Background: an optimization exercise with open tools, aiming at small area. Do not read the settings as production practice.
RTL that was checked went through simulation tests only; none was proved equivalent to the original.
The series may have gaps, and a smaller design here may also do less where the tests do not look.
For runs 6 to 8, only the layout was checked, not whether the RTL still works.

## flow/design.v

```verilog
`timescale 1ns / 1ps
module ad7621(
    input sys_clk,
    input sys_rst,
    input [15:0] FPGA_OFFSETVALUE,
    input [15:0] FPGA_MAXSATVALUE,
    input ad7621_restart,
    input ad7621_start,
    input ad7621_busy,
    input [15:0] ad7621_di,
    output reg ad7621_convst,
    output wire [15:0] ad7621_fifo_do,
    output reg ad7621_flag_fifo_do
    );
    function [22:0] radd;
        input [21:0] a;
        input [21:0] b;
        input cin;
        integer i;
        reg c;
        begin
            c = cin;
            for (i = 0; i < 22; i = i + 1) begin
                radd[i] = a[i] ^ b[i] ^ c;
                c = (a[i] & b[i]) | (c & (a[i] ^ b[i]));
            end
            radd[22] = c;
        end
    endfunction
    reg [2:0] busy_s;
    always @ (posedge sys_clk)
        busy_s <= {busy_s[1:0], ad7621_busy};
    wire busy_fall = busy_s[2] & ~busy_s[1];
    reg [11:0] cnt_rd_pixel;
    always @ (posedge sys_clk)
    begin
        if (sys_rst || ad7621_restart) cnt_rd_pixel <= 12'd0;
        else if (ad7621_start) cnt_rd_pixel <= cnt_rd_pixel + 12'd1;
    end
    wire [22:0] pix_sub = radd({6'd0, ad7621_di}, {6'd0, ~FPGA_OFFSETVALUE}, 1'b1);
    reg [15:0] r_dat_temp;
    reg start;
    wire in_window = (cnt_rd_pixel >= 12'd34) && (cnt_rd_pixel <= 12'd2081);
    always @ (posedge sys_clk)
    begin
        if (sys_rst || ad7621_restart)
        begin
            r_dat_temp <= 16'd0;
            start <= 1'b0;
        end
        else begin
            start <= busy_fall & in_window;
            if (busy_fall & in_window) r_dat_temp <= pix_sub[15:0];
        end
    end
    wire [9:0] y = FPGA_MAXSATVALUE[15:6];
    reg busy;
    reg [3:0] iter;
    reg [9:0] y1;
    reg [10:0] ac;
    reg [19:0] acc;
    reg sat;
    wire [22:0] ac_sub_full = radd({11'd0, ac}, {11'd0, 1'b1, ~y1}, 1'b1);
    wire [11:0] ac_diff = {~ac_sub_full[11], ac_sub_full[10:0]};
    wire qbit = ~ac_diff[11];
    wire [10:0] ac_sub = qbit ? ac_diff[10:0] : ac;
    wire [10:0] ac_next = {ac_sub[9:0], ~(iter[3] & (iter[2:0] != 3'd0))};    
    wire [22:0] acc_sum_full = radd({1'b0, acc, 1'b0}, qbit ? {6'd0, r_dat_temp} : 22'd0, 1'b0);
    wire [21:0] acc_sum = acc_sum_full[21:0];
    wire done = busy & (iter == 4'd13);
    always @ (posedge sys_clk)
    begin
        if (sys_rst) begin
            busy <= 1'b0;
            ad7621_flag_fifo_do <= 1'b0;
        end
        else begin
            ad7621_flag_fifo_do <= done & ~start;
            if (start) busy <= (y[9:4] != 6'd0);
            else if (done) busy <= 1'b0;
        end
    end
    always @ (posedge sys_clk)
    begin
        if (start) begin
            iter <= 4'd0;
            ac <= 11'd1;
            acc <= 20'd0;
            sat <= 1'b0;
        end
        else begin
            iter <= iter + 4'd1;
            ac <= ac_next;
            if (ad7621_restart & ~done) begin
                acc <= 20'd0;
                sat <= 1'b0;
            end else begin
                acc <= acc_sum[19:0];
                sat <= sat | (acc_sum[21:20] != 2'd0);
            end
        end
    end
    always @ (posedge sys_clk)
        if (start) y1 <= y;
    assign ad7621_fifo_do = sat ? 16'hFFFF : acc[19:4];
    reg ad7621_start_ff1;
    reg ad7621_start_ff2;
    always @ (posedge sys_clk)
    begin
        ad7621_start_ff1 <= ad7621_start;
        ad7621_start_ff2 <= ad7621_start_ff1;
    end
    always @ (posedge sys_clk)
    begin
        if (sys_rst || ad7621_restart)
            ad7621_convst <= 1'b1;
        else begin
            if (ad7621_start) ad7621_convst <= 1'b0;
            if (ad7621_start_ff2) ad7621_convst <= 1'b1;
        end
    end
endmodule
`timescale 1ns / 1ps
module fpga_spi(
    input sys_clk,
    input sys_rst,
    input clk_rise,          
    input clk_fall,          
    output reg [15:0] FPGA_COUNTBASE,     
    output reg [15:0] FPGA_STRBCOUNT,     
    output reg [15:0] FPGA_INTCLOCK,      
    output reg [15:0] FPGA_SSLOWDELAY,    
    output reg [15:0] FPGA_SSHIGHDELAY,   
    output reg [15:0] FPGA_LAMPENABLE,    
    output reg [15:0] FPGA_OFFSETVALUE,   
    output reg [15:0] FPGA_MAXSATVALUE,   
    output reg strobe_param_change,       
    input fpga_cs,
    input fpga_mosi,
    output reg fpga_miso
    );
    localparam [15:0] version = 16'd1;
    reg [2:0] cs_s;
    always @ (posedge sys_clk)
        cs_s <= {cs_s[1:0], fpga_cs};
    wire cs_rise = cs_s[1] & ~cs_s[2];
    reg [4:0] cnt_spi;
    reg Rx_Done;
    reg [23:0] receive_data;
    always @ (posedge sys_clk)
    begin
        if (cs_rise || sys_rst)
        begin
            cnt_spi <= 5'd0;
            Rx_Done <= 1'b0;
        end
        else if (clk_rise && ~fpga_cs) begin
            cnt_spi <= cnt_spi + 5'd1;
            receive_data <= {receive_data[22:0], fpga_mosi};
            if (cnt_spi == 5'd23) Rx_Done <= 1'b1;
        end
    end
    reg wr_or_rd;
    reg [5:0] fpga_addr;
    reg [16:0] transmit_data;
    always @ (posedge sys_clk)
    begin
        if (sys_rst)
            transmit_data <= 17'd0;
        else if (cnt_spi == 5'd8)
        begin
            case (fpga_addr)
                6'h02: transmit_data <= {FPGA_COUNTBASE, 1'b0};
                6'h03: transmit_data <= {FPGA_STRBCOUNT, 1'b0};
                6'h06: transmit_data <= {FPGA_INTCLOCK, 1'b0};
                6'h0E: transmit_data <= {FPGA_SSLOWDELAY, 1'b0};
                6'h0F: transmit_data <= {FPGA_SSHIGHDELAY, 1'b0};
                6'h10: transmit_data <= {FPGA_LAMPENABLE, 1'b0};
                6'h17: transmit_data <= {FPGA_OFFSETVALUE, 1'b0};
                6'h1A: transmit_data <= {FPGA_MAXSATVALUE, 1'b0};
                default: transmit_data <= {version, 1'b0};
            endcase
        end
    end
    reg [4:0] cnt_shift_data;
    always @ (posedge sys_clk)
    begin
        if (cs_rise || sys_rst)
        begin
            wr_or_rd <= 1'b0;
            fpga_addr <= 6'd0;
        end
        else if (clk_fall)
        begin
            if (cnt_spi == 5'd8) begin
                wr_or_rd <= receive_data[0];
                fpga_addr <= receive_data[7:2];
            end
            if (cnt_spi[4] ^ cnt_spi[3])     
            begin
                cnt_shift_data <= cnt_shift_data - 5'd1;
                fpga_miso <= transmit_data[cnt_shift_data];
            end
            else begin
                fpga_miso <= 1'b0;
                cnt_shift_data <= 5'd16;
            end
        end
        if (sys_rst)
        begin
            fpga_miso <= 1'b0;
            cnt_shift_data <= 5'd16;
        end
    end
    wire wr = Rx_Done & wr_or_rd;
    wire [5:0] wa = receive_data[23:18];
    wire [15:0] wd = receive_data[15:0];
    wire [7:0] we = {8{wr}} & {wa == 6'h1A, wa == 6'h17, wa == 6'h10, wa == 6'h0F,
                               wa == 6'h0E, wa == 6'h06, wa == 6'h03, wa == 6'h02};
    always @ (posedge sys_clk) if (sys_rst | we[0]) FPGA_COUNTBASE   <= sys_rst ? 16'd48000 : wd;
    always @ (posedge sys_clk) if (sys_rst | we[1]) FPGA_STRBCOUNT   <= sys_rst ? 16'd4800  : wd;
    always @ (posedge sys_clk) if (sys_rst | we[2]) FPGA_INTCLOCK    <= sys_rst ? 16'd6     : wd;
    always @ (posedge sys_clk) if (sys_rst | we[3]) FPGA_SSLOWDELAY  <= sys_rst ? 16'h0005 : wd;
    always @ (posedge sys_clk) if (sys_rst | we[4]) FPGA_SSHIGHDELAY <= sys_rst ? 16'h0001 : wd;
    always @ (posedge sys_clk) if (sys_rst | we[5]) FPGA_LAMPENABLE  <= sys_rst ? 16'h0000 : wd;
    always @ (posedge sys_clk) if (sys_rst | we[6]) FPGA_OFFSETVALUE <= sys_rst ? 16'h0000 : wd;
    always @ (posedge sys_clk) if (sys_rst | we[7]) FPGA_MAXSATVALUE <= sys_rst ? 16'h55F0 : wd;
    always @ (posedge sys_clk)
    begin
        if (sys_rst) strobe_param_change <= 1'b0;
        else strobe_param_change <= wr & (((wa == 6'h02) & (wd != FPGA_COUNTBASE)) |
                                          ((wa == 6'h03) & (wd != FPGA_STRBCOUNT)));
    end
endmodule
`timescale 1ns / 1ps
module ilx511b(
    input sys_clk,
    input sys_rst,
    input [15:0] FPGA_INTCLOCK,
    input acq_rise,                  
    output reg ilx511b_clk,
    output reg ilx511b_rog,
    output flag_adc_start,
    output reg flag_sel_clok,
    output flag_en_single_strobe
    );
    localparam [2:0] IDLE = 3'd0,
                     WAIT_CLK_TO_ROG1 = 3'd1,
                     RESET_CCD = 3'd2,
                     INTEGRATION = 3'd4,
                     LATCH_DATA = 3'd5,
                     WAIT_ROG_TO_CLK2 = 3'd6,
                     READ_SPECTRUM = 3'd7;
    reg [2:0] current_state;
    reg [2:0] next_state;
    wire en_wait1 = (next_state == WAIT_CLK_TO_ROG1);
    wire en_reset = (next_state == RESET_CCD);
    wire en_integ = (next_state == INTEGRATION);
    wire en_latch = (next_state == LATCH_DATA);
    wire en_wait2 = (next_state == WAIT_ROG_TO_CLK2);
    wire en_read  = (next_state == READ_SPECTRUM);
    wire en_delay = en_wait1 | en_reset | en_latch | en_wait2;
    localparam [15:0] CNT_0 = 16'h0001,
                      CNT_10 = 16'h0444,
                      CNT_19 = 16'h88d0,
                      CNT_299 = 16'h7c7b,
                      CNT_47700 = 16'h9078,
                      CNT_47999 = 16'hb8c5;
    reg [15:0] cnt;
    reg [15:0] cnt2;
    wire [15:0] cnt_step = {cnt[14:0], cnt[15] ^ cnt[14] ^ cnt[12] ^ cnt[3]};
    wire [16:0] cnt2_inc = cnt2 + 17'd1;
    reg read_d;          
    reg delay_done;      
    reg integ_done;
    reg flag_en_frame;
    wire f_rog1  = delay_done & en_wait1;
    wire f_integ = delay_done & en_reset;
    wire f_latch = delay_done & en_latch;
    wire f_smp   = delay_done & en_wait2;
    always @ (posedge sys_clk)
    begin
        if (sys_rst) current_state <= IDLE;
        else current_state <= next_state;
    end
    always @ (posedge sys_clk)
    begin
        if (sys_rst)
        begin
            next_state <= IDLE;
            flag_sel_clok <= 1'b0;
            flag_en_frame <= 1'b0;
        end else begin
            case (current_state)
            IDLE:
            begin
                flag_sel_clok <= 1'b0;
                flag_en_frame <= 1'b0;
                if (acq_rise) next_state <= WAIT_CLK_TO_ROG1;
            end
            WAIT_CLK_TO_ROG1:
            begin
                flag_sel_clok <= 1'b1;
                if (f_rog1) next_state <= RESET_CCD;
            end
            RESET_CCD:
                if (f_integ) next_state <= INTEGRATION;
            INTEGRATION:
            begin
                if ((cnt2_inc == {1'b0, FPGA_INTCLOCK})&&(cnt == CNT_47700)) flag_sel_clok <= 1'b1;
                if ((cnt2 == 0)&&(cnt == CNT_299)) flag_sel_clok <= 1'b0;
                if (integ_done) next_state <= LATCH_DATA;
            end
            LATCH_DATA:
                if (f_latch) next_state <= WAIT_ROG_TO_CLK2;
            WAIT_ROG_TO_CLK2:
                if (f_smp) next_state <= READ_SPECTRUM;
            READ_SPECTRUM:
                if (cnt2 == 4200      )
                begin
                    next_state <= IDLE;
                    flag_en_frame <= 1'b1;
                end
            default: next_state <= IDLE;
            endcase
        end
    end
    always @ (posedge sys_clk)
    begin
        read_d <= en_read;
        if (en_read)
        begin
            if (cnt == CNT_19)
            begin
                cnt <= CNT_0;
                if (cnt2 == 4200      ) cnt2 <= 16'd0;
                else cnt2 <= cnt2_inc[15:0];
            end
            else cnt <= cnt_step;
        end
        else if (sys_rst | delay_done | integ_done)
        begin
            cnt <= CNT_0;
            cnt2 <= 16'd0;
        end
        else if (en_delay)
        begin
            if (cnt == CNT_299) cnt <= CNT_0;
            else cnt <= cnt_step;
            cnt2 <= 16'd0;
        end
        else if (en_integ)
        begin
            if (cnt == CNT_47999)
            begin
                cnt <= CNT_0;
                cnt2 <= cnt2_inc[15:0];
            end
            else cnt <= cnt_step;
        end
        else begin
            cnt <= CNT_0;
            cnt2 <= 16'd0;
        end
    end
    always @ (posedge sys_clk)
    begin
        if (sys_rst | delay_done) delay_done <= 1'b0;
        else delay_done <= en_delay & (cnt == CNT_299);
    end
    always @ (posedge sys_clk)
    begin
        if (sys_rst | integ_done) integ_done <= 1'b0;
        else integ_done <= en_integ & (cnt2 == FPGA_INTCLOCK);
    end
    always @ (posedge sys_clk)
    begin
        if (sys_rst | flag_en_frame)
            ilx511b_rog <= 1'b1;
        else begin
            if (f_rog1 | integ_done) ilx511b_rog <= 1'b0;
            if (f_integ | f_latch) ilx511b_rog <= 1'b1;
        end
    end
    always @ (posedge sys_clk)
    begin
        if (sys_rst | flag_en_frame)
            ilx511b_clk <= 1'b1;
        if (en_read && (cnt == CNT_19) && (cnt2 != 4200      ))
            ilx511b_clk <= ~ilx511b_clk;
    end
    reg [1:0] adc_s;
    always @ (posedge sys_clk)
        adc_s <= {adc_s[0], read_d & (cnt == CNT_10) & (ilx511b_clk == 1'b0)};
    assign flag_adc_start = adc_s[1];
    assign flag_en_single_strobe = f_latch;
endmodule
`timescale 1ns / 1ps
module make_strobe(
	 input sys_clk,
	 input sys_rst,
	 input flag_en_single_strobe,
	 input param_change,            
	 input [15:0] FPGA_COUNTBASE,
	 input [15:0] FPGA_STRBCOUNT,
	 input [15:0] FPGA_SSLOWDELAY,
	 input [15:0] FPGA_SSHIGHDELAY,
	 input lamp_enable,
	 output reg single_strobe,
	 output reg cont_strobe
    );
	 reg flag_start_single_strobe;
	 reg flag_end_single_strobe;
	 reg [15:0] cnt_mk_strobe;
	 reg [4:0] cnt_mk_2MHz;
	 always @ (posedge sys_clk)
	 begin
		if (sys_rst | ~lamp_enable | flag_end_single_strobe)
		begin
			single_strobe <= 1'b1;
			cnt_mk_2MHz <= 5'd0;
			cnt_mk_strobe <= 16'd0;
			flag_start_single_strobe <= 1'b0;
			flag_end_single_strobe <= 1'b0;
		end
		else begin
			if (cnt_mk_strobe == FPGA_SSHIGHDELAY) single_strobe <= 1'b0;
			if (cnt_mk_strobe == FPGA_SSLOWDELAY)
			begin
				single_strobe <= 1'b1;
				flag_end_single_strobe <= 1'b1;
			end
			if (flag_en_single_strobe) flag_start_single_strobe <= 1'b1;
			if (flag_start_single_strobe)
			begin
				if (cnt_mk_2MHz == 5'd23)
				begin
					cnt_mk_strobe <= cnt_mk_strobe + 16'd1;
					cnt_mk_2MHz <= 5'd0;
				end else begin
					cnt_mk_2MHz <= cnt_mk_2MHz + 5'd1;
				end
			end else begin
				cnt_mk_2MHz <= 5'd0;
				cnt_mk_strobe <= 16'd0;
			end
		end
	 end
	 wire [14:0] base = FPGA_COUNTBASE[15:1];
	 reg [14:0] cnt_base;
	 reg [15:0] cnt_rep;
	 reg [27:0] lfsr;
	 reg lfsr_run;
	 reg wrapped;
	 wire base_end = (cnt_base == 15'd1);
	 wire period_end = base_end & (cnt_rep == 16'd0) & ~wrapped & (base != 15'd0);
	 always @ (posedge sys_clk)
	 begin
		if (sys_rst | ~lamp_enable | param_change | period_end)
		begin
			cnt_base <= base;
			cnt_rep <= FPGA_STRBCOUNT;
			lfsr <= 28'd1;
			lfsr_run <= 1'b0;
			wrapped <= 1'b0;
		end else begin
			if (base_end)
			begin
				cnt_base <= base;
				cnt_rep <= cnt_rep - 16'd1;
			end
			else cnt_base <= cnt_base - 15'd1;
			lfsr <= {lfsr[26:0], lfsr[27] ^ lfsr[24]};
			lfsr_run <= 1'b1;
			wrapped <= wrapped | (lfsr_run & (lfsr == 28'd1));
		end
	 end
	 always @ (posedge sys_clk)
	 begin
		if (sys_rst | ~lamp_enable | param_change)
			cont_strobe <= 1'b1;
		else if (period_end)
			cont_strobe <= ~cont_strobe;
	 end
endmodule
`timescale 1ns / 1ps
module make_22500pulse(
	 input sys_clk,
	 input sys_rst,
	 output reg clk_2_5Mhz
    );
	 reg [3:0] cnt_make_2_5Mhz;
	 always @ (posedge sys_clk)
	 begin
		if (sys_rst)
		begin
			cnt_make_2_5Mhz <= 4'd0;
			clk_2_5Mhz <= 1'b0;
		end
		else if (cnt_make_2_5Mhz == 4'd9)
		begin
			cnt_make_2_5Mhz <= 4'd0;
			clk_2_5Mhz <= ~clk_2_5Mhz;
		end
		else cnt_make_2_5Mhz <= cnt_make_2_5Mhz + 4'd1;
	 end
endmodule
`timescale 1ns / 1ps
module fifo_spi(
    input sys_clk,
    input sys_rst,
    input [15:0] fifo_data,
    input clk_rise,
    output flag_rd_fifo,
    input fifo_cs,
    output fifo_miso
    );
    reg [2:0] cs_s;
    always @ (posedge sys_clk)
        cs_s <= {cs_s[1:0], fifo_cs};
    assign flag_rd_fifo = cs_s[2] & ~cs_s[1];
    reg flag_fifo_data_ff;
    always @ (posedge sys_clk)
    begin
        if (sys_rst) flag_fifo_data_ff <= 1'b0;
        else flag_fifo_data_ff <= flag_rd_fifo;
    end
    reg [15:0] data_tranfer;
    always @ (posedge sys_clk)
    begin
        if (sys_rst) data_tranfer <= 16'd0;
        else if (clk_rise) data_tranfer <= (data_tranfer << 1'b1);
        else if (flag_fifo_data_ff) data_tranfer <= fifo_data;
    end
    assign fifo_miso = data_tranfer[15];
endmodule
`timescale 1ns / 1ps
module top_embed(
	input sys_clk,
	input xreset,
	input fifo_rset,
	input trigger,
	output reg pixel_ready,
	output single_strobe,
	output cont_strobe,
	input spi_clk,
	input spi_mosi,
	output spi_miso,
	output spi_miso_oe,
	input fpga_cs,
	input fifo_cs,
	input e2_cs,
	input adt_cs,
	output adt7301_clk,
	output adt7301_cs,
	output eeprom_clk,
	output eeprom_cs,
	output ilx511b_clk,
	output ilx511b_rog,
	output ilx511b_shsw,
	input ad7621_busy,
	input [15:0] ad7621_di,
	output ad7621_convst,
	output fifo_rst,
	output [15:0] fifo_din,
	output fifo_wr_en,
	output fifo_rd_en,
	input [15:0] fifo_dout,
	input fifo_full,
	input fifo_empty,
	input [10:0] fifo_data_count
    );
	reg [2:0] sclk_s;
	reg [2:0] acq_s;
	always @ (posedge sys_clk)
	begin
		sclk_s <= {sclk_s[1:0], spi_clk};
		acq_s <= {acq_s[1:0], fifo_rset | trigger};
	end
	wire sclk_rise = sclk_s[1] & ~sclk_s[2];
	wire sclk_fall = sclk_s[2] & ~sclk_s[1];
	wire acq_rise = acq_s[1] & ~acq_s[2];
	wire fpga_miso;
	wire fifo_miso;
	assign spi_miso = (fifo_cs == 1'b0) ? fifo_miso : (fpga_cs == 1'b0) ? fpga_miso : 1'b0;
	assign spi_miso_oe = e2_cs & adt_cs;
	assign eeprom_clk = spi_clk;
	assign eeprom_cs = e2_cs;
	assign adt7301_clk = spi_clk;
	assign adt7301_cs = adt_cs;
	wire [15:0] FPGA_COUNTBASE;
	wire [15:0] FPGA_STRBCOUNT;
	wire [15:0] FPGA_INTCLOCK;
	wire [15:0] FPGA_SSLOWDELAY;
	wire [15:0] FPGA_SSHIGHDELAY;
	wire [15:0] FPGA_LAMPENABLE;
	wire [15:0] FPGA_OFFSETVALUE;
	wire [15:0] FPGA_MAXSATVALUE;
	wire strobe_param_change;
	fpga_spi fpga_spi_instance (
	.sys_clk(sys_clk),
	.sys_rst(xreset),
	.clk_rise(sclk_rise),
	.clk_fall(sclk_fall),
	.FPGA_COUNTBASE(FPGA_COUNTBASE),
	.FPGA_STRBCOUNT(FPGA_STRBCOUNT),
	.FPGA_INTCLOCK(FPGA_INTCLOCK),
	.FPGA_SSLOWDELAY(FPGA_SSLOWDELAY),
	.FPGA_SSHIGHDELAY(FPGA_SSHIGHDELAY),
	.FPGA_LAMPENABLE(FPGA_LAMPENABLE),
	.FPGA_OFFSETVALUE(FPGA_OFFSETVALUE),
	.FPGA_MAXSATVALUE(FPGA_MAXSATVALUE),
	.strobe_param_change(strobe_param_change),
	.fpga_cs(fpga_cs),
	.fpga_mosi(spi_mosi),
	.fpga_miso(fpga_miso)
	);
	wire flag_adc_start;
	wire ilx511b_clk_ff;
	wire ilx511b_rog_ff;
	wire flag_sel_clok;
	wire flag_en_single_strobe;
	ilx511b ilx_instance (
	.sys_clk(sys_clk),
	.sys_rst(xreset),
	.FPGA_INTCLOCK(FPGA_INTCLOCK),
	.acq_rise(acq_rise),
	.ilx511b_clk(ilx511b_clk_ff),
	.ilx511b_rog(ilx511b_rog_ff),
	.flag_adc_start(flag_adc_start),
	.flag_sel_clok(flag_sel_clok),
	.flag_en_single_strobe(flag_en_single_strobe)
	);
	make_strobe mk_strobe_instance (
	.sys_clk(sys_clk),
	.sys_rst(xreset),
	.flag_en_single_strobe(flag_en_single_strobe),
	.param_change(strobe_param_change),
	.FPGA_COUNTBASE(FPGA_COUNTBASE),
	.FPGA_STRBCOUNT(FPGA_STRBCOUNT),
	.FPGA_SSLOWDELAY(FPGA_SSLOWDELAY),
	.FPGA_SSHIGHDELAY(FPGA_SSHIGHDELAY),
	.lamp_enable(FPGA_LAMPENABLE[0]),
	.single_strobe(single_strobe),
	.cont_strobe(cont_strobe)
	);
	wire clk_2_5Mhz;
	make_22500pulse make_pulse_instance (
	.sys_clk(sys_clk),
	.sys_rst(xreset),
	.clk_2_5Mhz(clk_2_5Mhz)
	);
	assign ilx511b_clk = (flag_sel_clok == 1'b1) ? ~ilx511b_clk_ff : ~clk_2_5Mhz;
	assign ilx511b_rog = ~ilx511b_rog_ff;
	assign ilx511b_shsw = 1'b0;
	wire ad7621_flag_fifo_do;
	ad7621 ad7621_instance (
	.sys_clk(sys_clk),
	.sys_rst(xreset),
	.FPGA_OFFSETVALUE(FPGA_OFFSETVALUE),
	.FPGA_MAXSATVALUE(FPGA_MAXSATVALUE),
	.ad7621_restart(acq_rise),
	.ad7621_start(flag_adc_start),
	.ad7621_busy(ad7621_busy),
	.ad7621_di(ad7621_di),
	.ad7621_convst(ad7621_convst),
	.ad7621_fifo_do(fifo_din),
	.ad7621_flag_fifo_do(ad7621_flag_fifo_do)
	);
	wire flag_rd_fifo;
	assign fifo_rst = xreset | acq_rise;
	assign fifo_wr_en = ad7621_flag_fifo_do & ~fifo_full;
	assign fifo_rd_en = flag_rd_fifo & ~fifo_empty;
	always @ (posedge sys_clk)
		pixel_ready <= |fifo_data_count;
	fifo_spi fifo_spi_instance (
	.sys_clk(sys_clk),
	.sys_rst(xreset),
	.fifo_data(fifo_dout),
	.clk_rise(sclk_rise),
	.flag_rd_fifo(flag_rd_fifo),
	.fifo_cs(fifo_cs),
	.fifo_miso(fifo_miso)
	);
endmodule
```

## flow/constraint.sdc

```tcl
create_clock -name core_clock -period 20.0 [get_ports {sys_clk}]
set_input_delay 4.0000 -clock core_clock [delete_from_list [all_inputs] [get_ports {sys_clk}]]
set_output_delay 4.0000 -clock core_clock [all_outputs]
set_load 0.01 [all_outputs]
```

## flow/config.mk

```make
export PLATFORM = sky130hd
export DESIGN_NAME = top_embed
export DESIGN_NICKNAME = top_embed
export VERILOG_FILES = /design/flow/design.v
export SDC_FILE = /design/flow/constraint.sdc
export NUM_CORES = 4
export LEC_CHECK = 0
export CAP_MARGIN = 20
export CORE_MARGIN = 2
export CORE_UTILIZATION = 40
export SLEW_MARGIN = 20
```

## flow/flow/run.sh

```bash
#!/bin/bash
export BUFFER_PORTS_ARGS="-buffer_cell sky130_fd_sc_hd__buf_1"
export CTS_ARGS="-sink_clustering_enable -repair_clock_nets -dont_use_dummy_load -buf_list sky130_fd_sc_hd__clkbuf_4 -sink_clustering_size 8 -sink_clustering_max_diameter 40"
bash standard.sh > standard_flow.log 2>&1
```

## flow/standard.sh

```bash
#!/bin/bash
# synth_recipe.tcl (not shown) runs the flow's synth.tcl, then flattens the netlist and writes it again
# the make line also repeats each setting of config.mk as NAME=value (left out here)
make -C /OpenROAD-flow-scripts/flow DESIGN_CONFIG=/design/flow/config.mk WORK_HOME=/design/flow/orfs CLKGATE_MAP_FILE= SYNTH_SCRIPT=/design/flow/synth_recipe.tcl "${@:-finish}"
```

Figure 1. Flops by top-level scope (run 1).
Drawn at 1.5 px/um. Other sequential cells in the stronger gray, the rest of the logic in the fainter gray.
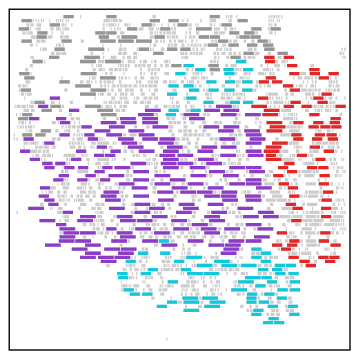
[mk_strobe_instance] cyan | sequential cells: 86
[fpga_spi_instance] purple | sequential cells: 191
[ad7621_instance] red | sequential cells: 83

Figure 2. A small window of the routed layout (run 1).
Window x 37 to 77, y 37 to 77 um. Cells in gray, sequential cells in the stronger gray; small squares are vias.
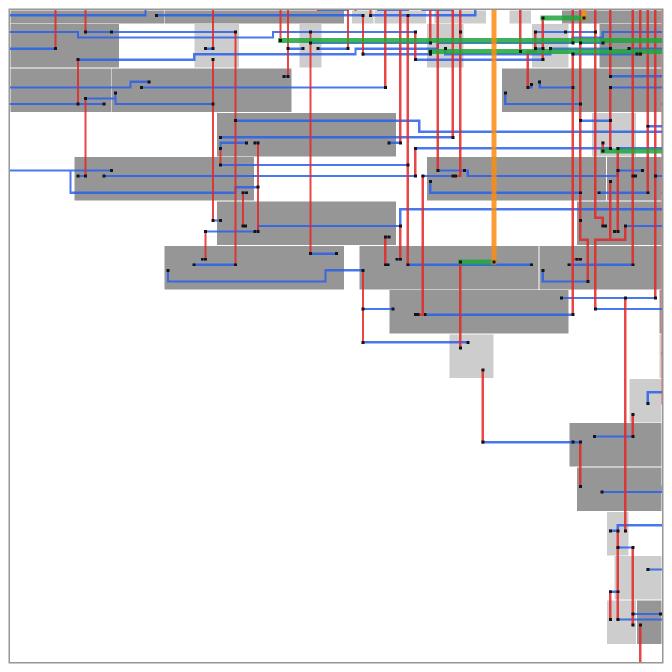
[metal 1] blue
[metal 4] orange
[metal 2] red
[metal 3] green
cells with their middle in the window: 24
sequential cells in the window: 14
most frequent: edfxtp_1 (12), clkbuf_4 (3)
netlist names of flops here include: fpga_spi_instance.receive_data (8), fpga_spi_instance.FPGA_COUNTBASE (3), mk_strobe_instance.cnt_base (2)

==> run summary, run 1 <==
yosys synthesis warning count=7; run status=timing/DRC/antenna clean; EDFF count, synth=195; Yosys top cell by area=edfxtp_1; clock sink total=439; Pins Over Slew Limit=0; Max-Cap Viols=0; vias in the first global route=13200; Top delay family on crit path=adder cells; slowest CP cell=or2_2; Starting Density=0.404; CP endpoint kind=flip-flop; Worst EP required=20.67 ns; largest net degree at the start of global routing=77; Worst-Skew Late Latency=0.81 ns; final hold vios=0; met1 global-route usage=0.267; Syn Area/Cell=11.0 um2; clock slew at reported path FFs=0.08 ns; CP Capture Point=ad7621_instance.acc[19]$_SDFF_PP0_; Remaining Overflow, GRT=0; Tcrit/Tclk final=0.534; share of cells above drive strength 1=0.100; most numerous cell on the critical path=fa_1; worst r2r src=ad7621_instance.ac[0]$_SDFF_PP1_; most frequent cell after synthesis=dfxtp_1; ys flop type=dfxtp_1; Layout Nets=2010; die area=51100 um2; Hold Path Class=reg2reg; grt met2 use=0.286; Slew headroom=0.300; CTS root buf=clkbuf_4; synth cell count leaders=dfxtp_1, edfxtp_1, nor2_1; Buffers & Inverters on Critical Path=6; critical path launch point=ad7621_instance.ac[0]$_SDFF_PP1_; DP HPWL=33.9 mm; overall die width=226 um; share of the synthesized area in the top cell type=0.297; global-route wire length before repair=74.0 mm; setup TNS=0 ns; metal2 WL=20.9 mm; flop-to-flop setup slack=9.32 ns; Synth area leaders=edfxtp_1, dfxtp_1, xor2_1; RD Place Congestion=0.901; Tmin final=10.68 ns; RSZ-0062 raised after global routing=no; CTS Hold Bufs=0; drt drc=0; Clock Tree Buf Depth=3; Post-Syn Nets=1921; worst-margin pin slew=1.05 ns; Final ANT Viol Nets=0; met3 usage=0.0393; Critical Path AT=11.35 ns; FF-to-FF End=ad7621_instance.acc[19]$_SDFF_PP0_; row cnt=81; global-route usage over all layers=0.188; PnR worst setup slack=9.32 ns; largest driver fanout on the critical path=33; via count=13600; routed len/inst=18.7 um; final WL=47.7 mm; Max Fclk=93.6 MHz; Seq/Total Area, Yosys=0.544; CTS tree=done; worst slack, placed=9.18 ns; WS Path Type=reg2reg; cell count after synthesis=1799; CP Launch Type=flip-flop; Finish-stage setup viols=0; Yosys reg bits=439; worst r2r path cells=38; DR top layer=met4; Die Span Y=226 um; critical path depth=38; vias per std cell=5.33; Most Crowded Layer GR=met2; core area=48800 um2; M1 WL=22.1 mm; postcts setup bufs=0; post-synthesis cell area=19700 um2; cts repair resizes=0; CP max stage delay=0.50 ns; PortBufs=86; synth unique cells=72; P&R area growth vs syn=7.52%; first-iteration detailed-routing DRC count=1126; IO Pins=88; metal3 WL=3.48 mm; initial antenna violation count=1; H-tree levels=3; TritonCTS Buffers=79; 1st-pass router iterations=5; ys async rst share=0
Figure 3. Clock wires, drivers and flops (run 1).
Drawn at 2 px/um.
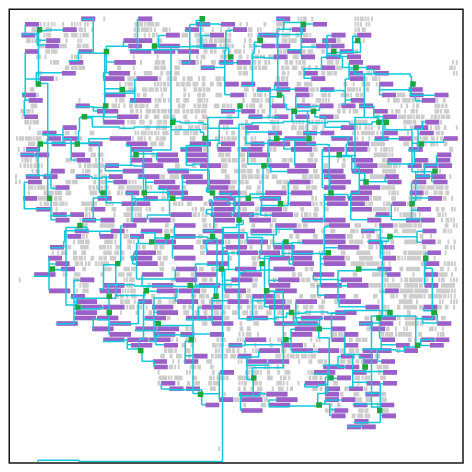
[clock drivers] green | count: 79
[flip-flops] purple | count: 439
[clock wires] cyan | length: 5950 um
routed clock nets: 80
Setup Skew: 0.108 ns

-- run 1: cells by family after synthesis --
group | share of synthesized area
simple gates | 0.182
xor+xnor | 0.0737
buf+inv | 0.0350
fa+ha+maj | 0.0559
mux | 0.0205
other cells | 0.000190
flops | 0.544
compound gates | 0.0882
-- run 1: flip-flops by register name (all words and copies together) (netlist names), 10 cells and up --
register and flops:
mk_strobe_instance.cnt_base 15, fpga_spi_instance.FPGA_STRBCOUNT 16, ilx_instance.cnt 16, fpga_spi_instance.FPGA_LAMPENABLE 16, mk_strobe_instance.cnt_rep 16, mk_strobe_instance.cnt_mk_strobe 16, fifo_spi_instance.data_tranfer 16, fpga_spi_instance.FPGA_MAXSATVALUE 16
ad7621_instance.acc 20, fpga_spi_instance.FPGA_SSHIGHDELAY 16, ad7621_instance.cnt_rd_pixel 12, fpga_spi_instance.FPGA_INTCLOCK 16, mk_strobe_instance.lfsr 28, ilx_instance.cnt2 16, fpga_spi_instance.FPGA_OFFSETVALUE 16, ad7621_instance.ac 11
fpga_spi_instance.FPGA_SSLOWDELAY 16, fpga_spi_instance.transmit_data 16, ad7621_instance.r_dat_temp 16, fpga_spi_instance.FPGA_COUNTBASE 16, ad7621_instance.y1 10, fpga_spi_instance.receive_data 24
-- run 1: layout make-up --
| class | count | area (um2) |
|---|---|---|
| Fill cell | 4745 | 27600 |
| Sequential cell | 439 | 10700 |
| Multi-Input combinational cell | 1198 | 8340 |
| Tap cell | 664 | 831 |
| Clock buffer | 79 | 593 |
| Timing Repair Buffer | 102 | 453 |
| Inverter | 68 | 255 |
| Antenna cell | 1 | 2.50 |
-- run 1: how the worst min path moves through the flow --
stage,slack [ns],to,startpoint,cells after the start
after detailed placement,0.31,ad7621_instance.busy_s[1]$_DFF_P_,ad7621_instance.busy_s[0]$_DFF_P_,0
after global routing,0.34,ad7621_instance.busy_s[1]$_DFF_P_,ad7621_instance.busy_s[0]$_DFF_P_,0
after CTS,0.33,sclk_s[1]$_DFF_P_,sclk_s[0]$_DFF_P_,0
after floorplan,0.31,acq_s[1]$_DFF_P_,acq_s[0]$_DFF_P_,0
after global placement,0.31,ad7621_instance.ad7621_start_ff2$_DFF_P_,ad7621_instance.ad7621_start_ff1$_DFF_P_,0
final,0.33,ad7621_instance.busy_s[1]$_DFF_P_,ad7621_instance.busy_s[0]$_DFF_P_,0
-- run 1: through the flow --
step,hold slack (ns),area (um2),util,cells
6_report,0.332,21200,0.434,2551
5_1_grt,0.341,21200,0.434,2551
4_1_cts,0.335,21200,0.434,2549
3_5_place_dp,0.314,20600,0.422,2470
3_3_place_gp,0.314,20600,0.421,2470
2_1_floorplan,0.310,19700,-,1799
-- run 1: cells in the final DEF (no fill, tap or decap), types with 12 or more instances in the layout --
| cell type | Yosys | layout |
|---|---|---|
| edfxtp_1 | 195 | 195 |
| xor2_1 | 97 | 97 |
| nor2b_1 | 47 | 47 |
| ha_1 | 29 | 29 |
| or2_2 | 34 | 34 |
| dfxtp_1 | 244 | 244 |
| mux2i_1 | 28 | 28 |
| nor3_1 | 39 | 37 |
| inv_1 | 68 | 68 |
| a211oi_1 | 39 | 39 |
| buf_1 | 3 | 85 |
| nor2_1 | 169 | 168 |
| or3_1 | 12 | 12 |
| fa_1 | 37 | 37 |
| clkbuf_4 | 0 | 80 |
| buf_4 | 5 | 15 |
| nand2_1 | 112 | 112 |
| nand3_1 | 29 | 29 |
| o21ai_0 | 45 | 44 |
| a21oi_1 | 52 | 51 |
| nor4_1 | 37 | 37 |
| nand2b_1 | 19 | 18 |
| and2_4 | 20 | 20 |
| xnor2_1 | 69 | 69 |
| nand4_1 | 37 | 37 |
| a22oi_1 | 68 | 68 |
| and2_1 | 53 | 53 |
-- run 1: worst register-to-register path, delay by kind of cell (launching register included) --
family / cells / cell delay, ns
AND/OR/NAND/NOR: 3 / 0.90
buffers and inverters: 6 / 0.34
adder cells (fa/ha/maj): 29 / 8.98
flip-flops: 1 / 0.32
Figure 4. Metal 1 (run 1).
Drawn at 2 px/um.
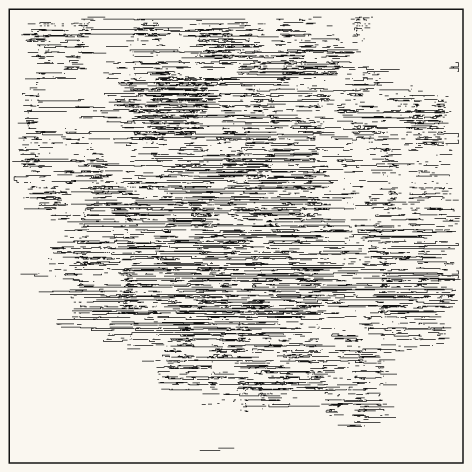

## Run 2: what changed since run 1
--- a/flow/design.v
+++ b/flow/design.v
@@ -12,6 +12,30 @@
     output wire [15:0] ad7621_fifo_do,
     output reg ad7621_flag_fifo_do
     );
+    function [31:0] rinc;
+        input [31:0] a;
+        integer i;
+        reg c;
+        begin
+            c = 1'b1;
+            for (i = 0; i < 32; i = i + 1) begin
+                rinc[i] = a[i] ^ c;
+                c = a[i] & c;
+            end
+        end
+    endfunction
+    function [31:0] rdec;
+        input [31:0] a;
+        integer i;
+        reg b;
+        begin
+            b = 1'b1;
+            for (i = 0; i < 32; i = i + 1) begin
+                rdec[i] = a[i] ^ b;
+                b = ~a[i] & b;
+            end
+        end
+    endfunction
     function [22:0] radd;
         input [21:0] a;
         input [21:0] b;
@@ -35,12 +59,14 @@
     always @ (posedge sys_clk)
     begin
         if (sys_rst || ad7621_restart) cnt_rd_pixel <= 12'd0;
-        else if (ad7621_start) cnt_rd_pixel <= cnt_rd_pixel + 12'd1;
+        else if (ad7621_start) cnt_rd_pixel <= rinc({20'd0, cnt_rd_pixel});
     end
     wire [22:0] pix_sub = radd({6'd0, ad7621_di}, {6'd0, ~FPGA_OFFSETVALUE}, 1'b1);
     reg [15:0] r_dat_temp;
     reg start;
-    wire in_window = (cnt_rd_pixel >= 12'd34) && (cnt_rd_pixel <= 12'd2081);
+    wire ge34 = (cnt_rd_pixel[11:6] != 6'd0) | (cnt_rd_pixel[5] & (cnt_rd_pixel[4:1] != 4'd0));
+    wire le2081 = ~cnt_rd_pixel[11] | ((cnt_rd_pixel[10:6] == 5'd0) & (~cnt_rd_pixel[5] | (cnt_rd_pixel[4:1] == 4'd0)));
+    wire in_window = ge34 & le2081;
     always @ (posedge sys_clk)
     begin
         if (sys_rst || ad7621_restart)
@@ -89,7 +115,7 @@
             sat <= 1'b0;
         end
         else begin
-            iter <= iter + 4'd1;
+            iter <= rinc({28'd0, iter});
             ac <= ac_next;
             if (ad7621_restart & ~done) begin
                 acc <= 20'd0;
@@ -140,6 +166,30 @@
     output reg fpga_miso
     );
     localparam [15:0] version = 16'd1;
+    function [31:0] rinc;
+        input [31:0] a;
+        integer i;
+        reg c;
+        begin
+            c = 1'b1;
+            for (i = 0; i < 32; i = i + 1) begin
+                rinc[i] = a[i] ^ c;
+                c = a[i] & c;
+            end
+        end
+    endfunction
+    function [31:0] rdec;
+        input [31:0] a;
+        integer i;
+        reg b;
+        begin
+            b = 1'b1;
+            for (i = 0; i < 32; i = i + 1) begin
+                rdec[i] = a[i] ^ b;
+                b = ~a[i] & b;
+            end
+        end
+    endfunction
     reg [2:0] cs_s;
     always @ (posedge sys_clk)
         cs_s <= {cs_s[1:0], fpga_cs};
@@ -155,7 +205,7 @@
             Rx_Done <= 1'b0;
         end
         else if (clk_rise && ~fpga_cs) begin
-            cnt_spi <= cnt_spi + 5'd1;
+            cnt_spi <= rinc({27'd0, cnt_spi});
             receive_data <= {receive_data[22:0], fpga_mosi};
             if (cnt_spi == 5'd23) Rx_Done <= 1'b1;
         end
@@ -166,7 +216,7 @@
     always @ (posedge sys_clk)
     begin
         if (sys_rst)
-            transmit_data <= 17'd0;
+            transmit_data[16] <= 1'b0;
         else if (cnt_spi == 5'd8)
         begin
             case (fpga_addr)
@@ -198,7 +248,7 @@
             end
             if (cnt_spi[4] ^ cnt_spi[3])     
             begin
-                cnt_shift_data <= cnt_shift_data - 5'd1;
+                cnt_shift_data <= rdec({27'd0, cnt_shift_data});
                 fpga_miso <= transmit_data[cnt_shift_data];
             end
             else begin
@@ -207,10 +257,7 @@
             end
         end
         if (sys_rst)
-        begin
             fpga_miso <= 1'b0;
-            cnt_shift_data <= 5'd16;
-        end
     end
     wire wr = Rx_Done & wr_or_rd;
     wire [5:0] wa = receive_data[23:18];
@@ -244,6 +291,30 @@
     output reg flag_sel_clok,
     output flag_en_single_strobe
     );
+    function [31:0] rinc;
+        input [31:0] a;
+        integer i;
+        reg c;
+        begin
+            c = 1'b1;
+            for (i = 0; i < 32; i = i + 1) begin
+                rinc[i] = a[i] ^ c;
+                c = a[i] & c;
+            end
+        end
+    endfunction
+    function [31:0] rdec;
+        input [31:0] a;
+        integer i;
+        reg b;
+        begin
+            b = 1'b1;
+            for (i = 0; i < 32; i = i + 1) begin
+                rdec[i] = a[i] ^ b;
+                b = ~a[i] & b;
+            end
+        end
+    endfunction
     localparam [2:0] IDLE = 3'd0,
                      WAIT_CLK_TO_ROG1 = 3'd1,
                      RESET_CCD = 3'd2,
@@ -269,7 +340,8 @@
     reg [15:0] cnt;
     reg [15:0] cnt2;
     wire [15:0] cnt_step = {cnt[14:0], cnt[15] ^ cnt[14] ^ cnt[12] ^ cnt[3]};
-    wire [16:0] cnt2_inc = cnt2 + 17'd1;
+    wire [31:0] cnt2_inc32 = rinc({16'd0, cnt2});
+    wire [16:0] cnt2_inc = cnt2_inc32[16:0];
     reg read_d;          
     reg delay_done;      
     reg integ_done;
@@ -409,6 +481,30 @@
 	 output reg single_strobe,
 	 output reg cont_strobe
     );
+    function [31:0] rinc;
+        input [31:0] a;
+        integer i;
+        reg c;
+        begin
+            c = 1'b1;
+            for (i = 0; i < 32; i = i + 1) begin
+                rinc[i] = a[i] ^ c;
+                c = a[i] & c;
+            end
+        end
+    endfunction
+    function [31:0] rdec;
+        input [31:0] a;
+        integer i;
+        reg b;
+        begin
+            b = 1'b1;
+            for (i = 0; i < 32; i = i + 1) begin
+                rdec[i] = a[i] ^ b;
+                b = ~a[i] & b;
+            end
+        end
+    endfunction
 	 reg flag_start_single_strobe;
 	 reg flag_end_single_strobe;
 	 reg [15:0] cnt_mk_strobe;
@@ -435,10 +531,10 @@
 			begin
 				if (cnt_mk_2MHz == 5'd23)
 				begin
-					cnt_mk_strobe <= cnt_mk_strobe + 16'd1;
+					cnt_mk_strobe <= rinc({16'd0, cnt_mk_strobe});
 					cnt_mk_2MHz <= 5'd0;
 				end else begin
-					cnt_mk_2MHz <= cnt_mk_2MHz + 5'd1;
+					cnt_mk_2MHz <= rinc({27'd0, cnt_mk_2MHz});
 				end
 			end else begin
 				cnt_mk_2MHz <= 5'd0;
@@ -467,9 +563,9 @@
 			if (base_end)
 			begin
 				cnt_base <= base;
-				cnt_rep <= cnt_rep - 16'd1;
+				cnt_rep <= rdec({16'd0, cnt_rep});
 			end
-			else cnt_base <= cnt_base - 15'd1;
+			else cnt_base <= rdec({17'd0, cnt_base});
 			lfsr <= {lfsr[26:0], lfsr[27] ^ lfsr[24]};
 			lfsr_run <= 1'b1;
 			wrapped <= wrapped | (lfsr_run & (lfsr == 28'd1));
@@ -489,6 +585,30 @@
 	 input sys_rst,
 	 output reg clk_2_5Mhz
     );
+    function [31:0] rinc;
+        input [31:0] a;
+        integer i;
+        reg c;
+        begin
+            c = 1'b1;
+            for (i = 0; i < 32; i = i + 1) begin
+                rinc[i] = a[i] ^ c;
+                c = a[i] & c;
+            end
+        end
+    endfunction
+    function [31:0] rdec;
+        input [31:0] a;
+        integer i;
+        reg b;
+        begin
+            b = 1'b1;
+            for (i = 0; i < 32; i = i + 1) begin
+                rdec[i] = a[i] ^ b;
+                b = ~a[i] & b;
+            end
+        end
+    endfunction
 	 reg [3:0] cnt_make_2_5Mhz;
 	 always @ (posedge sys_clk)
 	 begin
@@ -502,7 +622,7 @@
 			cnt_make_2_5Mhz <= 4'd0;
 			clk_2_5Mhz <= ~clk_2_5Mhz;
 		end
-		else cnt_make_2_5Mhz <= cnt_make_2_5Mhz + 4'd1;
+		else cnt_make_2_5Mhz <= rinc({28'd0, cnt_make_2_5Mhz});
 	 end
 endmodule
 `timescale 1ns / 1ps
Figure 5. Metal 1 (run 2).
Drawn at 2 px/um.
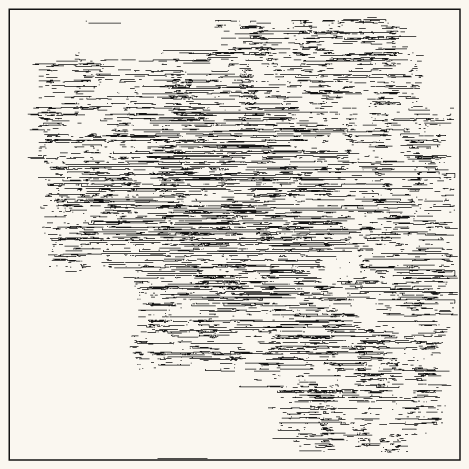
share of all routed wire: 44%
main direction: horizontal

==> run 2 against run 1 <==
Net effect:
- final area down 0.96%
- critical path depth unchanged
- sequential cell count unchanged
- via count down 6.9%
- first-iteration DRC count up 1.6%
- hold slack worse by 0.0022 ns
==> run summary, run 2 <==
WS Path Type=reg2reg; CTS root buf=clkbuf_4; drt drc=0; slowest CP cell=or2_2; hold slack=0.330 ns; Yosys reg bits=439; RD Place Congestion=0.888; overall die width=225 um; Die Span Y=225 um; Top Registers=mk_strobe_instance.lfsr: 28 flops, fpga_spi_instance.receive_data: 24 flops, ad7621_instance.acc: 20 flops; Final ANT Viol Nets=0; routed len/inst=19.4 um; ys async rst share=0; Max-Cap Viols=0; most frequent cells in the layout=dfxtp_1, edfxtp_1, nor2_1; most common cell after layout, fill and taps aside=dfxtp_1; Finish-stage setup viols=0; cts repair resizes=0; Worst EP required=20.69 ns; EDFF count, synth=215; share of the synthesized area in the top cell type=0.332; synth unique cells=65; P&R area growth vs syn=7.90%; largest net degree at the start of global routing=63; CTS Hold Bufs=0; Slew headroom=0.316; vias per std cell=5.35; largest driver fanout on the critical path=33; Tcrit/Tclk final=0.535; Synth area leaders=edfxtp_1, dfxtp_1, ha_1; row cnt=80; CP endpoint kind=flip-flop; max FFs per register=28; via count=12700; Tmin final=10.71 ns; RSZ-0062 raised after global routing=no; setup TNS=0 ns; Starting Density=0.407; Seq/Total Area, Yosys=0.562; H-tree levels=3; Post-Syn Nets=1824; Remaining Overflow, GRT=0; Critical Path AT=11.40 ns; Setup Skew=0.0783 ns; IO Pins=88; final WL=45.9 mm; PortBufs=86; CTS tree=done; yosys synthesis warning count=7; Max Fclk=93.4 MHz; ys flop type=dfxtp_1; global-route wire length before repair=71.9 mm; Worst-Skew Late Latency=0.81 ns; Hold Path Class=reg2reg; first-iteration detailed-routing DRC count=1144; most numerous cell on the critical path=fa_1; CP Launch Type=flip-flop; Clock Tree Buf Depth=3; PnR worst setup slack=9.29 ns; core area=47800 um2; most frequent cell after synthesis=dfxtp_1; final hold vios=0; postcts setup bufs=0; initial antenna violation count=1; CP max stage delay=0.51 ns; TritonCTS Buffers=79; worst-margin pin slew=1.02 ns; die area=50500 um2; synth cell count leaders=dfxtp_1, edfxtp_1, nor2_1; Syn Area/Cell=11.9 um2; clock sink total=439; Largest Register=mk_strobe_instance.lfsr; DP HPWL=33.0 mm; share of cells above drive strength 1=0.107; global-route usage over all layers=0.186; post-synthesis cell area=19500 um2; worst slack, placed=9.17 ns; clock slew at reported path FFs=0.07 ns; Layout Nets=1939; Pins Over Slew Limit=0; vias in the first global route=12800; run status=timing/DRC/antenna clean
Figure 6. Clock wires, drivers and flops (run 2).
Drawn at 2 px/um.
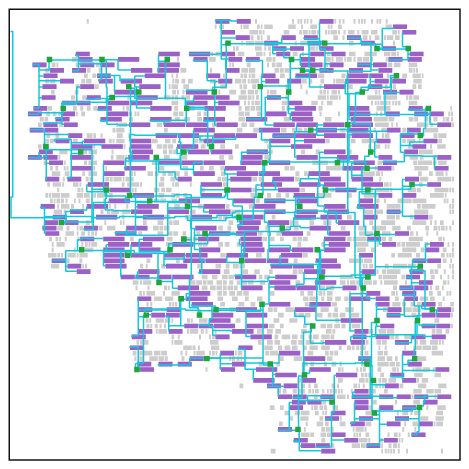
[clock drivers] green | count: 79
[clock wires] cyan | length: 5810 um
[flip-flops] purple | count: 439
routed clock nets: 80
flops lie: spread over the die

run 2: changes by cell type in the layout (fill, tap and decap cells not counted), sizes merged, moves of 14 or more:
cell | before | now
ha | 29 | 95
nor2 | 169 | 126
nand2 | 112 | 77
xnor2 | 69 | 39
o21ai | 48 | 24
dfxtp | 244 | 224
edfxtp | 195 | 215
xor2 | 97 | 78
inv | 68 | 86
nand3 | 29 | 11
nor3 | 39 | 25
run 2: cell families after synthesis:
family                   count (synthesis)  share of synthesized area
adder cells (fa/ha/maj)                132                     0.0991
AND/OR/NAND/NOR                        544                      0.154
AO/OA/AOI/OAI                          201                     0.0746
flip-flops                             439                      0.562
other                                    1                   0.000193
multiplexers                            45                     0.0254
XOR/XNOR                               117                     0.0526
buffers and inverters                  157                     0.0324
run 2: path summary, 6_finish.rpt:
path                                                        from                                 end  slack, ns  cells past startpoint
worst max-delay path            ad7621_instance.ac[0]$_SDFF_PP1_  ad7621_instance.acc[19]$_SDFF_PP0_       9.29                     38
worst min-delay path                            acq_s[0]$_DFF_P_                    acq_s[1]$_DFF_P_       0.33                      0
worst max register to register  ad7621_instance.ac[0]$_SDFF_PP1_  ad7621_instance.acc[19]$_SDFF_PP0_       9.29                     38
worst min register to register                  acq_s[0]$_DFF_P_                    acq_s[1]$_DFF_P_       0.33                      0
run 2: layer usage:
| metal | up-vias | part of all wire | global-route usage |
|---|---|---|---|
| met2 | 424 | 0.45 | 0.291 |
| met5 | - | 0 | 0 |
| met4 | 0 | 0.029 | 0.0735 |
| met1 | 6134 | 0.44 | 0.249 |
| li1 | 6006 | - | - |
| met3 | 89 | 0.076 | 0.0456 |
run 2: cell type report:
class	count	area [um2]
diodes	1	2.50
clock buffers	79	593
repair buffers	105	469
flip-flops and latches	439	10900
inverters	86	323
fillers	4492	26800
multi-input cells	1040	7910
well taps	615	769
run 2: critical path, delay by kind of cell (launching register included):
kind / cells / cell delay [ns]
fa+ha+maj: 29 / 9.00
buf+inv: 6 / 0.37
flops: 1 / 0.31
simple gates: 3 / 0.91
run 2: metrics by stage:
stage / cell area [um2] / instances
final: 21000 / 2365
after global routing: 21000 / 2365
after CTS: 21000 / 2364
after detailed placement: 20400 / 2285
after global placement: 20400 / 2285
after floorplan: 19500 / 1636
Figure 7. A small window of the routed layout (run 2).
Window x 36 to 76, y 36 to 76 um. Cells in gray, sequential cells in the stronger gray; small squares are vias.
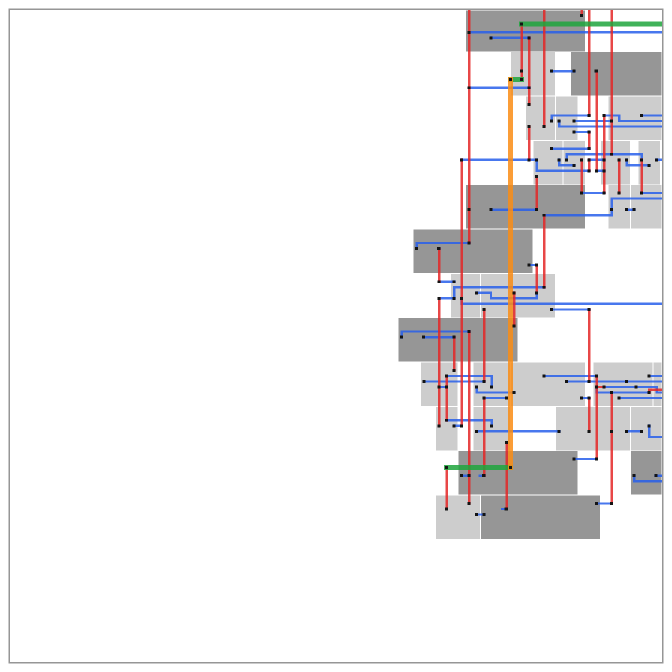

## Run 3: what changed since run 2
--- a/flow/design.v
+++ b/flow/design.v
@@ -232,7 +232,8 @@
             endcase
         end
     end
-    reg [4:0] cnt_shift_data;
+    reg [4:0] ncnt_shift;        
+    wire [4:0] cnt_shift_data = ~ncnt_shift;
     always @ (posedge sys_clk)
     begin
         if (cs_rise || sys_rst)
@@ -248,12 +249,12 @@
             end
             if (cnt_spi[4] ^ cnt_spi[3])     
             begin
-                cnt_shift_data <= rdec({27'd0, cnt_shift_data});
+                ncnt_shift <= rinc({27'd0, ncnt_shift});
                 fpga_miso <= transmit_data[cnt_shift_data];
             end
             else begin
                 fpga_miso <= 1'b0;
-                cnt_shift_data <= 5'd16;
+                ncnt_shift <= ~5'd16;
             end
         end
         if (sys_rst)
@@ -323,7 +324,19 @@
                      WAIT_ROG_TO_CLK2 = 3'd6,
                      READ_SPECTRUM = 3'd7;
     reg [2:0] current_state;
-    reg [2:0] next_state;
+    reg pending;
+    reg [2:0] succ_state;
+    always @ (*)
+        case (current_state)
+        IDLE:             succ_state = WAIT_CLK_TO_ROG1;
+        WAIT_CLK_TO_ROG1: succ_state = RESET_CCD;
+        RESET_CCD:        succ_state = INTEGRATION;
+        INTEGRATION:      succ_state = LATCH_DATA;
+        LATCH_DATA:       succ_state = WAIT_ROG_TO_CLK2;
+        WAIT_ROG_TO_CLK2: succ_state = READ_SPECTRUM;
+        default:          succ_state = IDLE;
+        endcase
+    wire [2:0] next_state = pending ? succ_state : current_state;
     wire en_wait1 = (next_state == WAIT_CLK_TO_ROG1);
     wire en_reset = (next_state == RESET_CCD);
     wire en_integ = (next_state == INTEGRATION);
@@ -350,16 +363,33 @@
     wire f_integ = delay_done & en_reset;
     wire f_latch = delay_done & en_latch;
     wire f_smp   = delay_done & en_wait2;
+    reg trigger;
+    always @ (*)
+        case (current_state)
+        IDLE:             trigger = acq_rise;
+        WAIT_CLK_TO_ROG1: trigger = f_rog1;
+        RESET_CCD:        trigger = f_integ;
+        INTEGRATION:      trigger = integ_done;
+        LATCH_DATA:       trigger = f_latch;
+        WAIT_ROG_TO_CLK2: trigger = f_smp;
+        READ_SPECTRUM:    trigger = (cnt2 == 4200      );
+        default:          trigger = 1'b1;
+        endcase
     always @ (posedge sys_clk)
     begin
-        if (sys_rst) current_state <= IDLE;
-        else current_state <= next_state;
+        if (sys_rst)
+        begin
+            current_state <= IDLE;
+            pending <= 1'b0;
+        end else begin
+            current_state <= next_state;
+            pending <= trigger & ~pending;
+        end
     end
     always @ (posedge sys_clk)
     begin
         if (sys_rst)
         begin
-            next_state <= IDLE;
             flag_sel_clok <= 1'b0;
             flag_en_frame <= 1'b0;
         end else begin
@@ -368,32 +398,17 @@
             begin
                 flag_sel_clok <= 1'b0;
                 flag_en_frame <= 1'b0;
-                if (acq_rise) next_state <= WAIT_CLK_TO_ROG1;
             end
             WAIT_CLK_TO_ROG1:
-            begin
                 flag_sel_clok <= 1'b1;
-                if (f_rog1) next_state <= RESET_CCD;
-            end
-            RESET_CCD:
-                if (f_integ) next_state <= INTEGRATION;
             INTEGRATION:
             begin
                 if ((cnt2_inc == {1'b0, FPGA_INTCLOCK})&&(cnt == CNT_47700)) flag_sel_clok <= 1'b1;
                 if ((cnt2 == 0)&&(cnt == CNT_299)) flag_sel_clok <= 1'b0;
-                if (integ_done) next_state <= LATCH_DATA;
             end
-            LATCH_DATA:
-                if (f_latch) next_state <= WAIT_ROG_TO_CLK2;
-            WAIT_ROG_TO_CLK2:
-                if (f_smp) next_state <= READ_SPECTRUM;
             READ_SPECTRUM:
-                if (cnt2 == 4200      )
-                begin
-                    next_state <= IDLE;
-                    flag_en_frame <= 1'b1;
-                end
-            default: next_state <= IDLE;
+                if (cnt2 == 4200      ) flag_en_frame <= 1'b1;
+            default: ;
             endcase
         end
     end
@@ -543,29 +558,29 @@
 		end
 	 end
 	 wire [14:0] base = FPGA_COUNTBASE[15:1];
-	 reg [14:0] cnt_base;
-	 reg [15:0] cnt_rep;
+	 reg [14:0] ncnt_base;
+	 reg [15:0] ncnt_rep;
 	 reg [27:0] lfsr;
 	 reg lfsr_run;
 	 reg wrapped;
-	 wire base_end = (cnt_base == 15'd1);
-	 wire period_end = base_end & (cnt_rep == 16'd0) & ~wrapped & (base != 15'd0);
+	 wire base_end = (ncnt_base == 15'h7ffe);       
+	 wire period_end = base_end & (ncnt_rep == 16'hffff) & ~wrapped & (base != 15'd0);
 	 always @ (posedge sys_clk)
 	 begin
 		if (sys_rst | ~lamp_enable | param_change | period_end)
 		begin
-			cnt_base <= base;
-			cnt_rep <= FPGA_STRBCOUNT;
+			ncnt_base <= ~base;
+			ncnt_rep <= ~FPGA_STRBCOUNT;
 			lfsr <= 28'd1;
 			lfsr_run <= 1'b0;
 			wrapped <= 1'b0;
 		end else begin
 			if (base_end)
 			begin
-				cnt_base <= base;
-				cnt_rep <= rdec({16'd0, cnt_rep});
+				ncnt_base <= ~base;
+				ncnt_rep <= rinc({16'd0, ncnt_rep});
 			end
-			else cnt_base <= rdec({17'd0, cnt_base});
+			else ncnt_base <= rinc({17'd0, ncnt_base});
 			lfsr <= {lfsr[26:0], lfsr[27] ^ lfsr[24]};
 			lfsr_run <= 1'b1;
 			wrapped <= wrapped | (lfsr_run & (lfsr == 28'd1));
Figure 8. A small window of the routed layout (run 3).
Window x 36 to 76, y 36 to 76 um. Cells in gray, sequential cells in the stronger gray; small squares are vias.
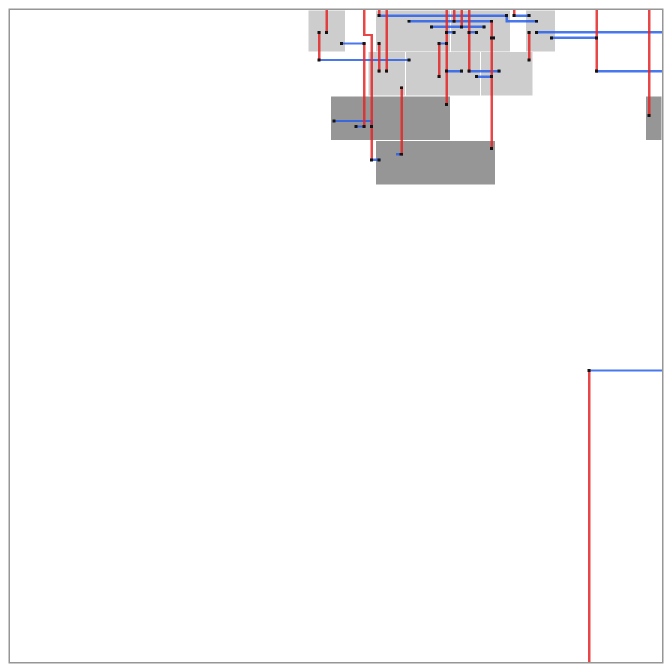
[metal 1] blue
[metal 2] red
sequential cells in the window: 2
most frequent: and2_1 (2), ha_1 (2), dfxtp_1 (2)
netlist names of flops here include: mk_strobe_instance.cnt_mk_2MHz (2)
cells with their middle in the window: 9

==> run 3 against run 2 <==
Net effect:
- hold slack got worse by 0.00077 ns
- sequential share of layout area is 0.41 points higher
- clock skew increased by 0.019 ns
- largest cell class unchanged
- clock-buffer cell count decreased by 6
- fmax up 0.43%
- register-to-register slack improved by 0.05 ns
- wire length shrank 2.8%
- critical endpoint unchanged
- non-clock buffer count is the same
- critical path type unchanged
- critical path depth is the same
- global-route usage shrank 0.46 points
- worst setup slack better by 0.046 ns
==> run summary, run 3 <==
final hold vios=0; Seq/Total Area, Yosys=0.568; PortBufs=86; DR top layer=met4; metal3 WL=3.25 mm; initial antenna violation count=2; setup TNS=0 ns; Syn Area/Cell=12.0 um2; hold depth=0; clock sink total=437; TritonCTS Buffers=73; cell count after synthesis=1597; Worst EP required=20.68 ns; Area after DPL=20200 um2; IO Pins=88; most numerous cell on the critical path=fa_1; routed len/inst=19.2 um; die area=49700 um2; CP endpoint kind=flip-flop; hold slack=0.329 ns; synth unique cells=68; Pins Over Slew Limit=0; Max-Cap Viols=0; RSZ-0062 raised after global routing=no; Die Span Y=223 um; slowest CP cell=or2_2; critical path depth=38; overall die width=223 um; Clock Tree Buf Depth=3; worst r2r path cells=38; ys flop type=dfxtp_1; CP max stage delay=0.51 ns; Top Registers=mk_strobe_instance.lfsr: 28 flops, fpga_spi_instance.receive_data: 24 flops, ad7621_instance.acc: 20 flops; post-synthesis cell area=19200 um2; largest driver fanout on the critical path=33; Layout Nets=1901; cts repair resizes=0; Max Fclk=93.8 MHz; via count=12500; drt drc=0; postcts setup bufs=0; Finish-stage setup viols=0; Tcrit/Tclk final=0.533; most frequent cells in the layout=dfxtp_1, edfxtp_1, nor2_1; global-route wire length before repair=69.6 mm; largest net degree at the start of global routing=65; H-tree levels=3; Worst-Skew Late Latency=0.80 ns; Synth area leaders=edfxtp_1, dfxtp_1, ha_1; core area=47500 um2; first-iteration detailed-routing DRC count=1094; # fillers=4408; max FFs per register=28; CTS tree=done; CP Launch Type=flip-flop; EDFF count, synth=215; share of the synthesized area in the top cell type=0.336; RD Place Congestion=0.864; area occupied by multi-input gates=7850 um2; vias in the first global route=12100; most frequent cell after synthesis=dfxtp_1; yosys synthesis warning count=7; CTS root buf=clkbuf_4; Top delay family on crit path=adder cells; metal2 WL=19.9 mm; Buffers & Inverters on Critical Path=6; Largest Register=mk_strobe_instance.lfsr; share of cells above drive strength 1=0.0879; synth cell count leaders=dfxtp_1, edfxtp_1, nor2_1; Reg area=10900 um2; Yosys reg bits=437; most common cell after layout, fill and taps aside=dfxtp_1; post-layout util=0.437; global-route usage over all layers=0.182; Post-Syn Nets=1789; P&R area growth vs syn=8.23%; worst-margin pin slew=1.04 ns; DP HPWL=32.0 mm; row cnt=80; Slew headroom=0.303; Yosys top cell by area=edfxtp_1; final WL=44.6 mm; 1st-pass router iterations=7; Starting Density=0.404; Hold Path Class=reg2reg; clock slew at reported path FFs=0.08 ns; Tmin final=10.66 ns; M1 WL=20.2 mm; Remaining Overflow, GRT=0; Critical Path AT=11.34 ns; Setup Skew=0.0972 ns; ys async rst share=0; cell area after layout=20800 um2; WS Path Type=reg2reg; vias per std cell=5.38; Final ANT Viol Nets=0; CTS Hold Bufs=0; run status=timing/DRC/antenna clean
Figure 9. Metal 1 (run 3).
Drawn at 2 px/um.
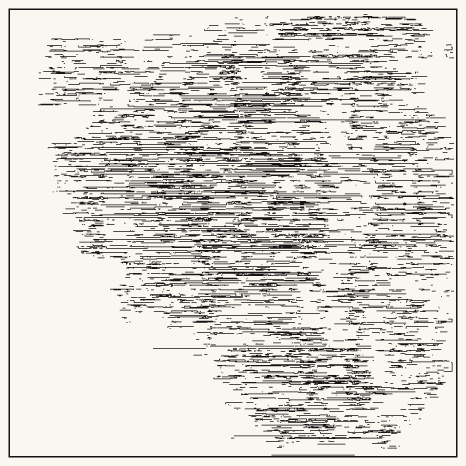
wire length on this layer: 20.2 mm
share of all routed wire: 45%

## run 3: changes by cell type after synthesis, moves of 5 or more
cell / previous run / this run
nor2_1: 111 / 119
nor4_1: 41 / 34
nor3_1: 23 / 17
nor2_2: 15 / 0
a211oi_2: 16 / 1
xor2_1: 78 / 67
nand4_1: 35 / 41
nor4b_1: 8 / 3
inv_1: 86 / 55
and2b_1: 0 / 5
mux2i_1: 37 / 44
a211oi_1: 25 / 40
xnor2_1: 39 / 48
nor2b_1: 59 / 53
## run 3: area by class of cell
class,instances,share of cell area
timing repair buffer,105,0.0239
multi-input combinational,1037,0.378
antenna,1,0.000120
clock buffer,73,0.0264
tap,615,0.0370
sequential,437,0.525
inverter,55,0.00994
## run 3: cells by family after synthesis
| group | after synthesis | synth area share |
|---|---|---|
| compound gates | 205 | 0.0728 |
| fa+ha+maj | 136 | 0.103 |
| simple gates | 532 | 0.151 |
| mux | 48 | 0.0265 |
| other cells | 1 | 0.000195 |
| flops | 437 | 0.568 |
| xor+xnor | 115 | 0.0525 |
| buf+inv | 123 | 0.0256 |
## run 3: path summary, 6_finish.rpt
check                               startpoint                            endpoint  slack (ns)
max           ad7621_instance.ac[0]$_SDFF_PP1_  ad7621_instance.acc[19]$_SDFF_PP0_        9.34
min          fpga_spi_instance.cs_s[0]$_DFF_P_   fpga_spi_instance.cs_s[1]$_DFF_P_        0.33
max reg2reg   ad7621_instance.ac[0]$_SDFF_PP1_  ad7621_instance.acc[19]$_SDFF_PP0_        9.34
min reg2reg  fpga_spi_instance.cs_s[0]$_DFF_P_   fpga_spi_instance.cs_s[1]$_DFF_P_        0.33
## run 3: metrics by stage
stage                     cells  setup slack, ns
after global routing       2323             8.75
after global placement     2247             9.33
after detailed placement   2248             9.17
final                      2323             9.34
after CTS                  2321             9.18
after floorplan            1597             9.66
## run 3: routing by layer
layer | up-vias | track usage
li1 | 5907 | -
met4 | 0 | 0.0708
met3 | 79 | 0.0391
met5 | - | 0
met2 | 446 | 0.278
met1 | 6068 | 0.252
Figure 10. Flops by top-level scope (run 3).
Drawn at 1.5 px/um. Other sequential cells in the stronger gray, the rest of the logic in the fainter gray.
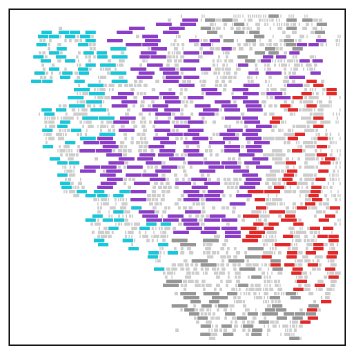

## Run 4: what changed since run 3
--- a/flow/config.mk
+++ b/flow/config.mk
@@ -7,5 +7,5 @@
 export LEC_CHECK = 0
 export CAP_MARGIN = 20
 export CORE_MARGIN = 2
-export CORE_UTILIZATION = 40
+export CORE_UTILIZATION = 65
 export SLEW_MARGIN = 20
Figure 11. Flops by top-level scope (run 4).
Drawn at 2 px/um. Other sequential cells in the stronger gray, the rest of the logic in the fainter gray.
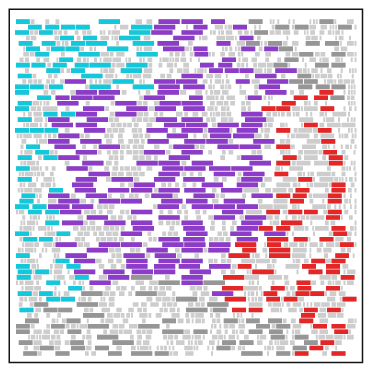
[ad7621_instance] red | sequential cells: 83
[mk_strobe_instance] cyan | sequential cells: 86
[fpga_spi_instance] purple | sequential cells: 191

==> run 4 against run 3 <==
Net effect:
- still clean on timing, DRC and antenna
- non-clock buffer count unchanged
- clock skew decreased by 0.016 ns
- via count decreased by 0.34%
- register-to-register slack improved by 0.03 ns
- critical endpoint unchanged
- highest routed layer unchanged
==> run summary, run 4 <==
PnR worst setup slack=9.37 ns; WS Path Type=reg2reg; vias in the first global route=12100; Synth area leaders=edfxtp_1, dfxtp_1, ha_1; synth unique cells=68; adder-cell area share of the yosys netlist=0.103; Reg area=10900 um2; largest net degree at the start of global routing=61; global-route wire length before repair=66.1 mm; Die Span Y=176 um; max FFs per register=28; P&R area growth vs syn=6.38%; Syn Area/Cell=12.0 um2; core area=28900 um2; worst slack, placed=9.28 ns; most common cell after layout, fill and taps aside=dfxtp_1; CP max stage delay=0.50 ns; Tmin final=10.63 ns; Setup Skew=0.0817 ns; EDFF count, synth=215; compound-gate portion of the synthesized area=0.0728; vias per std cell=5.97; Final ANT Viol Nets=0; Post-Syn Nets=1789; CP Launch Type=flip-flop; via count=12500; Pins Over Slew Limit=0; Critical Path AT=11.18 ns; PortBufs=86; CTS tree=done; overall die width=176 um; row cnt=62; die area=30900 um2; CTS root buf=clkbuf_4; 1st-pass router iterations=7; initial antenna violation count=1; RSZ-0062 raised after global routing=no; ys flop type=dfxtp_1; worst-margin pin slew=0.998 ns; Largest Register=mk_strobe_instance.lfsr; Hold Path Class=reg2reg; H-tree levels=3; cts repair resizes=0; CTS Hold Bufs=0; cell count after synthesis=1597; Layout Nets=1895; Finish-stage setup viols=0; area occupied by multi-input gates=7850 um2; synth cell count leaders=dfxtp_1, edfxtp_1, nor2_1; main combinational cell family by area after synthesis=simple AND/OR/NAND/NOR gates; Worst-Skew Late Latency=0.69 ns; first-iteration detailed-routing DRC count=1077; Slew headroom=0.335; yosys synthesis warning count=7; mux cell area share after synthesis=0.0265; Yosys reg bits=437; DP HPWL=30.6 mm; ys async rst share=0; postcts setup bufs=0; CP endpoint kind=flip-flop; Remaining Overflow, GRT=0; routed len/inst=20.5 um; Tcrit/Tclk final=0.532; Max-Cap Viols=0; clock sink total=437; TritonCTS Buffers=67; Worst EP required=20.55 ns; most frequent cell after synthesis=dfxtp_1; final WL=42.8 mm; Top Registers=mk_strobe_instance.lfsr: 28 flops, fpga_spi_instance.receive_data: 24 flops, ad7621_instance.acc: 20 flops; most numerous cell on the critical path=fa_1; share of the synthesized area in the top cell type=0.336; slowest CP cell=or2_2; Max Fclk=94.1 MHz; clock slew at reported path FFs=0.08 ns; IO Pins=88; RD Place Congestion=0.904; Seq/Total Area, Yosys=0.568; Yosys top cell by area=edfxtp_1; share of cells above drive strength 1=0.0852; drt drc=0; setup TNS=0 ns; final hold vios=0; post-synthesis cell area=19200 um2; Post-Synth XOR/XNOR Area=0.0525; Starting Density=0.665; largest driver fanout on the critical path=33; most frequent cells in the layout=dfxtp_1, edfxtp_1, nor2_1; run status=timing/DRC/antenna clean; Clock Tree Buf Depth=3; # fillers=2189; simple logic cell fraction of the synthesized area=0.151; global-route usage over all layers=0.282
Figure 12. Clock wires, drivers and flops (run 4).
Drawn at 3 px/um.
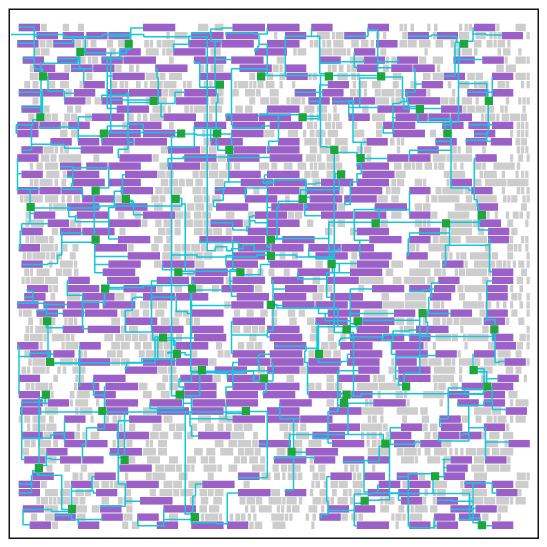
[clock drivers] green | count: 67
[flip-flops] purple | count: 437
[clock wires] cyan | length: 5090 um
routed clock nets: 68

## run 4: path summary, 6_finish.rpt
kind	startpoint	end	slack [ns]	cells past startpoint
worst max-delay path	ad7621_instance.ac[0]$_SDFF_PP1_	ad7621_instance.acc[19]$_SDFF_PP0_	9.37	38
worst max register to register	ad7621_instance.ac[0]$_SDFF_PP1_	ad7621_instance.acc[19]$_SDFF_PP0_	9.37	38
worst min register to register	ilx_instance.adc_s[0]$_DFF_P_	ilx_instance.adc_s[1]$_DFF_P_	0.33	0
worst min-delay path	ilx_instance.adc_s[0]$_DFF_P_	ilx_instance.adc_s[1]$_DFF_P_	0.33	0
## run 4: critical path: cells and delay by family (launching register included)
| family | cells | cell delay, ns |
|---|---|---|
| adder cells (fa/ha/maj) | 29 | 8.95 |
| AND/OR/NAND/NOR | 3 | 0.88 |
| flip-flops | 1 | 0.32 |
| buffers and inverters | 6 | 0.34 |
## run 4: cell families (layout without fill, tap and decap cells)
logic type	count (synthesis)	in the layout
other	1	2
buffers and inverters	123	227
XOR/XNOR	115	115
multiplexers	48	48
AND/OR/NAND/NOR	532	532
adder cells (fa/ha/maj)	136	136
flip-flops	437	437
AO/OA/AOI/OAI	205	205
## run 4: layer usage
metal / wire length (um) / vias up / track usage
met5: 0 / - / 0
met4: 1340 / 0 / 0.107
met3: 4250 / 105 / 0.0762
met2: 18600 / 535 / 0.422
met1: 18600 / 5930 / 0.397
li1: - / 5888 / -
## run 4: cell type report
cell class	instances	share of cell area
sequential	437	0.534
tap	384	0.0235
timing repair buffer	105	0.0232
clock buffer	67	0.0246
multi-input combinational	1037	0.384
inverter	55	0.0101
antenna	1	0.000123
## run 4: per-stage QoR
stage	cells	util	hold WS, ns	instance area [um2]
6_report	2086	0.707	0.331	20400
5_1_grt	2086	0.707	0.346	20400
4_1_cts	2084	0.707	0.333	20400
3_5_place_dp	2017	0.689	0.313	19900
3_3_place_gp	2017	0.689	0.311	19900
2_1_floorplan	1597	-	0.310	19200
Figure 13. A small window of the routed layout (run 4).
Window x 24 to 64, y 24 to 64 um. Cells in gray, sequential cells in the stronger gray; small squares are vias.
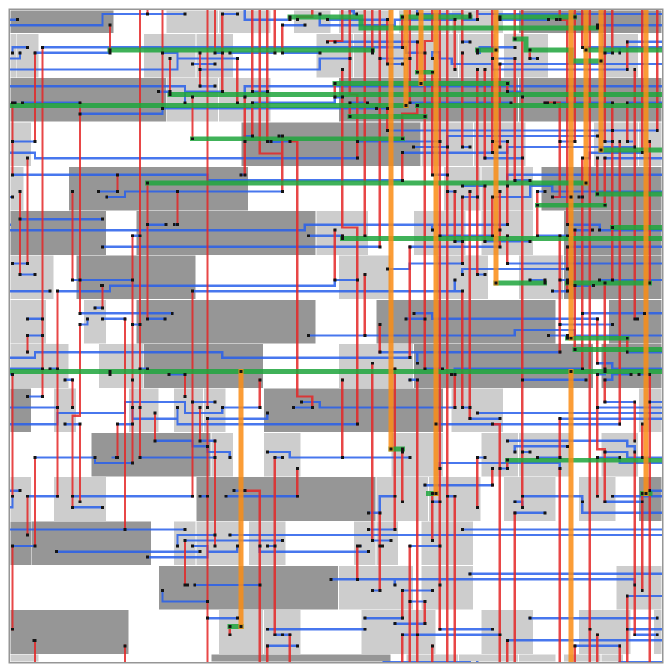

## Run 5: what changed since run 4
==> flow/config.mk (replaced) <==
export PLATFORM = sky130hd
export DESIGN_NAME = top_embed
export DESIGN_NICKNAME = top_embed
export VERILOG_FILES = /design/flow/design.v
export SDC_FILE = /design/flow/constraint.sdc
export NUM_CORES = 4
export LEC_CHECK = 0
export CAP_MARGIN = 0
export CORE_MARGIN = 2
export CORE_UTILIZATION = 80
export SLEW_MARGIN = 0
Figure 14. A small window of the routed layout (run 5).
Window x 20 to 60, y 20 to 60 um. Cells in gray, sequential cells in the stronger gray; small squares are vias.
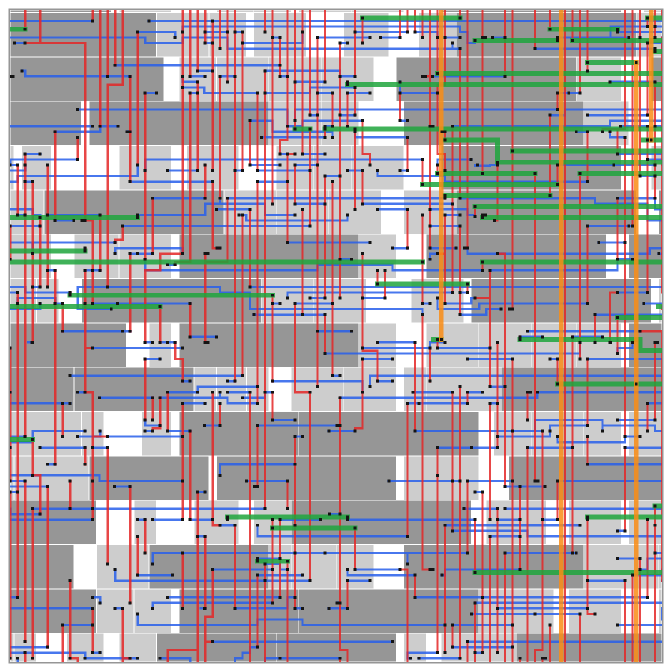
[metal 2] red
[metal 3] green
[metal 4] orange
[metal 1] blue
most frequent: edfxtp_1 (22), xor2_1 (21), dfxtp_1 (13)
netlist names of flops here include: fpga_spi_instance.FPGA_SSHIGHDELAY (6), fpga_spi_instance.FPGA_SSLOWDELAY (6), ilx_instance.cnt2 (6)
sequential cells in the window: 35
cells with their middle in the window: 109

Figure 15. Flops by top-level scope (run 5).
Drawn at 2 px/um. Other sequential cells in the stronger gray, the rest of the logic in the fainter gray.
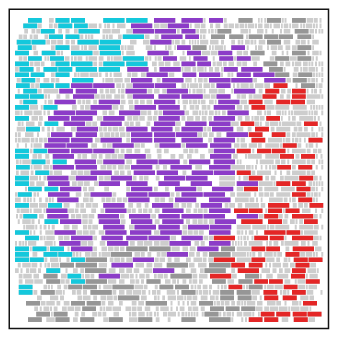
[ad7621_instance] red | sequential cells: 83
[mk_strobe_instance] cyan | sequential cells: 86
[fpga_spi_instance] purple | sequential cells: 191
not colored: 77
post-layout util: 0.860
die area: 25200 um2

==> run 5 against run 4 <==
Net effect:
- global-route usage is 7.0 points higher
- via count is 5.0% higher
- highest routed layer is now met5
- hold slack better by 0.00057 ns
- clock skew is 0.026 ns lower
- still clean on timing, DRC and antenna
==> run summary, run 5 <==
vias in the first global route=12900; Synth area leaders=edfxtp_1, dfxtp_1, ha_1; overall die width=159 um; Tmin final=10.80 ns; largest driver fanout on the critical path=33; final hold vios=0; DP HPWL=31.8 mm; cell count after synthesis=1597; Layout Cells excl Fill=2013; Yosys top cell by area=edfxtp_1; Clock Tree Buf Depth=3; synth unique cells=68; placed cells=1949; Max Fclk=92.6 MHz; largest net degree at the start of global routing=61; Worst-Skew Late Latency=0.76 ns; share of cells above drive strength 1=0.0775; max FFs per register=28; Layout Nets=1885; CTS tree=done; vias per std cell=6.50; row cnt=56; Remaining Overflow, GRT=0; first-iteration detailed-routing DRC count=1695; CP max stage delay=0.52 ns; worst-margin pin slew=1.22 ns; cts repair resizes=0; Critical Path AT=11.43 ns; TritonCTS Buffers=61; via count=13100; most frequent cells in the layout=dfxtp_1, edfxtp_1, nor2_1; clock sink total=437; Max-Cap Viols=0; setup TNS=0 ns; share of the synthesized area in the top cell type=0.336; P&R area growth vs syn=5.47%; Worst EP required=20.63 ns; RD Place Congestion=0.967; yosys synthesis warning count=7; most numerous cell on the critical path=fa_1; PortBufs=86; 1st-pass router iterations=6; CTS root buf=clkbuf_4; Syn Area/Cell=12.0 um2; final WL=44.4 mm; hold slack=0.332 ns; Pins Over Slew Limit=0; Starting Density=0.815; drt drc=0; global-route wire length before repair=68.9 mm; run status=timing/DRC/antenna clean; Tcrit/Tclk final=0.540; clock slew at reported path FFs=0.10 ns; global-route usage over all layers=0.352; cell area after layout=20200 um2; most common cell after layout, fill and taps aside=dfxtp_1; WS Path Type=reg2reg; ys flop type=dfxtp_1; CP Launch Type=flip-flop; most frequent cell after synthesis=dfxtp_1; routed len/inst=22.0 um; CTS Hold Bufs=0; Slew headroom=0.186; Largest Register=mk_strobe_instance.lfsr; Post-Syn Nets=1789; EDFF count, synth=215; Hold Path Class=reg2reg; core area=23500 um2; slowest CP cell=or2_2; post-synthesis cell area=19200 um2; Die Span Y=159 um; postcts setup bufs=0; Area after DPL=19800 um2; Top Registers=mk_strobe_instance.lfsr: 28 flops, fpga_spi_instance.receive_data: 24 flops, ad7621_instance.acc: 20 flops; Setup Skew=0.0559 ns; ys async rst share=0; initial antenna violation count=5; synth cell count leaders=dfxtp_1, edfxtp_1, nor2_1; IO Pins=88; Seq/Total Area, Yosys=0.568; RSZ-0062 raised after global routing=no; # fillers=1245; Finish-stage setup viols=0; CP endpoint kind=flip-flop; Yosys reg bits=437; H-tree levels=2; Final ANT Viol Nets=0
-- run 5: area by class of cell --
cell class	instances	area [um2]	share of cell area
timing repair buffer	101	437	0.0216
antenna	3	7.51	0.000371
inverter	55	206	0.0102
sequential	437	10900	0.539
tap	319	399	0.0197
multi-input combinational	1037	7830	0.387
clock buffer	61	458	0.0226
-- run 5: final timing paths --
check | from | endpoint | slack [ns] | depth (start not counted)
worst min register to register | ad7621_instance.busy_s[0]$_DFF_P_ | ad7621_instance.busy_s[1]$_DFF_P_ | 0.33 | 0
worst max-delay path | ad7621_instance.ac[0]$_SDFF_PP1_ | ad7621_instance.acc[19]$_SDFF_PP0_ | 9.20 | 38
worst min-delay path | ad7621_instance.busy_s[0]$_DFF_P_ | ad7621_instance.busy_s[1]$_DFF_P_ | 0.33 | 0
worst max register to register | ad7621_instance.ac[0]$_SDFF_PP1_ | ad7621_instance.acc[19]$_SDFF_PP0_ | 9.20 | 38
-- run 5: per-stage QoR --
step,util,worst slack (ns)
global route,0.860,8.64
detailed placement,0.840,9.14
global placement,0.840,9.37
finish,0.860,9.20
floorplan,-,9.66
CTS,0.859,9.07
-- run 5: cells by family (layout without fill, tap and decap cells) --
kind of cell / count (synthesis) / after routing / synth area share
fa+ha+maj: 136 / 136 / 0.103
buf+inv: 123 / 217 / 0.0256
simple gates: 532 / 532 / 0.151
xor+xnor: 115 / 115 / 0.0525
flops: 437 / 437 / 0.568
mux: 48 / 48 / 0.0265
compound gates: 205 / 205 / 0.0728
other cells: 1 / 4 / 0.000195
-- run 5: per-layer routing --
metal	wire [um]	GRT usage	share of wire
met1	16800	0.465	0.38
met2	20200	0.566	0.46
met3	5290	0.0870	0.12
met4	2030	0.142	0.046
met5	50	0	0.0011
-- run 5: critical path: cells and delay by family (launching register included) --
family                     cells  cell delay, ns
and+or+nand+nor                3            0.91
buffers and inverters          6            0.36
DFF                            1            0.33
adders and majority gates     29            9.02
Figure 16. Clock wires, drivers and flops (run 5).
Drawn at 4 px/um.
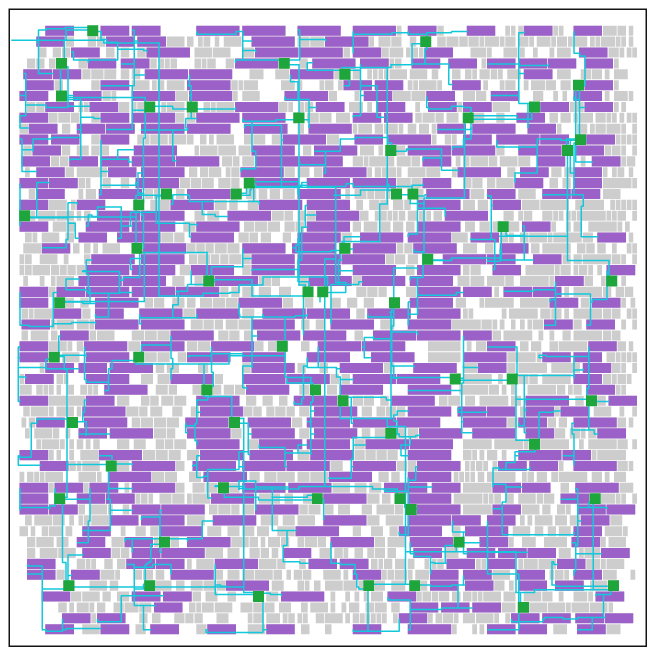

--- run 6: outline of the changes from run 5 ---
flow/design.v: 820 -> 662 lines; modules unchanged: 2
  ad7621: edited, 147 -> 98 lines
  fpga_spi: edited, 133 -> 111 lines
  ilx511b: edited, 201 -> 162 lines
  make_strobe: edited, 111 -> 87 lines
  make_22500pulse: edited, 45 -> 21 lines
==> module make_strobe as of run 6 <==
module make_strobe(
	 input sys_clk,
	 input sys_rst,
	 input flag_en_single_strobe,
	 input param_change,            
	 input [15:0] FPGA_COUNTBASE,
	 input [15:0] FPGA_STRBCOUNT,
	 input [15:0] FPGA_SSLOWDELAY,
	 input [15:0] FPGA_SSHIGHDELAY,
	 input lamp_enable,
	 output reg single_strobe,
	 output reg cont_strobe
    );
	 reg flag_start_single_strobe;
	 reg flag_end_single_strobe;
	 reg [15:0] cnt_mk_strobe;
	 reg [4:0] cnt_mk_2MHz;
	 always @ (posedge sys_clk)
	 begin
		if (sys_rst | ~lamp_enable | flag_end_single_strobe)
		begin
			single_strobe <= 1'b1;
			cnt_mk_2MHz <= 5'd0;
			cnt_mk_strobe <= 16'd0;
			flag_start_single_strobe <= 1'b0;
			flag_end_single_strobe <= 1'b0;
		end
		else begin
			if (cnt_mk_strobe == FPGA_SSHIGHDELAY) single_strobe <= 1'b0;
			if (cnt_mk_strobe == FPGA_SSLOWDELAY)
			begin
				single_strobe <= 1'b1;
				flag_end_single_strobe <= 1'b1;
			end
			if (flag_en_single_strobe) flag_start_single_strobe <= 1'b1;
			if (flag_start_single_strobe)
			begin
				if (cnt_mk_2MHz == 5'd23)
				begin
					cnt_mk_strobe <= cnt_mk_strobe + 16'd1;
					cnt_mk_2MHz <= 5'd0;
				end else begin
					cnt_mk_2MHz <= cnt_mk_2MHz + 5'd1;
				end
			end else begin
				cnt_mk_2MHz <= 5'd0;
				cnt_mk_strobe <= 16'd0;
			end
		end
	 end
	 wire [14:0] base = FPGA_COUNTBASE[15:1];
	 reg [14:0] cnt_base;
	 reg [15:0] cnt_rep;
	 reg [27:0] lfsr;
	 reg lfsr_run;
	 reg wrapped;
	 wire base_end = (cnt_base == 15'd1);
	 wire period_end = base_end & (cnt_rep == 16'd0) & ~wrapped & (base != 15'd0);
	 always @ (posedge sys_clk)
	 begin
		if (sys_rst | ~lamp_enable | param_change | period_end)
		begin
			cnt_base <= base;
			cnt_rep <= FPGA_STRBCOUNT;
			lfsr <= 28'd1;
			lfsr_run <= 1'b0;
			wrapped <= 1'b0;
		end else begin
			if (base_end)
			begin
				cnt_base <= base;
				cnt_rep <= cnt_rep - 16'd1;
			end
			else cnt_base <= cnt_base - 15'd1;
			lfsr <= {lfsr[26:0], lfsr[27] ^ lfsr[24]};
			lfsr_run <= 1'b1;
			wrapped <= wrapped | (lfsr_run & (lfsr == 28'd1));
		end
	 end
	 always @ (posedge sys_clk)
	 begin
		if (sys_rst | ~lamp_enable | param_change)
			cont_strobe <= 1'b1;
		else if (period_end)
			cont_strobe <= ~cont_strobe;
	 end
endmodule
==> module ad7621 as of run 6 <==
module ad7621(
    input sys_clk,
    input sys_rst,
    input [15:0] FPGA_OFFSETVALUE,
    input [15:0] FPGA_MAXSATVALUE,
    input ad7621_restart,
    input ad7621_start,
    input ad7621_busy,
    input [15:0] ad7621_di,
    output reg ad7621_convst,
    output wire [15:0] ad7621_fifo_do,
    output reg ad7621_flag_fifo_do
    );
    reg [2:0] busy_s;
    always @ (posedge sys_clk)
        busy_s <= {busy_s[1:0], ad7621_busy};
    wire busy_fall = busy_s[2] & ~busy_s[1];
    reg [11:0] cnt_rd_pixel;
    always @ (posedge sys_clk)
    begin
        if (sys_rst || ad7621_restart) cnt_rd_pixel <= 12'd0;
        else if (ad7621_start) cnt_rd_pixel <= cnt_rd_pixel + 12'd1;
    end
    reg [15:0] r_dat_temp;
    reg start;
    wire in_window = (cnt_rd_pixel >= 12'd34) && (cnt_rd_pixel <= 12'd2081);
    always @ (posedge sys_clk)
    begin
        if (sys_rst || ad7621_restart)
        begin
            r_dat_temp <= 16'd0;
            start <= 1'b0;
        end
        else begin
            start <= busy_fall & in_window;
            if (busy_fall & in_window) r_dat_temp <= ad7621_di - FPGA_OFFSETVALUE;
        end
    end
    wire [9:0] y = FPGA_MAXSATVALUE[15:6];
    reg busy;
    reg [3:0] iter;
    reg [9:0] y1;
    reg [10:0] ac;
    reg [19:0] acc;
    reg sat;
    wire qbit = (ac >= {1'b0, y1});
    wire [10:0] ac_sub = qbit ? (ac - {1'b0, y1}) : ac;
    wire [10:0] ac_next = {ac_sub[9:0], (iter <= 4'd8)};
    wire [21:0] acc_sum = {1'b0, acc, 1'b0} + (qbit ? {6'd0, r_dat_temp} : 22'd0);
    wire done = busy & (iter == 4'd13);
    always @ (posedge sys_clk)
    begin
        if (sys_rst) begin
            busy <= 1'b0;
            ad7621_flag_fifo_do <= 1'b0;
        end
        else begin
            ad7621_flag_fifo_do <= done & ~start;
            if (start) begin
                iter <= 4'd0;
                busy <= (y[9:4] != 6'd0);
                y1 <= y;
                ac <= 11'd1;
                acc <= 20'd0;
                sat <= 1'b0;
            end
            else if (busy) begin
                if (done) busy <= 1'b0;
                iter <= iter + 4'd1;
                ac <= ac_next;
                if (ad7621_restart & ~done) begin
                    acc <= 20'd0;
                    sat <= 1'b0;
                end else begin
                    acc <= acc_sum[19:0];
                    sat <= sat | (acc_sum[21:20] != 2'd0);
                end
            end
        end
    end
    assign ad7621_fifo_do = sat ? 16'hFFFF : acc[19:4];
    reg ad7621_start_ff1;
    reg ad7621_start_ff2;
    always @ (posedge sys_clk)
    begin
        ad7621_start_ff1 <= ad7621_start;
        ad7621_start_ff2 <= ad7621_start_ff1;
    end
    always @ (posedge sys_clk)
    begin
        if (sys_rst || ad7621_restart)
            ad7621_convst <= 1'b1;
        else begin
            if (ad7621_start) ad7621_convst <= 1'b0;
            if (ad7621_start_ff2) ad7621_convst <= 1'b1;
        end
    end
endmodule
==> module fpga_spi as of run 6 <==
module fpga_spi(
    input sys_clk,
    input sys_rst,
    input clk_rise,          
    input clk_fall,          
    output reg [15:0] FPGA_COUNTBASE,     
    output reg [15:0] FPGA_STRBCOUNT,     
    output reg [15:0] FPGA_INTCLOCK,      
    output reg [15:0] FPGA_SSLOWDELAY,    
    output reg [15:0] FPGA_SSHIGHDELAY,   
    output reg [15:0] FPGA_LAMPENABLE,    
    output reg [15:0] FPGA_OFFSETVALUE,   
    output reg [15:0] FPGA_MAXSATVALUE,   
    output reg strobe_param_change,       
    input fpga_cs,
    input fpga_mosi,
    output reg fpga_miso
    );
    localparam [15:0] version = 16'd1;
    reg [2:0] cs_s;
    always @ (posedge sys_clk)
        cs_s <= {cs_s[1:0], fpga_cs};
    wire cs_rise = cs_s[1] & ~cs_s[2];
    reg [4:0] cnt_spi;
    reg Rx_Done;
    reg [23:0] receive_data;
    always @ (posedge sys_clk)
    begin
        if (cs_rise || sys_rst)
        begin
            cnt_spi <= 5'd0;
            Rx_Done <= 1'b0;
        end
        else if (clk_rise && ~fpga_cs) begin
            cnt_spi <= cnt_spi + 5'd1;
            receive_data <= {receive_data[22:0], fpga_mosi};
            if (cnt_spi == 5'd23) Rx_Done <= 1'b1;
        end
    end
    reg wr_or_rd;
    reg [5:0] fpga_addr;
    reg [16:0] transmit_data;
    always @ (posedge sys_clk)
    begin
        if (sys_rst)
            transmit_data <= 17'd0;
        else if (cnt_spi == 5'd8)
        begin
            case (fpga_addr)
                6'h02: transmit_data <= {FPGA_COUNTBASE, 1'b0};
                6'h03: transmit_data <= {FPGA_STRBCOUNT, 1'b0};
                6'h06: transmit_data <= {FPGA_INTCLOCK, 1'b0};
                6'h0E: transmit_data <= {FPGA_SSLOWDELAY, 1'b0};
                6'h0F: transmit_data <= {FPGA_SSHIGHDELAY, 1'b0};
                6'h10: transmit_data <= {FPGA_LAMPENABLE, 1'b0};
                6'h17: transmit_data <= {FPGA_OFFSETVALUE, 1'b0};
                6'h1A: transmit_data <= {FPGA_MAXSATVALUE, 1'b0};
                default: transmit_data <= {version, 1'b0};
            endcase
        end
    end
    reg [4:0] cnt_shift_data;
    always @ (posedge sys_clk)
    begin
        if (cs_rise || sys_rst)
        begin
            wr_or_rd <= 1'b0;
            fpga_addr <= 6'd0;
        end
        else if (clk_fall)
        begin
            if (cnt_spi == 5'd8) begin
                wr_or_rd <= receive_data[0];
                fpga_addr <= receive_data[7:2];
            end
            if (cnt_spi >= 5'd8 && cnt_spi <= 5'd23)
            begin
                cnt_shift_data <= cnt_shift_data - 5'd1;
                fpga_miso <= transmit_data[cnt_shift_data];
            end
            else begin
                fpga_miso <= 1'b0;
                cnt_shift_data <= 5'd16;
            end
        end
        if (sys_rst)
        begin
            fpga_miso <= 1'b0;
            cnt_shift_data <= 5'd16;
        end
    end
    wire wr = Rx_Done & wr_or_rd;
    wire [5:0] wa = receive_data[23:18];
    wire [15:0] wd = receive_data[15:0];
    wire [7:0] we = {8{wr}} & {wa == 6'h1A, wa == 6'h17, wa == 6'h10, wa == 6'h0F,
                               wa == 6'h0E, wa == 6'h06, wa == 6'h03, wa == 6'h02};
    always @ (posedge sys_clk) if (sys_rst | we[0]) FPGA_COUNTBASE   <= sys_rst ? 16'd48000 : wd;
    always @ (posedge sys_clk) if (sys_rst | we[1]) FPGA_STRBCOUNT   <= sys_rst ? 16'd4800  : wd;
    always @ (posedge sys_clk) if (sys_rst | we[2]) FPGA_INTCLOCK    <= sys_rst ? 16'd6     : wd;
    always @ (posedge sys_clk) if (sys_rst | we[3]) FPGA_SSLOWDELAY  <= sys_rst ? 16'h0005 : wd;
    always @ (posedge sys_clk) if (sys_rst | we[4]) FPGA_SSHIGHDELAY <= sys_rst ? 16'h0001 : wd;
    always @ (posedge sys_clk) if (sys_rst | we[5]) FPGA_LAMPENABLE  <= sys_rst ? 16'h0000 : wd;
    always @ (posedge sys_clk) if (sys_rst | we[6]) FPGA_OFFSETVALUE <= sys_rst ? 16'h0000 : wd;
    always @ (posedge sys_clk) if (sys_rst | we[7]) FPGA_MAXSATVALUE <= sys_rst ? 16'h55F0 : wd;
    always @ (posedge sys_clk)
    begin
        if (sys_rst) strobe_param_change <= 1'b0;
        else strobe_param_change <= wr & (((wa == 6'h02) & (wd != FPGA_COUNTBASE)) |
                                          ((wa == 6'h03) & (wd != FPGA_STRBCOUNT)));
    end
endmodule
--- a/flow/config.mk
+++ b/flow/config.mk
@@ -6,6 +6,6 @@
 export NUM_CORES = 4
 export LEC_CHECK = 0
-export CAP_MARGIN = 0
+export CAP_MARGIN = 20
 export CORE_MARGIN = 2
-export CORE_UTILIZATION = 80
-export SLEW_MARGIN = 0
+export CORE_UTILIZATION = 40
+export SLEW_MARGIN = 20
Figure 17. Clock wires, drivers and flops (run 6).
Drawn at 2 px/um.
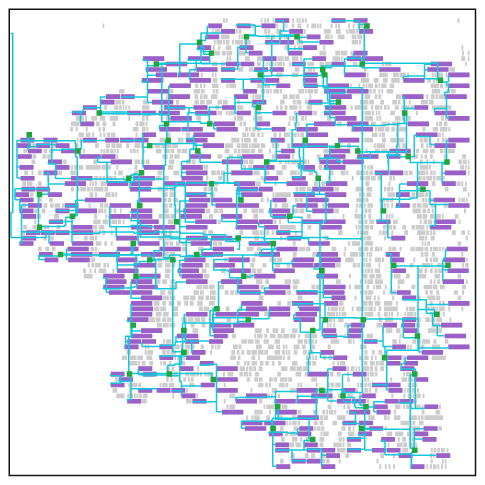
[clock wires] cyan | length: 5780 um
[clock drivers] green | count: 76
[flip-flops] purple | count: 439
flops lie: spread over the die
Setup Skew: 0.102 ns
Worst-Skew Late Latency: 0.83 ns

Figure 18. A small window of the routed layout (run 6).
Window x 38 to 78, y 38 to 78 um. Cells in gray, sequential cells in the stronger gray; small squares are vias.
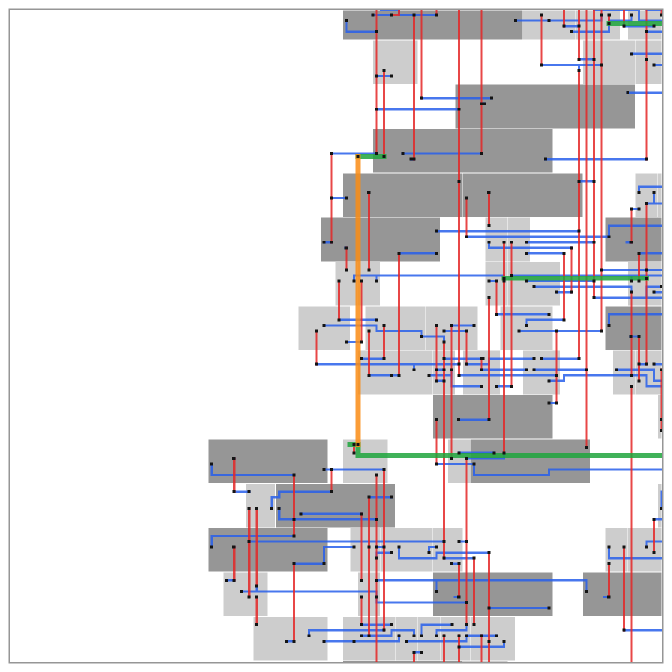
[metal 4] orange
[metal 2] red
[metal 1] blue
[metal 3] green
most frequent: dfxtp_1 (10), nor2_1 (9), xor2_1 (8)
cells with their middle in the window: 53
netlist names of flops here include: mk_strobe_instance.cnt_mk_strobe (6), mk_strobe_instance.cnt_mk_2MHz (4), fpga_spi_instance.FPGA_SSLOWDELAY (2)
sequential cells in the window: 13

==> run 6 against run 5 <==
Net effect:
- synthesized cell count rose by 23%
- sequential share of layout area is 4.5 points lower
- final area up 11%
- clock skew rose by 0.046 ns
- utilization is 42 points lower
- clock-buffer cell count up 15
- worst setup slack gained 1.5 ns
- hold slack worse by 0.015 ns
- critical path depth shrank 33
==> run summary, run 6 <==
run status=timing/DRC/antenna clean; IO Pins=88; post-synthesis cell area=20900 um2; TritonCTS Buffers=76; CP max stage delay=0.56 ns; via count=14900; worst r2r path cells=18; synth unique cells=75; Layout Nets=2189; hold depth=0; CP endpoint kind=primary output; Yosys top cell by area=edfxtp_1; share of cells above drive strength 1=0.0784; CTS Hold Bufs=0; vias in the first global route=14400; final hold vios=0; final WL=50.8 mm; most frequent cell after synthesis=edfxtp_1; slowest CP cell=nor2_1; Synth area leaders=edfxtp_1, dfxtp_1, xor2_1; first-iteration detailed-routing DRC count=1337; Post-Syn Nets=2085; # fillers=4852; Tcrit/Tclk final=0.467; cell area after layout=22500 um2; P&R area growth vs syn=7.80%; Buffers & Inverters on Critical Path=4; critical path depth=5; cell count after synthesis=1964; Yosys reg bits=439; vias per std cell=5.44; Top delay family on crit path=buffers and inverters; global-route wire length before repair=79.4 mm; PortBufs=86; overall die width=232 um; Pins Over Slew Limit=0; setup TNS=0 ns; worst-margin pin slew=0.975 ns; share of the synthesized area in the top cell type=0.333; yosys synthesis warning count=7; Tmin final=9.33 ns; row cnt=83; most common cell after layout, fill and taps aside=edfxtp_1; Max Fclk=107 MHz; clock sink total=439; Critical Path AT=5.33 ns; synth cell count leaders=edfxtp_1, dfxtp_1, nor2_1; ys flop type=edfxtp_1; CTS tree=done; Top Registers=mk_strobe_instance.lfsr: 28 flops, fpga_spi_instance.receive_data: 24 flops, ad7621_instance.acc: 20 flops; Remaining Overflow, GRT=0; CTS root buf=clkbuf_4; routed len/inst=18.5 um; max FFs per register=28; Slew headroom=0.349; CP Launch Type=input pin; RD Place Congestion=0.885; most frequent cells in the layout=edfxtp_1, dfxtp_1, nor2_1; EDFF count, synth=231; drt drc=0; Die Span Y=232 um
run 6: changes by cell type after synthesis, sizes merged, moves of 34 or more:
cell and change:
o21ai +38, nor2 +70, xor2 +38, fa -34, nand2 +51, ha -37
run 6: cells by family (layout without fill, tap and decap cells):
kind of cell	Yosys count	in the layout	share of synthesized area
mux	53	53	0.0275
compound gates	322	322	0.104
flops	439	439	0.532
simple gates	743	743	0.187
xor+xnor	185	185	0.0777
other cells	1	3	0.000180
fa+ha+maj	65	65	0.0401
buf+inv	156	258	0.0312
run 6: path summary, 6_finish.rpt:
path / start / endpoint / slack, ns
min reg2reg: fifo_spi_instance.cs_s[0]$_DFF_P_ / fifo_spi_instance.cs_s[1]$_DFF_P_ / 0.32
min: fifo_spi_instance.cs_s[0]$_DFF_P_ / fifo_spi_instance.cs_s[1]$_DFF_P_ / 0.32
max reg2reg: ad7621_instance.y1[1]$_DFFE_PP_ / ad7621_instance.acc[19]$_SDFFCE_PP0P_ / 15.22
max: xreset / fifo_rst / 10.67
run 6: final cells by class:
cell class / count / area share
Multi-Input combinational cell: 1369 / 0.407
Sequential cell: 439 / 0.494
Clock buffer: 76 / 0.0254
Timing Repair Buffer: 110 / 0.0234
Tap cell: 680 / 0.0378
Inverter: 72 / 0.0121
Antenna cell: 2 / 0.000223
run 6: per-stage QoR:
stage               setup WS [ns]  std cells
global route                10.56       2748
detailed placement          10.65       2669
global placement            10.70       2669
finish                      10.67       2748
floorplan                   11.44       1964
CTS                         10.66       2745
run 6: routing by layer:
| layer | part of all wire | vias up | global-route usage |
|---|---|---|---|
| met5 | 0 | - | 0 |
| met4 | 0.028 | 0 | 0.0727 |
| met3 | 0.067 | 109 | 0.0338 |
| met2 | 0.46 | 469 | 0.304 |
| met1 | 0.44 | 7108 | 0.248 |
| li1 | - | 7262 | - |
Figure 19. Flops by top-level scope (run 6).
Drawn at 1.5 px/um. Other sequential cells in the stronger gray, the rest of the logic in the fainter gray.
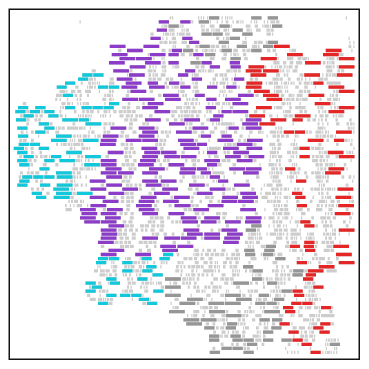

## Run 7: what changed since run 6
==> flow/flow/run.sh (replaced) <==
#!/bin/bash
export BUFFER_PORTS_ARGS="-buffer_cell sky130_fd_sc_hd__buf_1"
export CTS_ARGS="-sink_clustering_enable -repair_clock_nets -dont_use_dummy_load -buf_list sky130_fd_sc_hd__clkbuf_8 -sink_clustering_size 16 -sink_clustering_max_diameter 60"
bash standard.sh > standard_flow.log 2>&1
Figure 20. Flops by top-level scope (run 7).
Drawn at 1.5 px/um. Other sequential cells in the stronger gray, the rest of the logic in the fainter gray.
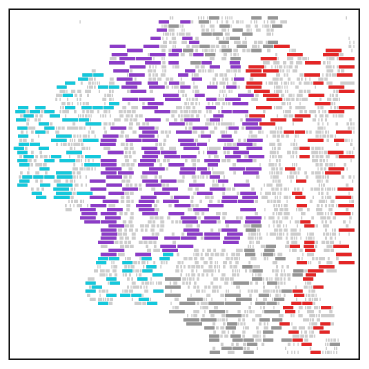
[mk_strobe_instance] cyan | sequential cells: 86
[ad7621_instance] red | sequential cells: 83 | where: a vertical strip on the right
[fpga_spi_instance] purple | sequential cells: 191
not colored: 79

Figure 21. Metal 1 (run 7).
Drawn at 2 px/um.
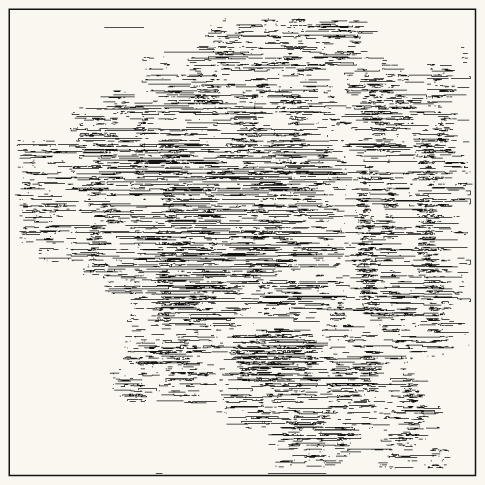
nets with wire on the layer: 2046
share of all routed wire: 44%
longest straight run: 64.4 um

==> run 7 against run 6 <==
Net effect:
- first-iteration DRC count shrank 8.2%
- clock-buffer cell count shrank 34
- cell count decreased by 1.3%
- synthesized cell count stayed put
- die area stayed put
- fmax barely moved
- critical path type unchanged
- critical endpoint unchanged
- largest cell class unchanged
==> run summary, run 7 <==
run status=timing/DRC/antenna clean; metal2 WL=23.5 mm; Seq/Total Area, Yosys=0.532; Yosys reg bits=439; Max-Cap Viols=0; synth cell count leaders=edfxtp_1, dfxtp_1, nor2_1; EDFF count, synth=231; CP Launch Type=input pin; CTS tree=done; Top Registers=mk_strobe_instance.lfsr: 28 flops, fpga_spi_instance.receive_data: 24 flops, ad7621_instance.acc: 20 flops; WS Path Type=in2out; Worst-Skew Late Latency=0.63 ns; Layout Nets=2155; Max Fclk=107 MHz; CTS root buf=clkbuf_8; post-layout util=0.438; initial antenna violation count=0; Final ANT Viol Nets=0; max FFs per register=28; first-iteration detailed-routing DRC count=1227; die area=54000 um2; clock sink total=439; post-synthesis cell area=20900 um2; overall die width=232 um; CP max stage delay=0.56 ns; ys flop type=edfxtp_1; Slew headroom=0.351; Starting Density=0.406; largest net degree at the start of global routing=65; most frequent cell after synthesis=edfxtp_1; Hold Path Class=reg2reg; Setup Skew=0.0717 ns; most frequent cells in the layout=edfxtp_1, dfxtp_1, nor2_1; Finish-stage setup viols=0; P&R area growth vs syn=7.82%; share of cells above drive strength 1=0.0630; ys async rst share=0; Tmin final=9.34 ns; drt drc=0; IO Pins=88; most common cell after layout, fill and taps aside=edfxtp_1; share of the synthesized area in the top cell type=0.333; Critical Path AT=5.34 ns; final WL=50.4 mm; postcts setup bufs=0; Die Span Y=232 um; yosys synthesis warning count=7; synth unique cells=75; Tcrit/Tclk final=0.467; global-route wire length before repair=78.9 mm; final hold vios=0; CTS Hold Bufs=0; vias per std cell=5.45; Worst EP required=16.00 ns; RSZ-0062 raised after global routing=no; via count=14800; Pins Over Slew Limit=0; worst path cell trace=clkbuf_4 > nor2_1 > clkinv_1 > buf_4 > buf_1; Post-Syn Nets=2085; routed len/inst=18.6 um; Clock Tree Buf Depth=3; Largest Register=mk_strobe_instance.lfsr; slowest CP cell=nor2_1; TritonCTS Buffers=42; largest driver fanout on the critical path=25; H-tree levels=2; CP endpoint kind=primary output; Yosys top cell by area=edfxtp_1; global-route usage over all layers=0.185; # fillers=4823; M1 WL=22.3 mm; Remaining Overflow, GRT=0; vias in the first global route=14200; DP HPWL=36.4 mm; DR top layer=met4; row cnt=83; setup TNS=0 ns; worst-margin pin slew=0.971 ns; 1st-pass router iterations=8; cts repair resizes=0; Synth area leaders=edfxtp_1, dfxtp_1, xor2_1; # diodes=0; cell count after synthesis=1964; metal3 WL=3.14 mm; PortBufs=86; core area=51400 um2
[run 7: cell counts after synthesis]
No cell type changed its count.
[run 7: cell type report]
cell class,instances,area (um2),area share
repair buffers,110,527,0.0234
flip-flops and latches,439,11100,0.494
clock buffers,42,578,0.0257
multi-input cells,1369,9160,0.407
well taps,680,851,0.0378
inverters,72,273,0.0121
[run 7: cell families after synthesis]
| family | Yosys count | share of synthesized area |
|---|---|---|
| AOI/OAI and AO/OA | 322 | 0.104 |
| xor gates and xnor gates | 185 | 0.0777 |
| adders and majority gates | 65 | 0.0401 |
| buffers and inverters | 156 | 0.0312 |
| DFF | 439 | 0.532 |
| muxes | 53 | 0.0275 |
| other | 1 | 0.000180 |
| and+or+nand+nor | 743 | 0.187 |
[run 7: worst paths after layout]
path                                                 startpoint                               endpoint  slack (ns)  cells past startpoint
worst max-delay path                                     xreset                               fifo_rst       10.66                      5
worst max register to register  ad7621_instance.y1[1]$_DFFE_PP_  ad7621_instance.acc[19]$_SDFFCE_PP0P_       15.21                     18
worst min-delay path              ilx_instance.adc_s[0]$_DFF_P_          ilx_instance.adc_s[1]$_DFF_P_        0.30                      0
worst min register to register    ilx_instance.adc_s[0]$_DFF_P_          ilx_instance.adc_s[1]$_DFF_P_        0.30                      0
[run 7: critical path, delay by kind of cell]
family                 cells  cell delay, ns
buffers and inverters      4            0.76
AND/OR/NAND/NOR            1            0.56
[run 7: per-layer routing]
layer,global-route usage,vias to the layer above
li1,-,7158
met1,0.250,7103
met2,0.303,422
met3,0.0286,91
met4,0.0611,0
met5,0,-
[run 7: stage by stage]
stage	cell area (um2)	instances	setup slack (ns)	hold slack [ns]
floorplan	20900	1964	11.44	0.310
global placement	21900	2669	10.70	0.312
detailed placement	21900	2669	10.65	0.315
CTS	22500	2711	10.66	0.312
global route	22500	2712	10.57	0.316
finish	22500	2712	10.66	0.305
Figure 22. A small window of the routed layout (run 7).
Window x 38 to 78, y 38 to 78 um. Cells in gray, sequential cells in the stronger gray; small squares are vias.
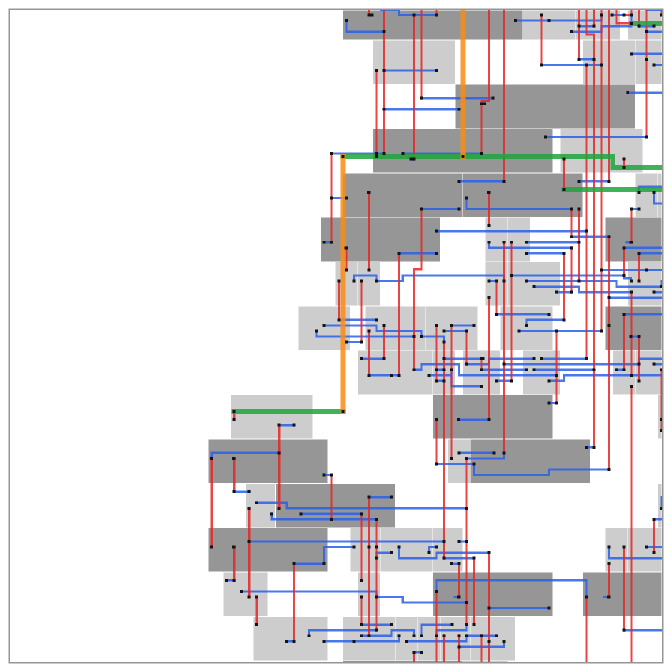

## Run 8: what changed since run 7
--- a/flow/design.v
+++ b/flow/design.v
@@ -192,16 +192,32 @@
     wire wr = Rx_Done & wr_or_rd;
     wire [5:0] wa = receive_data[23:18];
     wire [15:0] wd = receive_data[15:0];
-    wire [7:0] we = {8{wr}} & {wa == 6'h1A, wa == 6'h17, wa == 6'h10, wa == 6'h0F,
-                               wa == 6'h0E, wa == 6'h06, wa == 6'h03, wa == 6'h02};
-    always @ (posedge sys_clk) if (sys_rst | we[0]) FPGA_COUNTBASE   <= sys_rst ? 16'd48000 : wd;
-    always @ (posedge sys_clk) if (sys_rst | we[1]) FPGA_STRBCOUNT   <= sys_rst ? 16'd4800  : wd;
-    always @ (posedge sys_clk) if (sys_rst | we[2]) FPGA_INTCLOCK    <= sys_rst ? 16'd6     : wd;
-    always @ (posedge sys_clk) if (sys_rst | we[3]) FPGA_SSLOWDELAY  <= sys_rst ? 16'h0005 : wd;
-    always @ (posedge sys_clk) if (sys_rst | we[4]) FPGA_SSHIGHDELAY <= sys_rst ? 16'h0001 : wd;
-    always @ (posedge sys_clk) if (sys_rst | we[5]) FPGA_LAMPENABLE  <= sys_rst ? 16'h0000 : wd;
-    always @ (posedge sys_clk) if (sys_rst | we[6]) FPGA_OFFSETVALUE <= sys_rst ? 16'h0000 : wd;
-    always @ (posedge sys_clk) if (sys_rst | we[7]) FPGA_MAXSATVALUE <= sys_rst ? 16'h55F0 : wd;
+    always @ (posedge sys_clk)
+    begin
+        if (sys_rst) begin
+            FPGA_COUNTBASE <= 16'd48000;
+            FPGA_STRBCOUNT <= 16'd4800;
+            FPGA_INTCLOCK <= 16'd6;
+            FPGA_SSLOWDELAY <= 16'h0005;
+            FPGA_SSHIGHDELAY <= 16'h0001;
+            FPGA_LAMPENABLE <= 16'h0000;
+            FPGA_OFFSETVALUE <= 16'h0000;
+            FPGA_MAXSATVALUE <= 16'h55F0;
+        end
+        else if (wr) begin
+            case (wa)
+                6'h02: FPGA_COUNTBASE <= wd;
+                6'h03: FPGA_STRBCOUNT <= wd;
+                6'h06: FPGA_INTCLOCK <= wd;
+                6'h0E: FPGA_SSLOWDELAY <= wd;
+                6'h0F: FPGA_SSHIGHDELAY <= wd;
+                6'h10: FPGA_LAMPENABLE <= wd;
+                6'h17: FPGA_OFFSETVALUE <= wd;
+                6'h1A: FPGA_MAXSATVALUE <= wd;
+                default: ;
+            endcase
+        end
+    end
     always @ (posedge sys_clk)
     begin
         if (sys_rst) strobe_param_change <= 1'b0;
@@ -237,16 +253,8 @@
     wire en_wait2 = (next_state == WAIT_ROG_TO_CLK2);
     wire en_read  = (next_state == READ_SPECTRUM);
     wire en_delay = en_wait1 | en_reset | en_latch | en_wait2;
-    localparam [15:0] CNT_0 = 16'h0001,
-                      CNT_10 = 16'h0444,
-                      CNT_19 = 16'h88d0,
-                      CNT_299 = 16'h7c7b,
-                      CNT_47700 = 16'h9078,
-                      CNT_47999 = 16'hb8c5;
     reg [15:0] cnt;
     reg [15:0] cnt2;
-    wire [15:0] cnt_step = {cnt[14:0], cnt[15] ^ cnt[14] ^ cnt[12] ^ cnt[3]};
-    wire [16:0] cnt2_inc = cnt2 + 17'd1;
     reg read_d;          
     reg delay_done;      
     reg integ_done;
@@ -284,8 +292,8 @@
                 if (f_integ) next_state <= INTEGRATION;
             INTEGRATION:
             begin
-                if ((cnt2_inc == {1'b0, FPGA_INTCLOCK})&&(cnt == CNT_47700)) flag_sel_clok <= 1'b1;
-                if ((cnt2 == 0)&&(cnt == CNT_299)) flag_sel_clok <= 1'b0;
+                if ((cnt2 == FPGA_INTCLOCK-1)&&(cnt == 47999        - 299)) flag_sel_clok <= 1'b1;
+                if ((cnt2 == 0)&&(cnt == 299)) flag_sel_clok <= 1'b0;
                 if (integ_done) next_state <= LATCH_DATA;
             end
             LATCH_DATA:
@@ -307,43 +315,43 @@
         read_d <= en_read;
         if (en_read)
         begin
-            if (cnt == CNT_19)
+            if (cnt == 20        - 1)
             begin
-                cnt <= CNT_0;
+                cnt <= 16'd0;
                 if (cnt2 == 4200      ) cnt2 <= 16'd0;
-                else cnt2 <= cnt2_inc[15:0];
+                else cnt2 <= cnt2 + 16'd1;
             end
-            else cnt <= cnt_step;
+            else cnt <= cnt + 16'd1;
         end
         else if (sys_rst | delay_done | integ_done)
         begin
-            cnt <= CNT_0;
+            cnt <= 16'd0;
             cnt2 <= 16'd0;
         end
         else if (en_delay)
         begin
-            if (cnt == CNT_299) cnt <= CNT_0;
-            else cnt <= cnt_step;
+            if (cnt == 16'd299) cnt <= 16'd0;
+            else cnt <= cnt + 16'd1;
             cnt2 <= 16'd0;
         end
         else if (en_integ)
         begin
-            if (cnt == CNT_47999)
+            if (cnt == 47999       )
             begin
-                cnt <= CNT_0;
-                cnt2 <= cnt2_inc[15:0];
+                cnt <= 16'd0;
+                cnt2 <= cnt2 + 16'd1;
             end
-            else cnt <= cnt_step;
+            else cnt <= cnt + 16'd1;
         end
         else begin
-            cnt <= CNT_0;
+            cnt <= 16'd0;
             cnt2 <= 16'd0;
         end
     end
     always @ (posedge sys_clk)
     begin
         if (sys_rst | delay_done) delay_done <= 1'b0;
-        else delay_done <= en_delay & (cnt == CNT_299);
+        else delay_done <= en_delay & (cnt == 16'd299);
     end
     always @ (posedge sys_clk)
     begin
@@ -363,12 +371,12 @@
     begin
         if (sys_rst | flag_en_frame)
             ilx511b_clk <= 1'b1;
-        if (en_read && (cnt == CNT_19) && (cnt2 != 4200      ))
+        if (en_read && (cnt == 20        - 1) && (cnt2 != 4200      ))
             ilx511b_clk <= ~ilx511b_clk;
     end
     reg [1:0] adc_s;
     always @ (posedge sys_clk)
-        adc_s <= {adc_s[0], read_d & (cnt == CNT_10) & (ilx511b_clk == 1'b0)};
+        adc_s <= {adc_s[0], read_d & (cnt == 10        ) & (ilx511b_clk == 1'b0)};
     assign flag_adc_start = adc_s[1];
     assign flag_en_single_strobe = f_latch;
 endmodule
@@ -426,20 +434,16 @@
 	 wire [14:0] base = FPGA_COUNTBASE[15:1];
 	 reg [14:0] cnt_base;
 	 reg [15:0] cnt_rep;
-	 reg [27:0] lfsr;
-	 reg lfsr_run;
-	 reg wrapped;
+	 reg [28:0] cnt_all;
 	 wire base_end = (cnt_base == 15'd1);
-	 wire period_end = base_end & (cnt_rep == 16'd0) & ~wrapped & (base != 15'd0);
+	 wire period_end = base_end & (cnt_rep == 16'd0) & ~cnt_all[28] & (base != 15'd0);
 	 always @ (posedge sys_clk)
 	 begin
 		if (sys_rst | ~lamp_enable | param_change | period_end)
 		begin
 			cnt_base <= base;
 			cnt_rep <= FPGA_STRBCOUNT;
-			lfsr <= 28'd1;
-			lfsr_run <= 1'b0;
-			wrapped <= 1'b0;
+			cnt_all <= 29'd0;
 		end else begin
 			if (base_end)
 			begin
@@ -447,9 +451,8 @@
 				cnt_rep <= cnt_rep - 16'd1;
 			end
 			else cnt_base <= cnt_base - 15'd1;
-			lfsr <= {lfsr[26:0], lfsr[27] ^ lfsr[24]};
-			lfsr_run <= 1'b1;
-			wrapped <= wrapped | (lfsr_run & (lfsr == 28'd1));
+			cnt_all[27:0] <= cnt_all[27:0] + 28'd1;
+			cnt_all[28] <= cnt_all[28] | (&cnt_all[27:0]);
 		end
 	 end
 	 always @ (posedge sys_clk)
==> flow/run.sh (new file) <==
#!/bin/bash
# synth_recipe.tcl (not shown) runs the flow's synth.tcl, then flattens the netlist and writes it again
# the make line also repeats each setting of config.mk as NAME=value (left out here)
make -C /OpenROAD-flow-scripts/flow DESIGN_CONFIG=/design/flow/config.mk WORK_HOME=/design/flow/orfs CLKGATE_MAP_FILE= SYNTH_SCRIPT=/design/flow/synth_recipe.tcl finish
removed: flow/flow/run.sh
removed: flow/standard.sh
Figure 23. A small window of the routed layout (run 8).
Window x 39 to 79, y 39 to 79 um. Cells in gray, sequential cells in the stronger gray; small squares are vias.
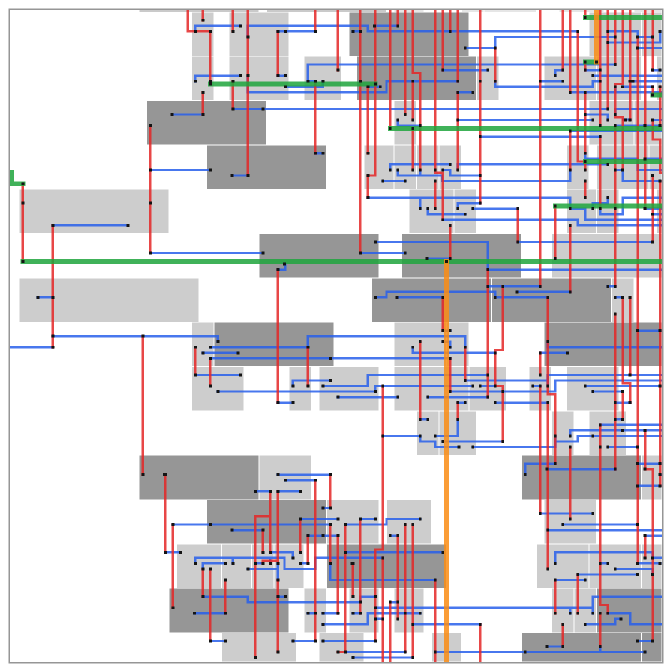
[metal 2] red
[metal 4] orange
[metal 1] blue
[metal 3] green
sequential cells in the window: 17
most frequent: dfxtp_1 (17), nand2_1 (11)
netlist names of flops here include: mk_strobe_instance.cnt_mk_strobe (7), fpga_spi_instance.FPGA_SSLOWDELAY (4), mk_strobe_instance.cnt_mk_2MHz (4)
cells with their middle in the window: 76

Figure 24. Metal 1 (run 8).
Drawn at 2 px/um.
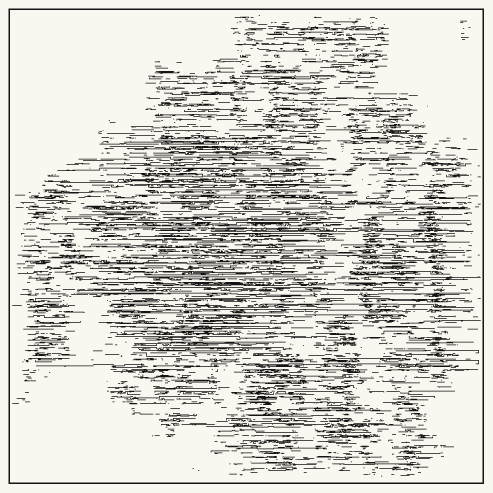
longest straight run: 56.6 um
nets with wire on the layer: 2357
share of all routed wire: 45%
wire length on this layer: 24.6 mm
final WL: 55.1 mm
met1 global-route usage: 0.257

==> run 8 against run 7 <==
Net effect:
- still clean
- non-clock buffer count decreased by 4
- sequential share of layout area decreased by 9.7 points
- fmax decreased by 3.2%
- global-route usage increased by 1.2 points
- largest cell class is now multi-input combinational cells
==> run summary, run 8 <==
most frequent cells in the layout=dfxtp_1, nor2_1, nand2_1; Tmin final=9.64 ns; Area after DPL=23000 um2; RD Place Congestion=0.869; largest driver fanout on the critical path=61; worst r2r src=ad7621_instance.y1[1]$_DFFE_PP_; share of the synthesized area in the top cell type=0.311; share of cells above drive strength 1=0.0592; adder-cell area share of the yosys netlist=0.0399; CP max stage delay=0.59 ns; CP Launch Type=input pin; vias per std cell=5.42; Slew headroom=0.293; vias in the first global route=16700; run status=timing/DRC/antenna clean; Setup Skew=0.0168 ns; cell area after layout=24700 um2; Worst EP required=16.00 ns; Post-Synth XOR/XNOR Area=0.0966; Clock Tree Buf Depth=3; row cnt=85; global-route wire length before repair=88.9 mm; ys flop type=dfxtp_1; Tcrit/Tclk final=0.482; Yosys top cell by area=dfxtp_1; most common cell after layout, fill and taps aside=dfxtp_1; post-synthesis cell area=21600 um2; Pins Over Slew Limit=0; worst r2r path cells=17; via count=17000; cts repair resizes=0
-- run 8: worst min path at each step --
stage / from / end / slack, ns
6_report: sclk_s[0]$_DFF_P_ / sclk_s[1]$_DFF_P_ / 0.33
5_1_grt: ad7621_instance.ad7621_start_ff1$_DFF_P_ / ad7621_instance.ad7621_start_ff2$_DFF_P_ / 0.34
4_1_cts: sclk_s[0]$_DFF_P_ / sclk_s[1]$_DFF_P_ / 0.33
3_5_place_dp: sclk_s[0]$_DFF_P_ / sclk_s[1]$_DFF_P_ / 0.31
3_3_place_gp: ad7621_instance.ad7621_start_ff1$_DFF_P_ / ad7621_instance.ad7621_start_ff2$_DFF_P_ / 0.31
2_1_floorplan: acq_s[0]$_DFF_P_ / acq_s[1]$_DFF_P_ / 0.31
-- run 8: layout make-up --
type / instances / area (um2) / share of cell area
inverters: 75 / 282 / 0.0114
repair buffers: 106 / 1030 / 0.0417
flip-flops and latches: 438 / 9800 / 0.396
multi-input cells: 1721 / 11100 / 0.448
clock inverters: 11 / 140 / 0.00566
clock buffers: 81 / 1540 / 0.0623
well taps: 696 / 871 / 0.0352
-- run 8: worst max-delay path: cells and delay by family --
kind                   cells  cell delay (ns)
AND/OR/NAND/NOR            1             0.26
buffers and inverters      4             1.35
-- run 8: routing by layer --
metal  up-vias  wire [um]  GRT usage  part of all wire
li1       8301          -          -                 -
met1      8060      24600      0.257              0.45
met2       496      25500      0.327              0.46
met4         0       1560     0.0660             0.028
met3       112       3450     0.0377             0.063
met5         -          0          0                 0

==> gallery <==
Clock wires, drivers and flops.
Drawn at 2 px/um.
Plate I
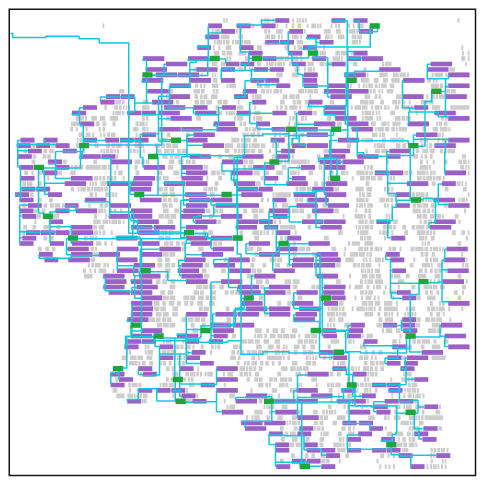
Plate II
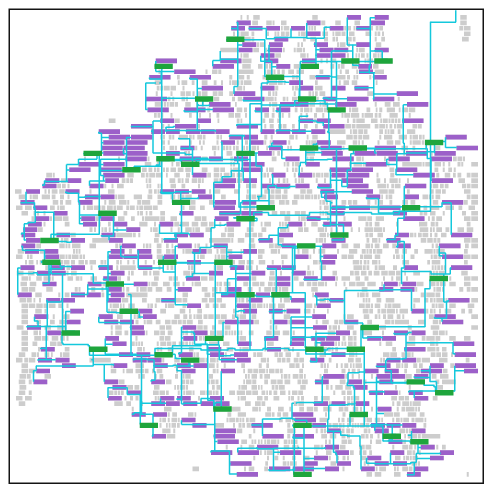
Plate III
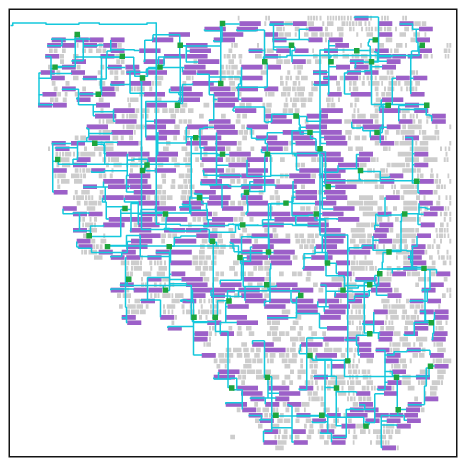
Plate III -> run 3
Plate II -> run 8
Plate I -> run 7

Key to Plate I:
[clock wires] cyan | length: 5380 um
[flip-flops] purple | count: 439
[clock drivers] green | count: 42
routed clock nets: 43


==> notes/layouts.md <==
Pictures saved along the way, in no particular order.

Metal 1.
(a)
Drawn at 3 px/um.
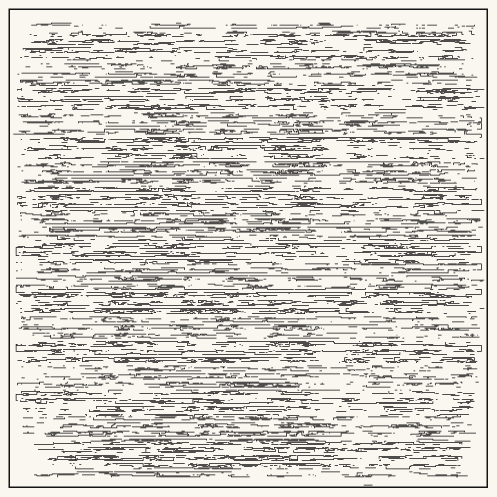
(b)
Drawn at 2 px/um.
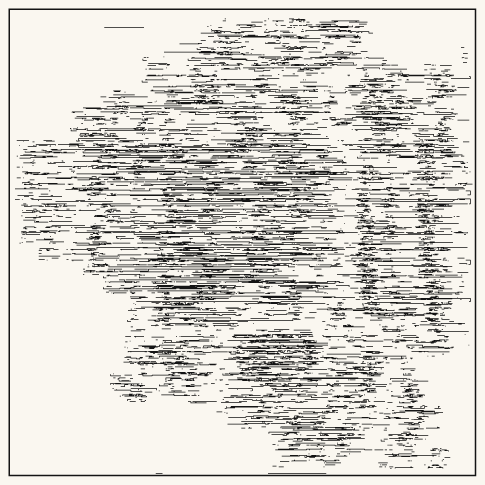
- run 6 = (b)
- run 5 = (a)
Of these, largest die: (b)

Key to (b):
nets with wire on the layer: 2078
share of all routed wire: 44%
longest straight run: 61.6 um
main direction: horizontal

## what the ideal ports hide
The flow's constraints put no driver on any port. The routed layouts listed below were extracted and timed again, unchanged, in two steps. Step 1 (the two cells are an assumption about what drives the block):
set clk [get_ports {sys_clk}]
set_driving_cell -lib_cell sky130_fd_sc_hd__clkbuf_16 $clk
set_driving_cell -lib_cell sky130_fd_sc_hd__buf_2 [delete_from_list [all_inputs] $clk]
Step 2 also shifts input and output timing later by t, the mid clock arrival at the registers, as if the neighbouring blocks saw the same clock. Three values: ideal, step 1, step 2; two values: the first two.
run	t (ns)	slack for setup (ns)	hold slack, ns	slew at the worst register clock pin (ns)
run 1	0.809	9.318 / 9.318 / 9.318	0.332 / 0.332 / 0.332	0.10 / 0.10
run 2	0.818	9.295 / 9.295 / 9.295	0.330 / 0.330 / 0.330	0.10 / 0.10
run 3	0.806	9.341 / 9.341 / 9.341	0.329 / 0.329 / 0.329	0.10 / 0.10
run 4	0.707	9.369 / 9.369 / 9.369	0.331 / 0.331 / 0.331	0.10 / 0.10
run 5	0.788	9.202 / 9.202 / 9.202	0.332 / 0.332 / 0.332	0.10 / 0.10
run 6	0.828	10.667 / 10.643 / 10.643	0.317 / 0.317 / 0.317	0.10 / 0.10
run 7	0.650	10.663 / 10.638 / 10.638	0.305 / 0.305 / 0.305	0.11 / 0.11
run 8	0.637	10.357 / 10.296 / 10.296	0.326 / 0.326 / 0.326	0.06 / 0.06
After both steps setup and hold are still met in every run listed. For run 8, which loses most, drivers alone change the setup slack by -0.061 ns; drivers and shift together by -0.061 ns.
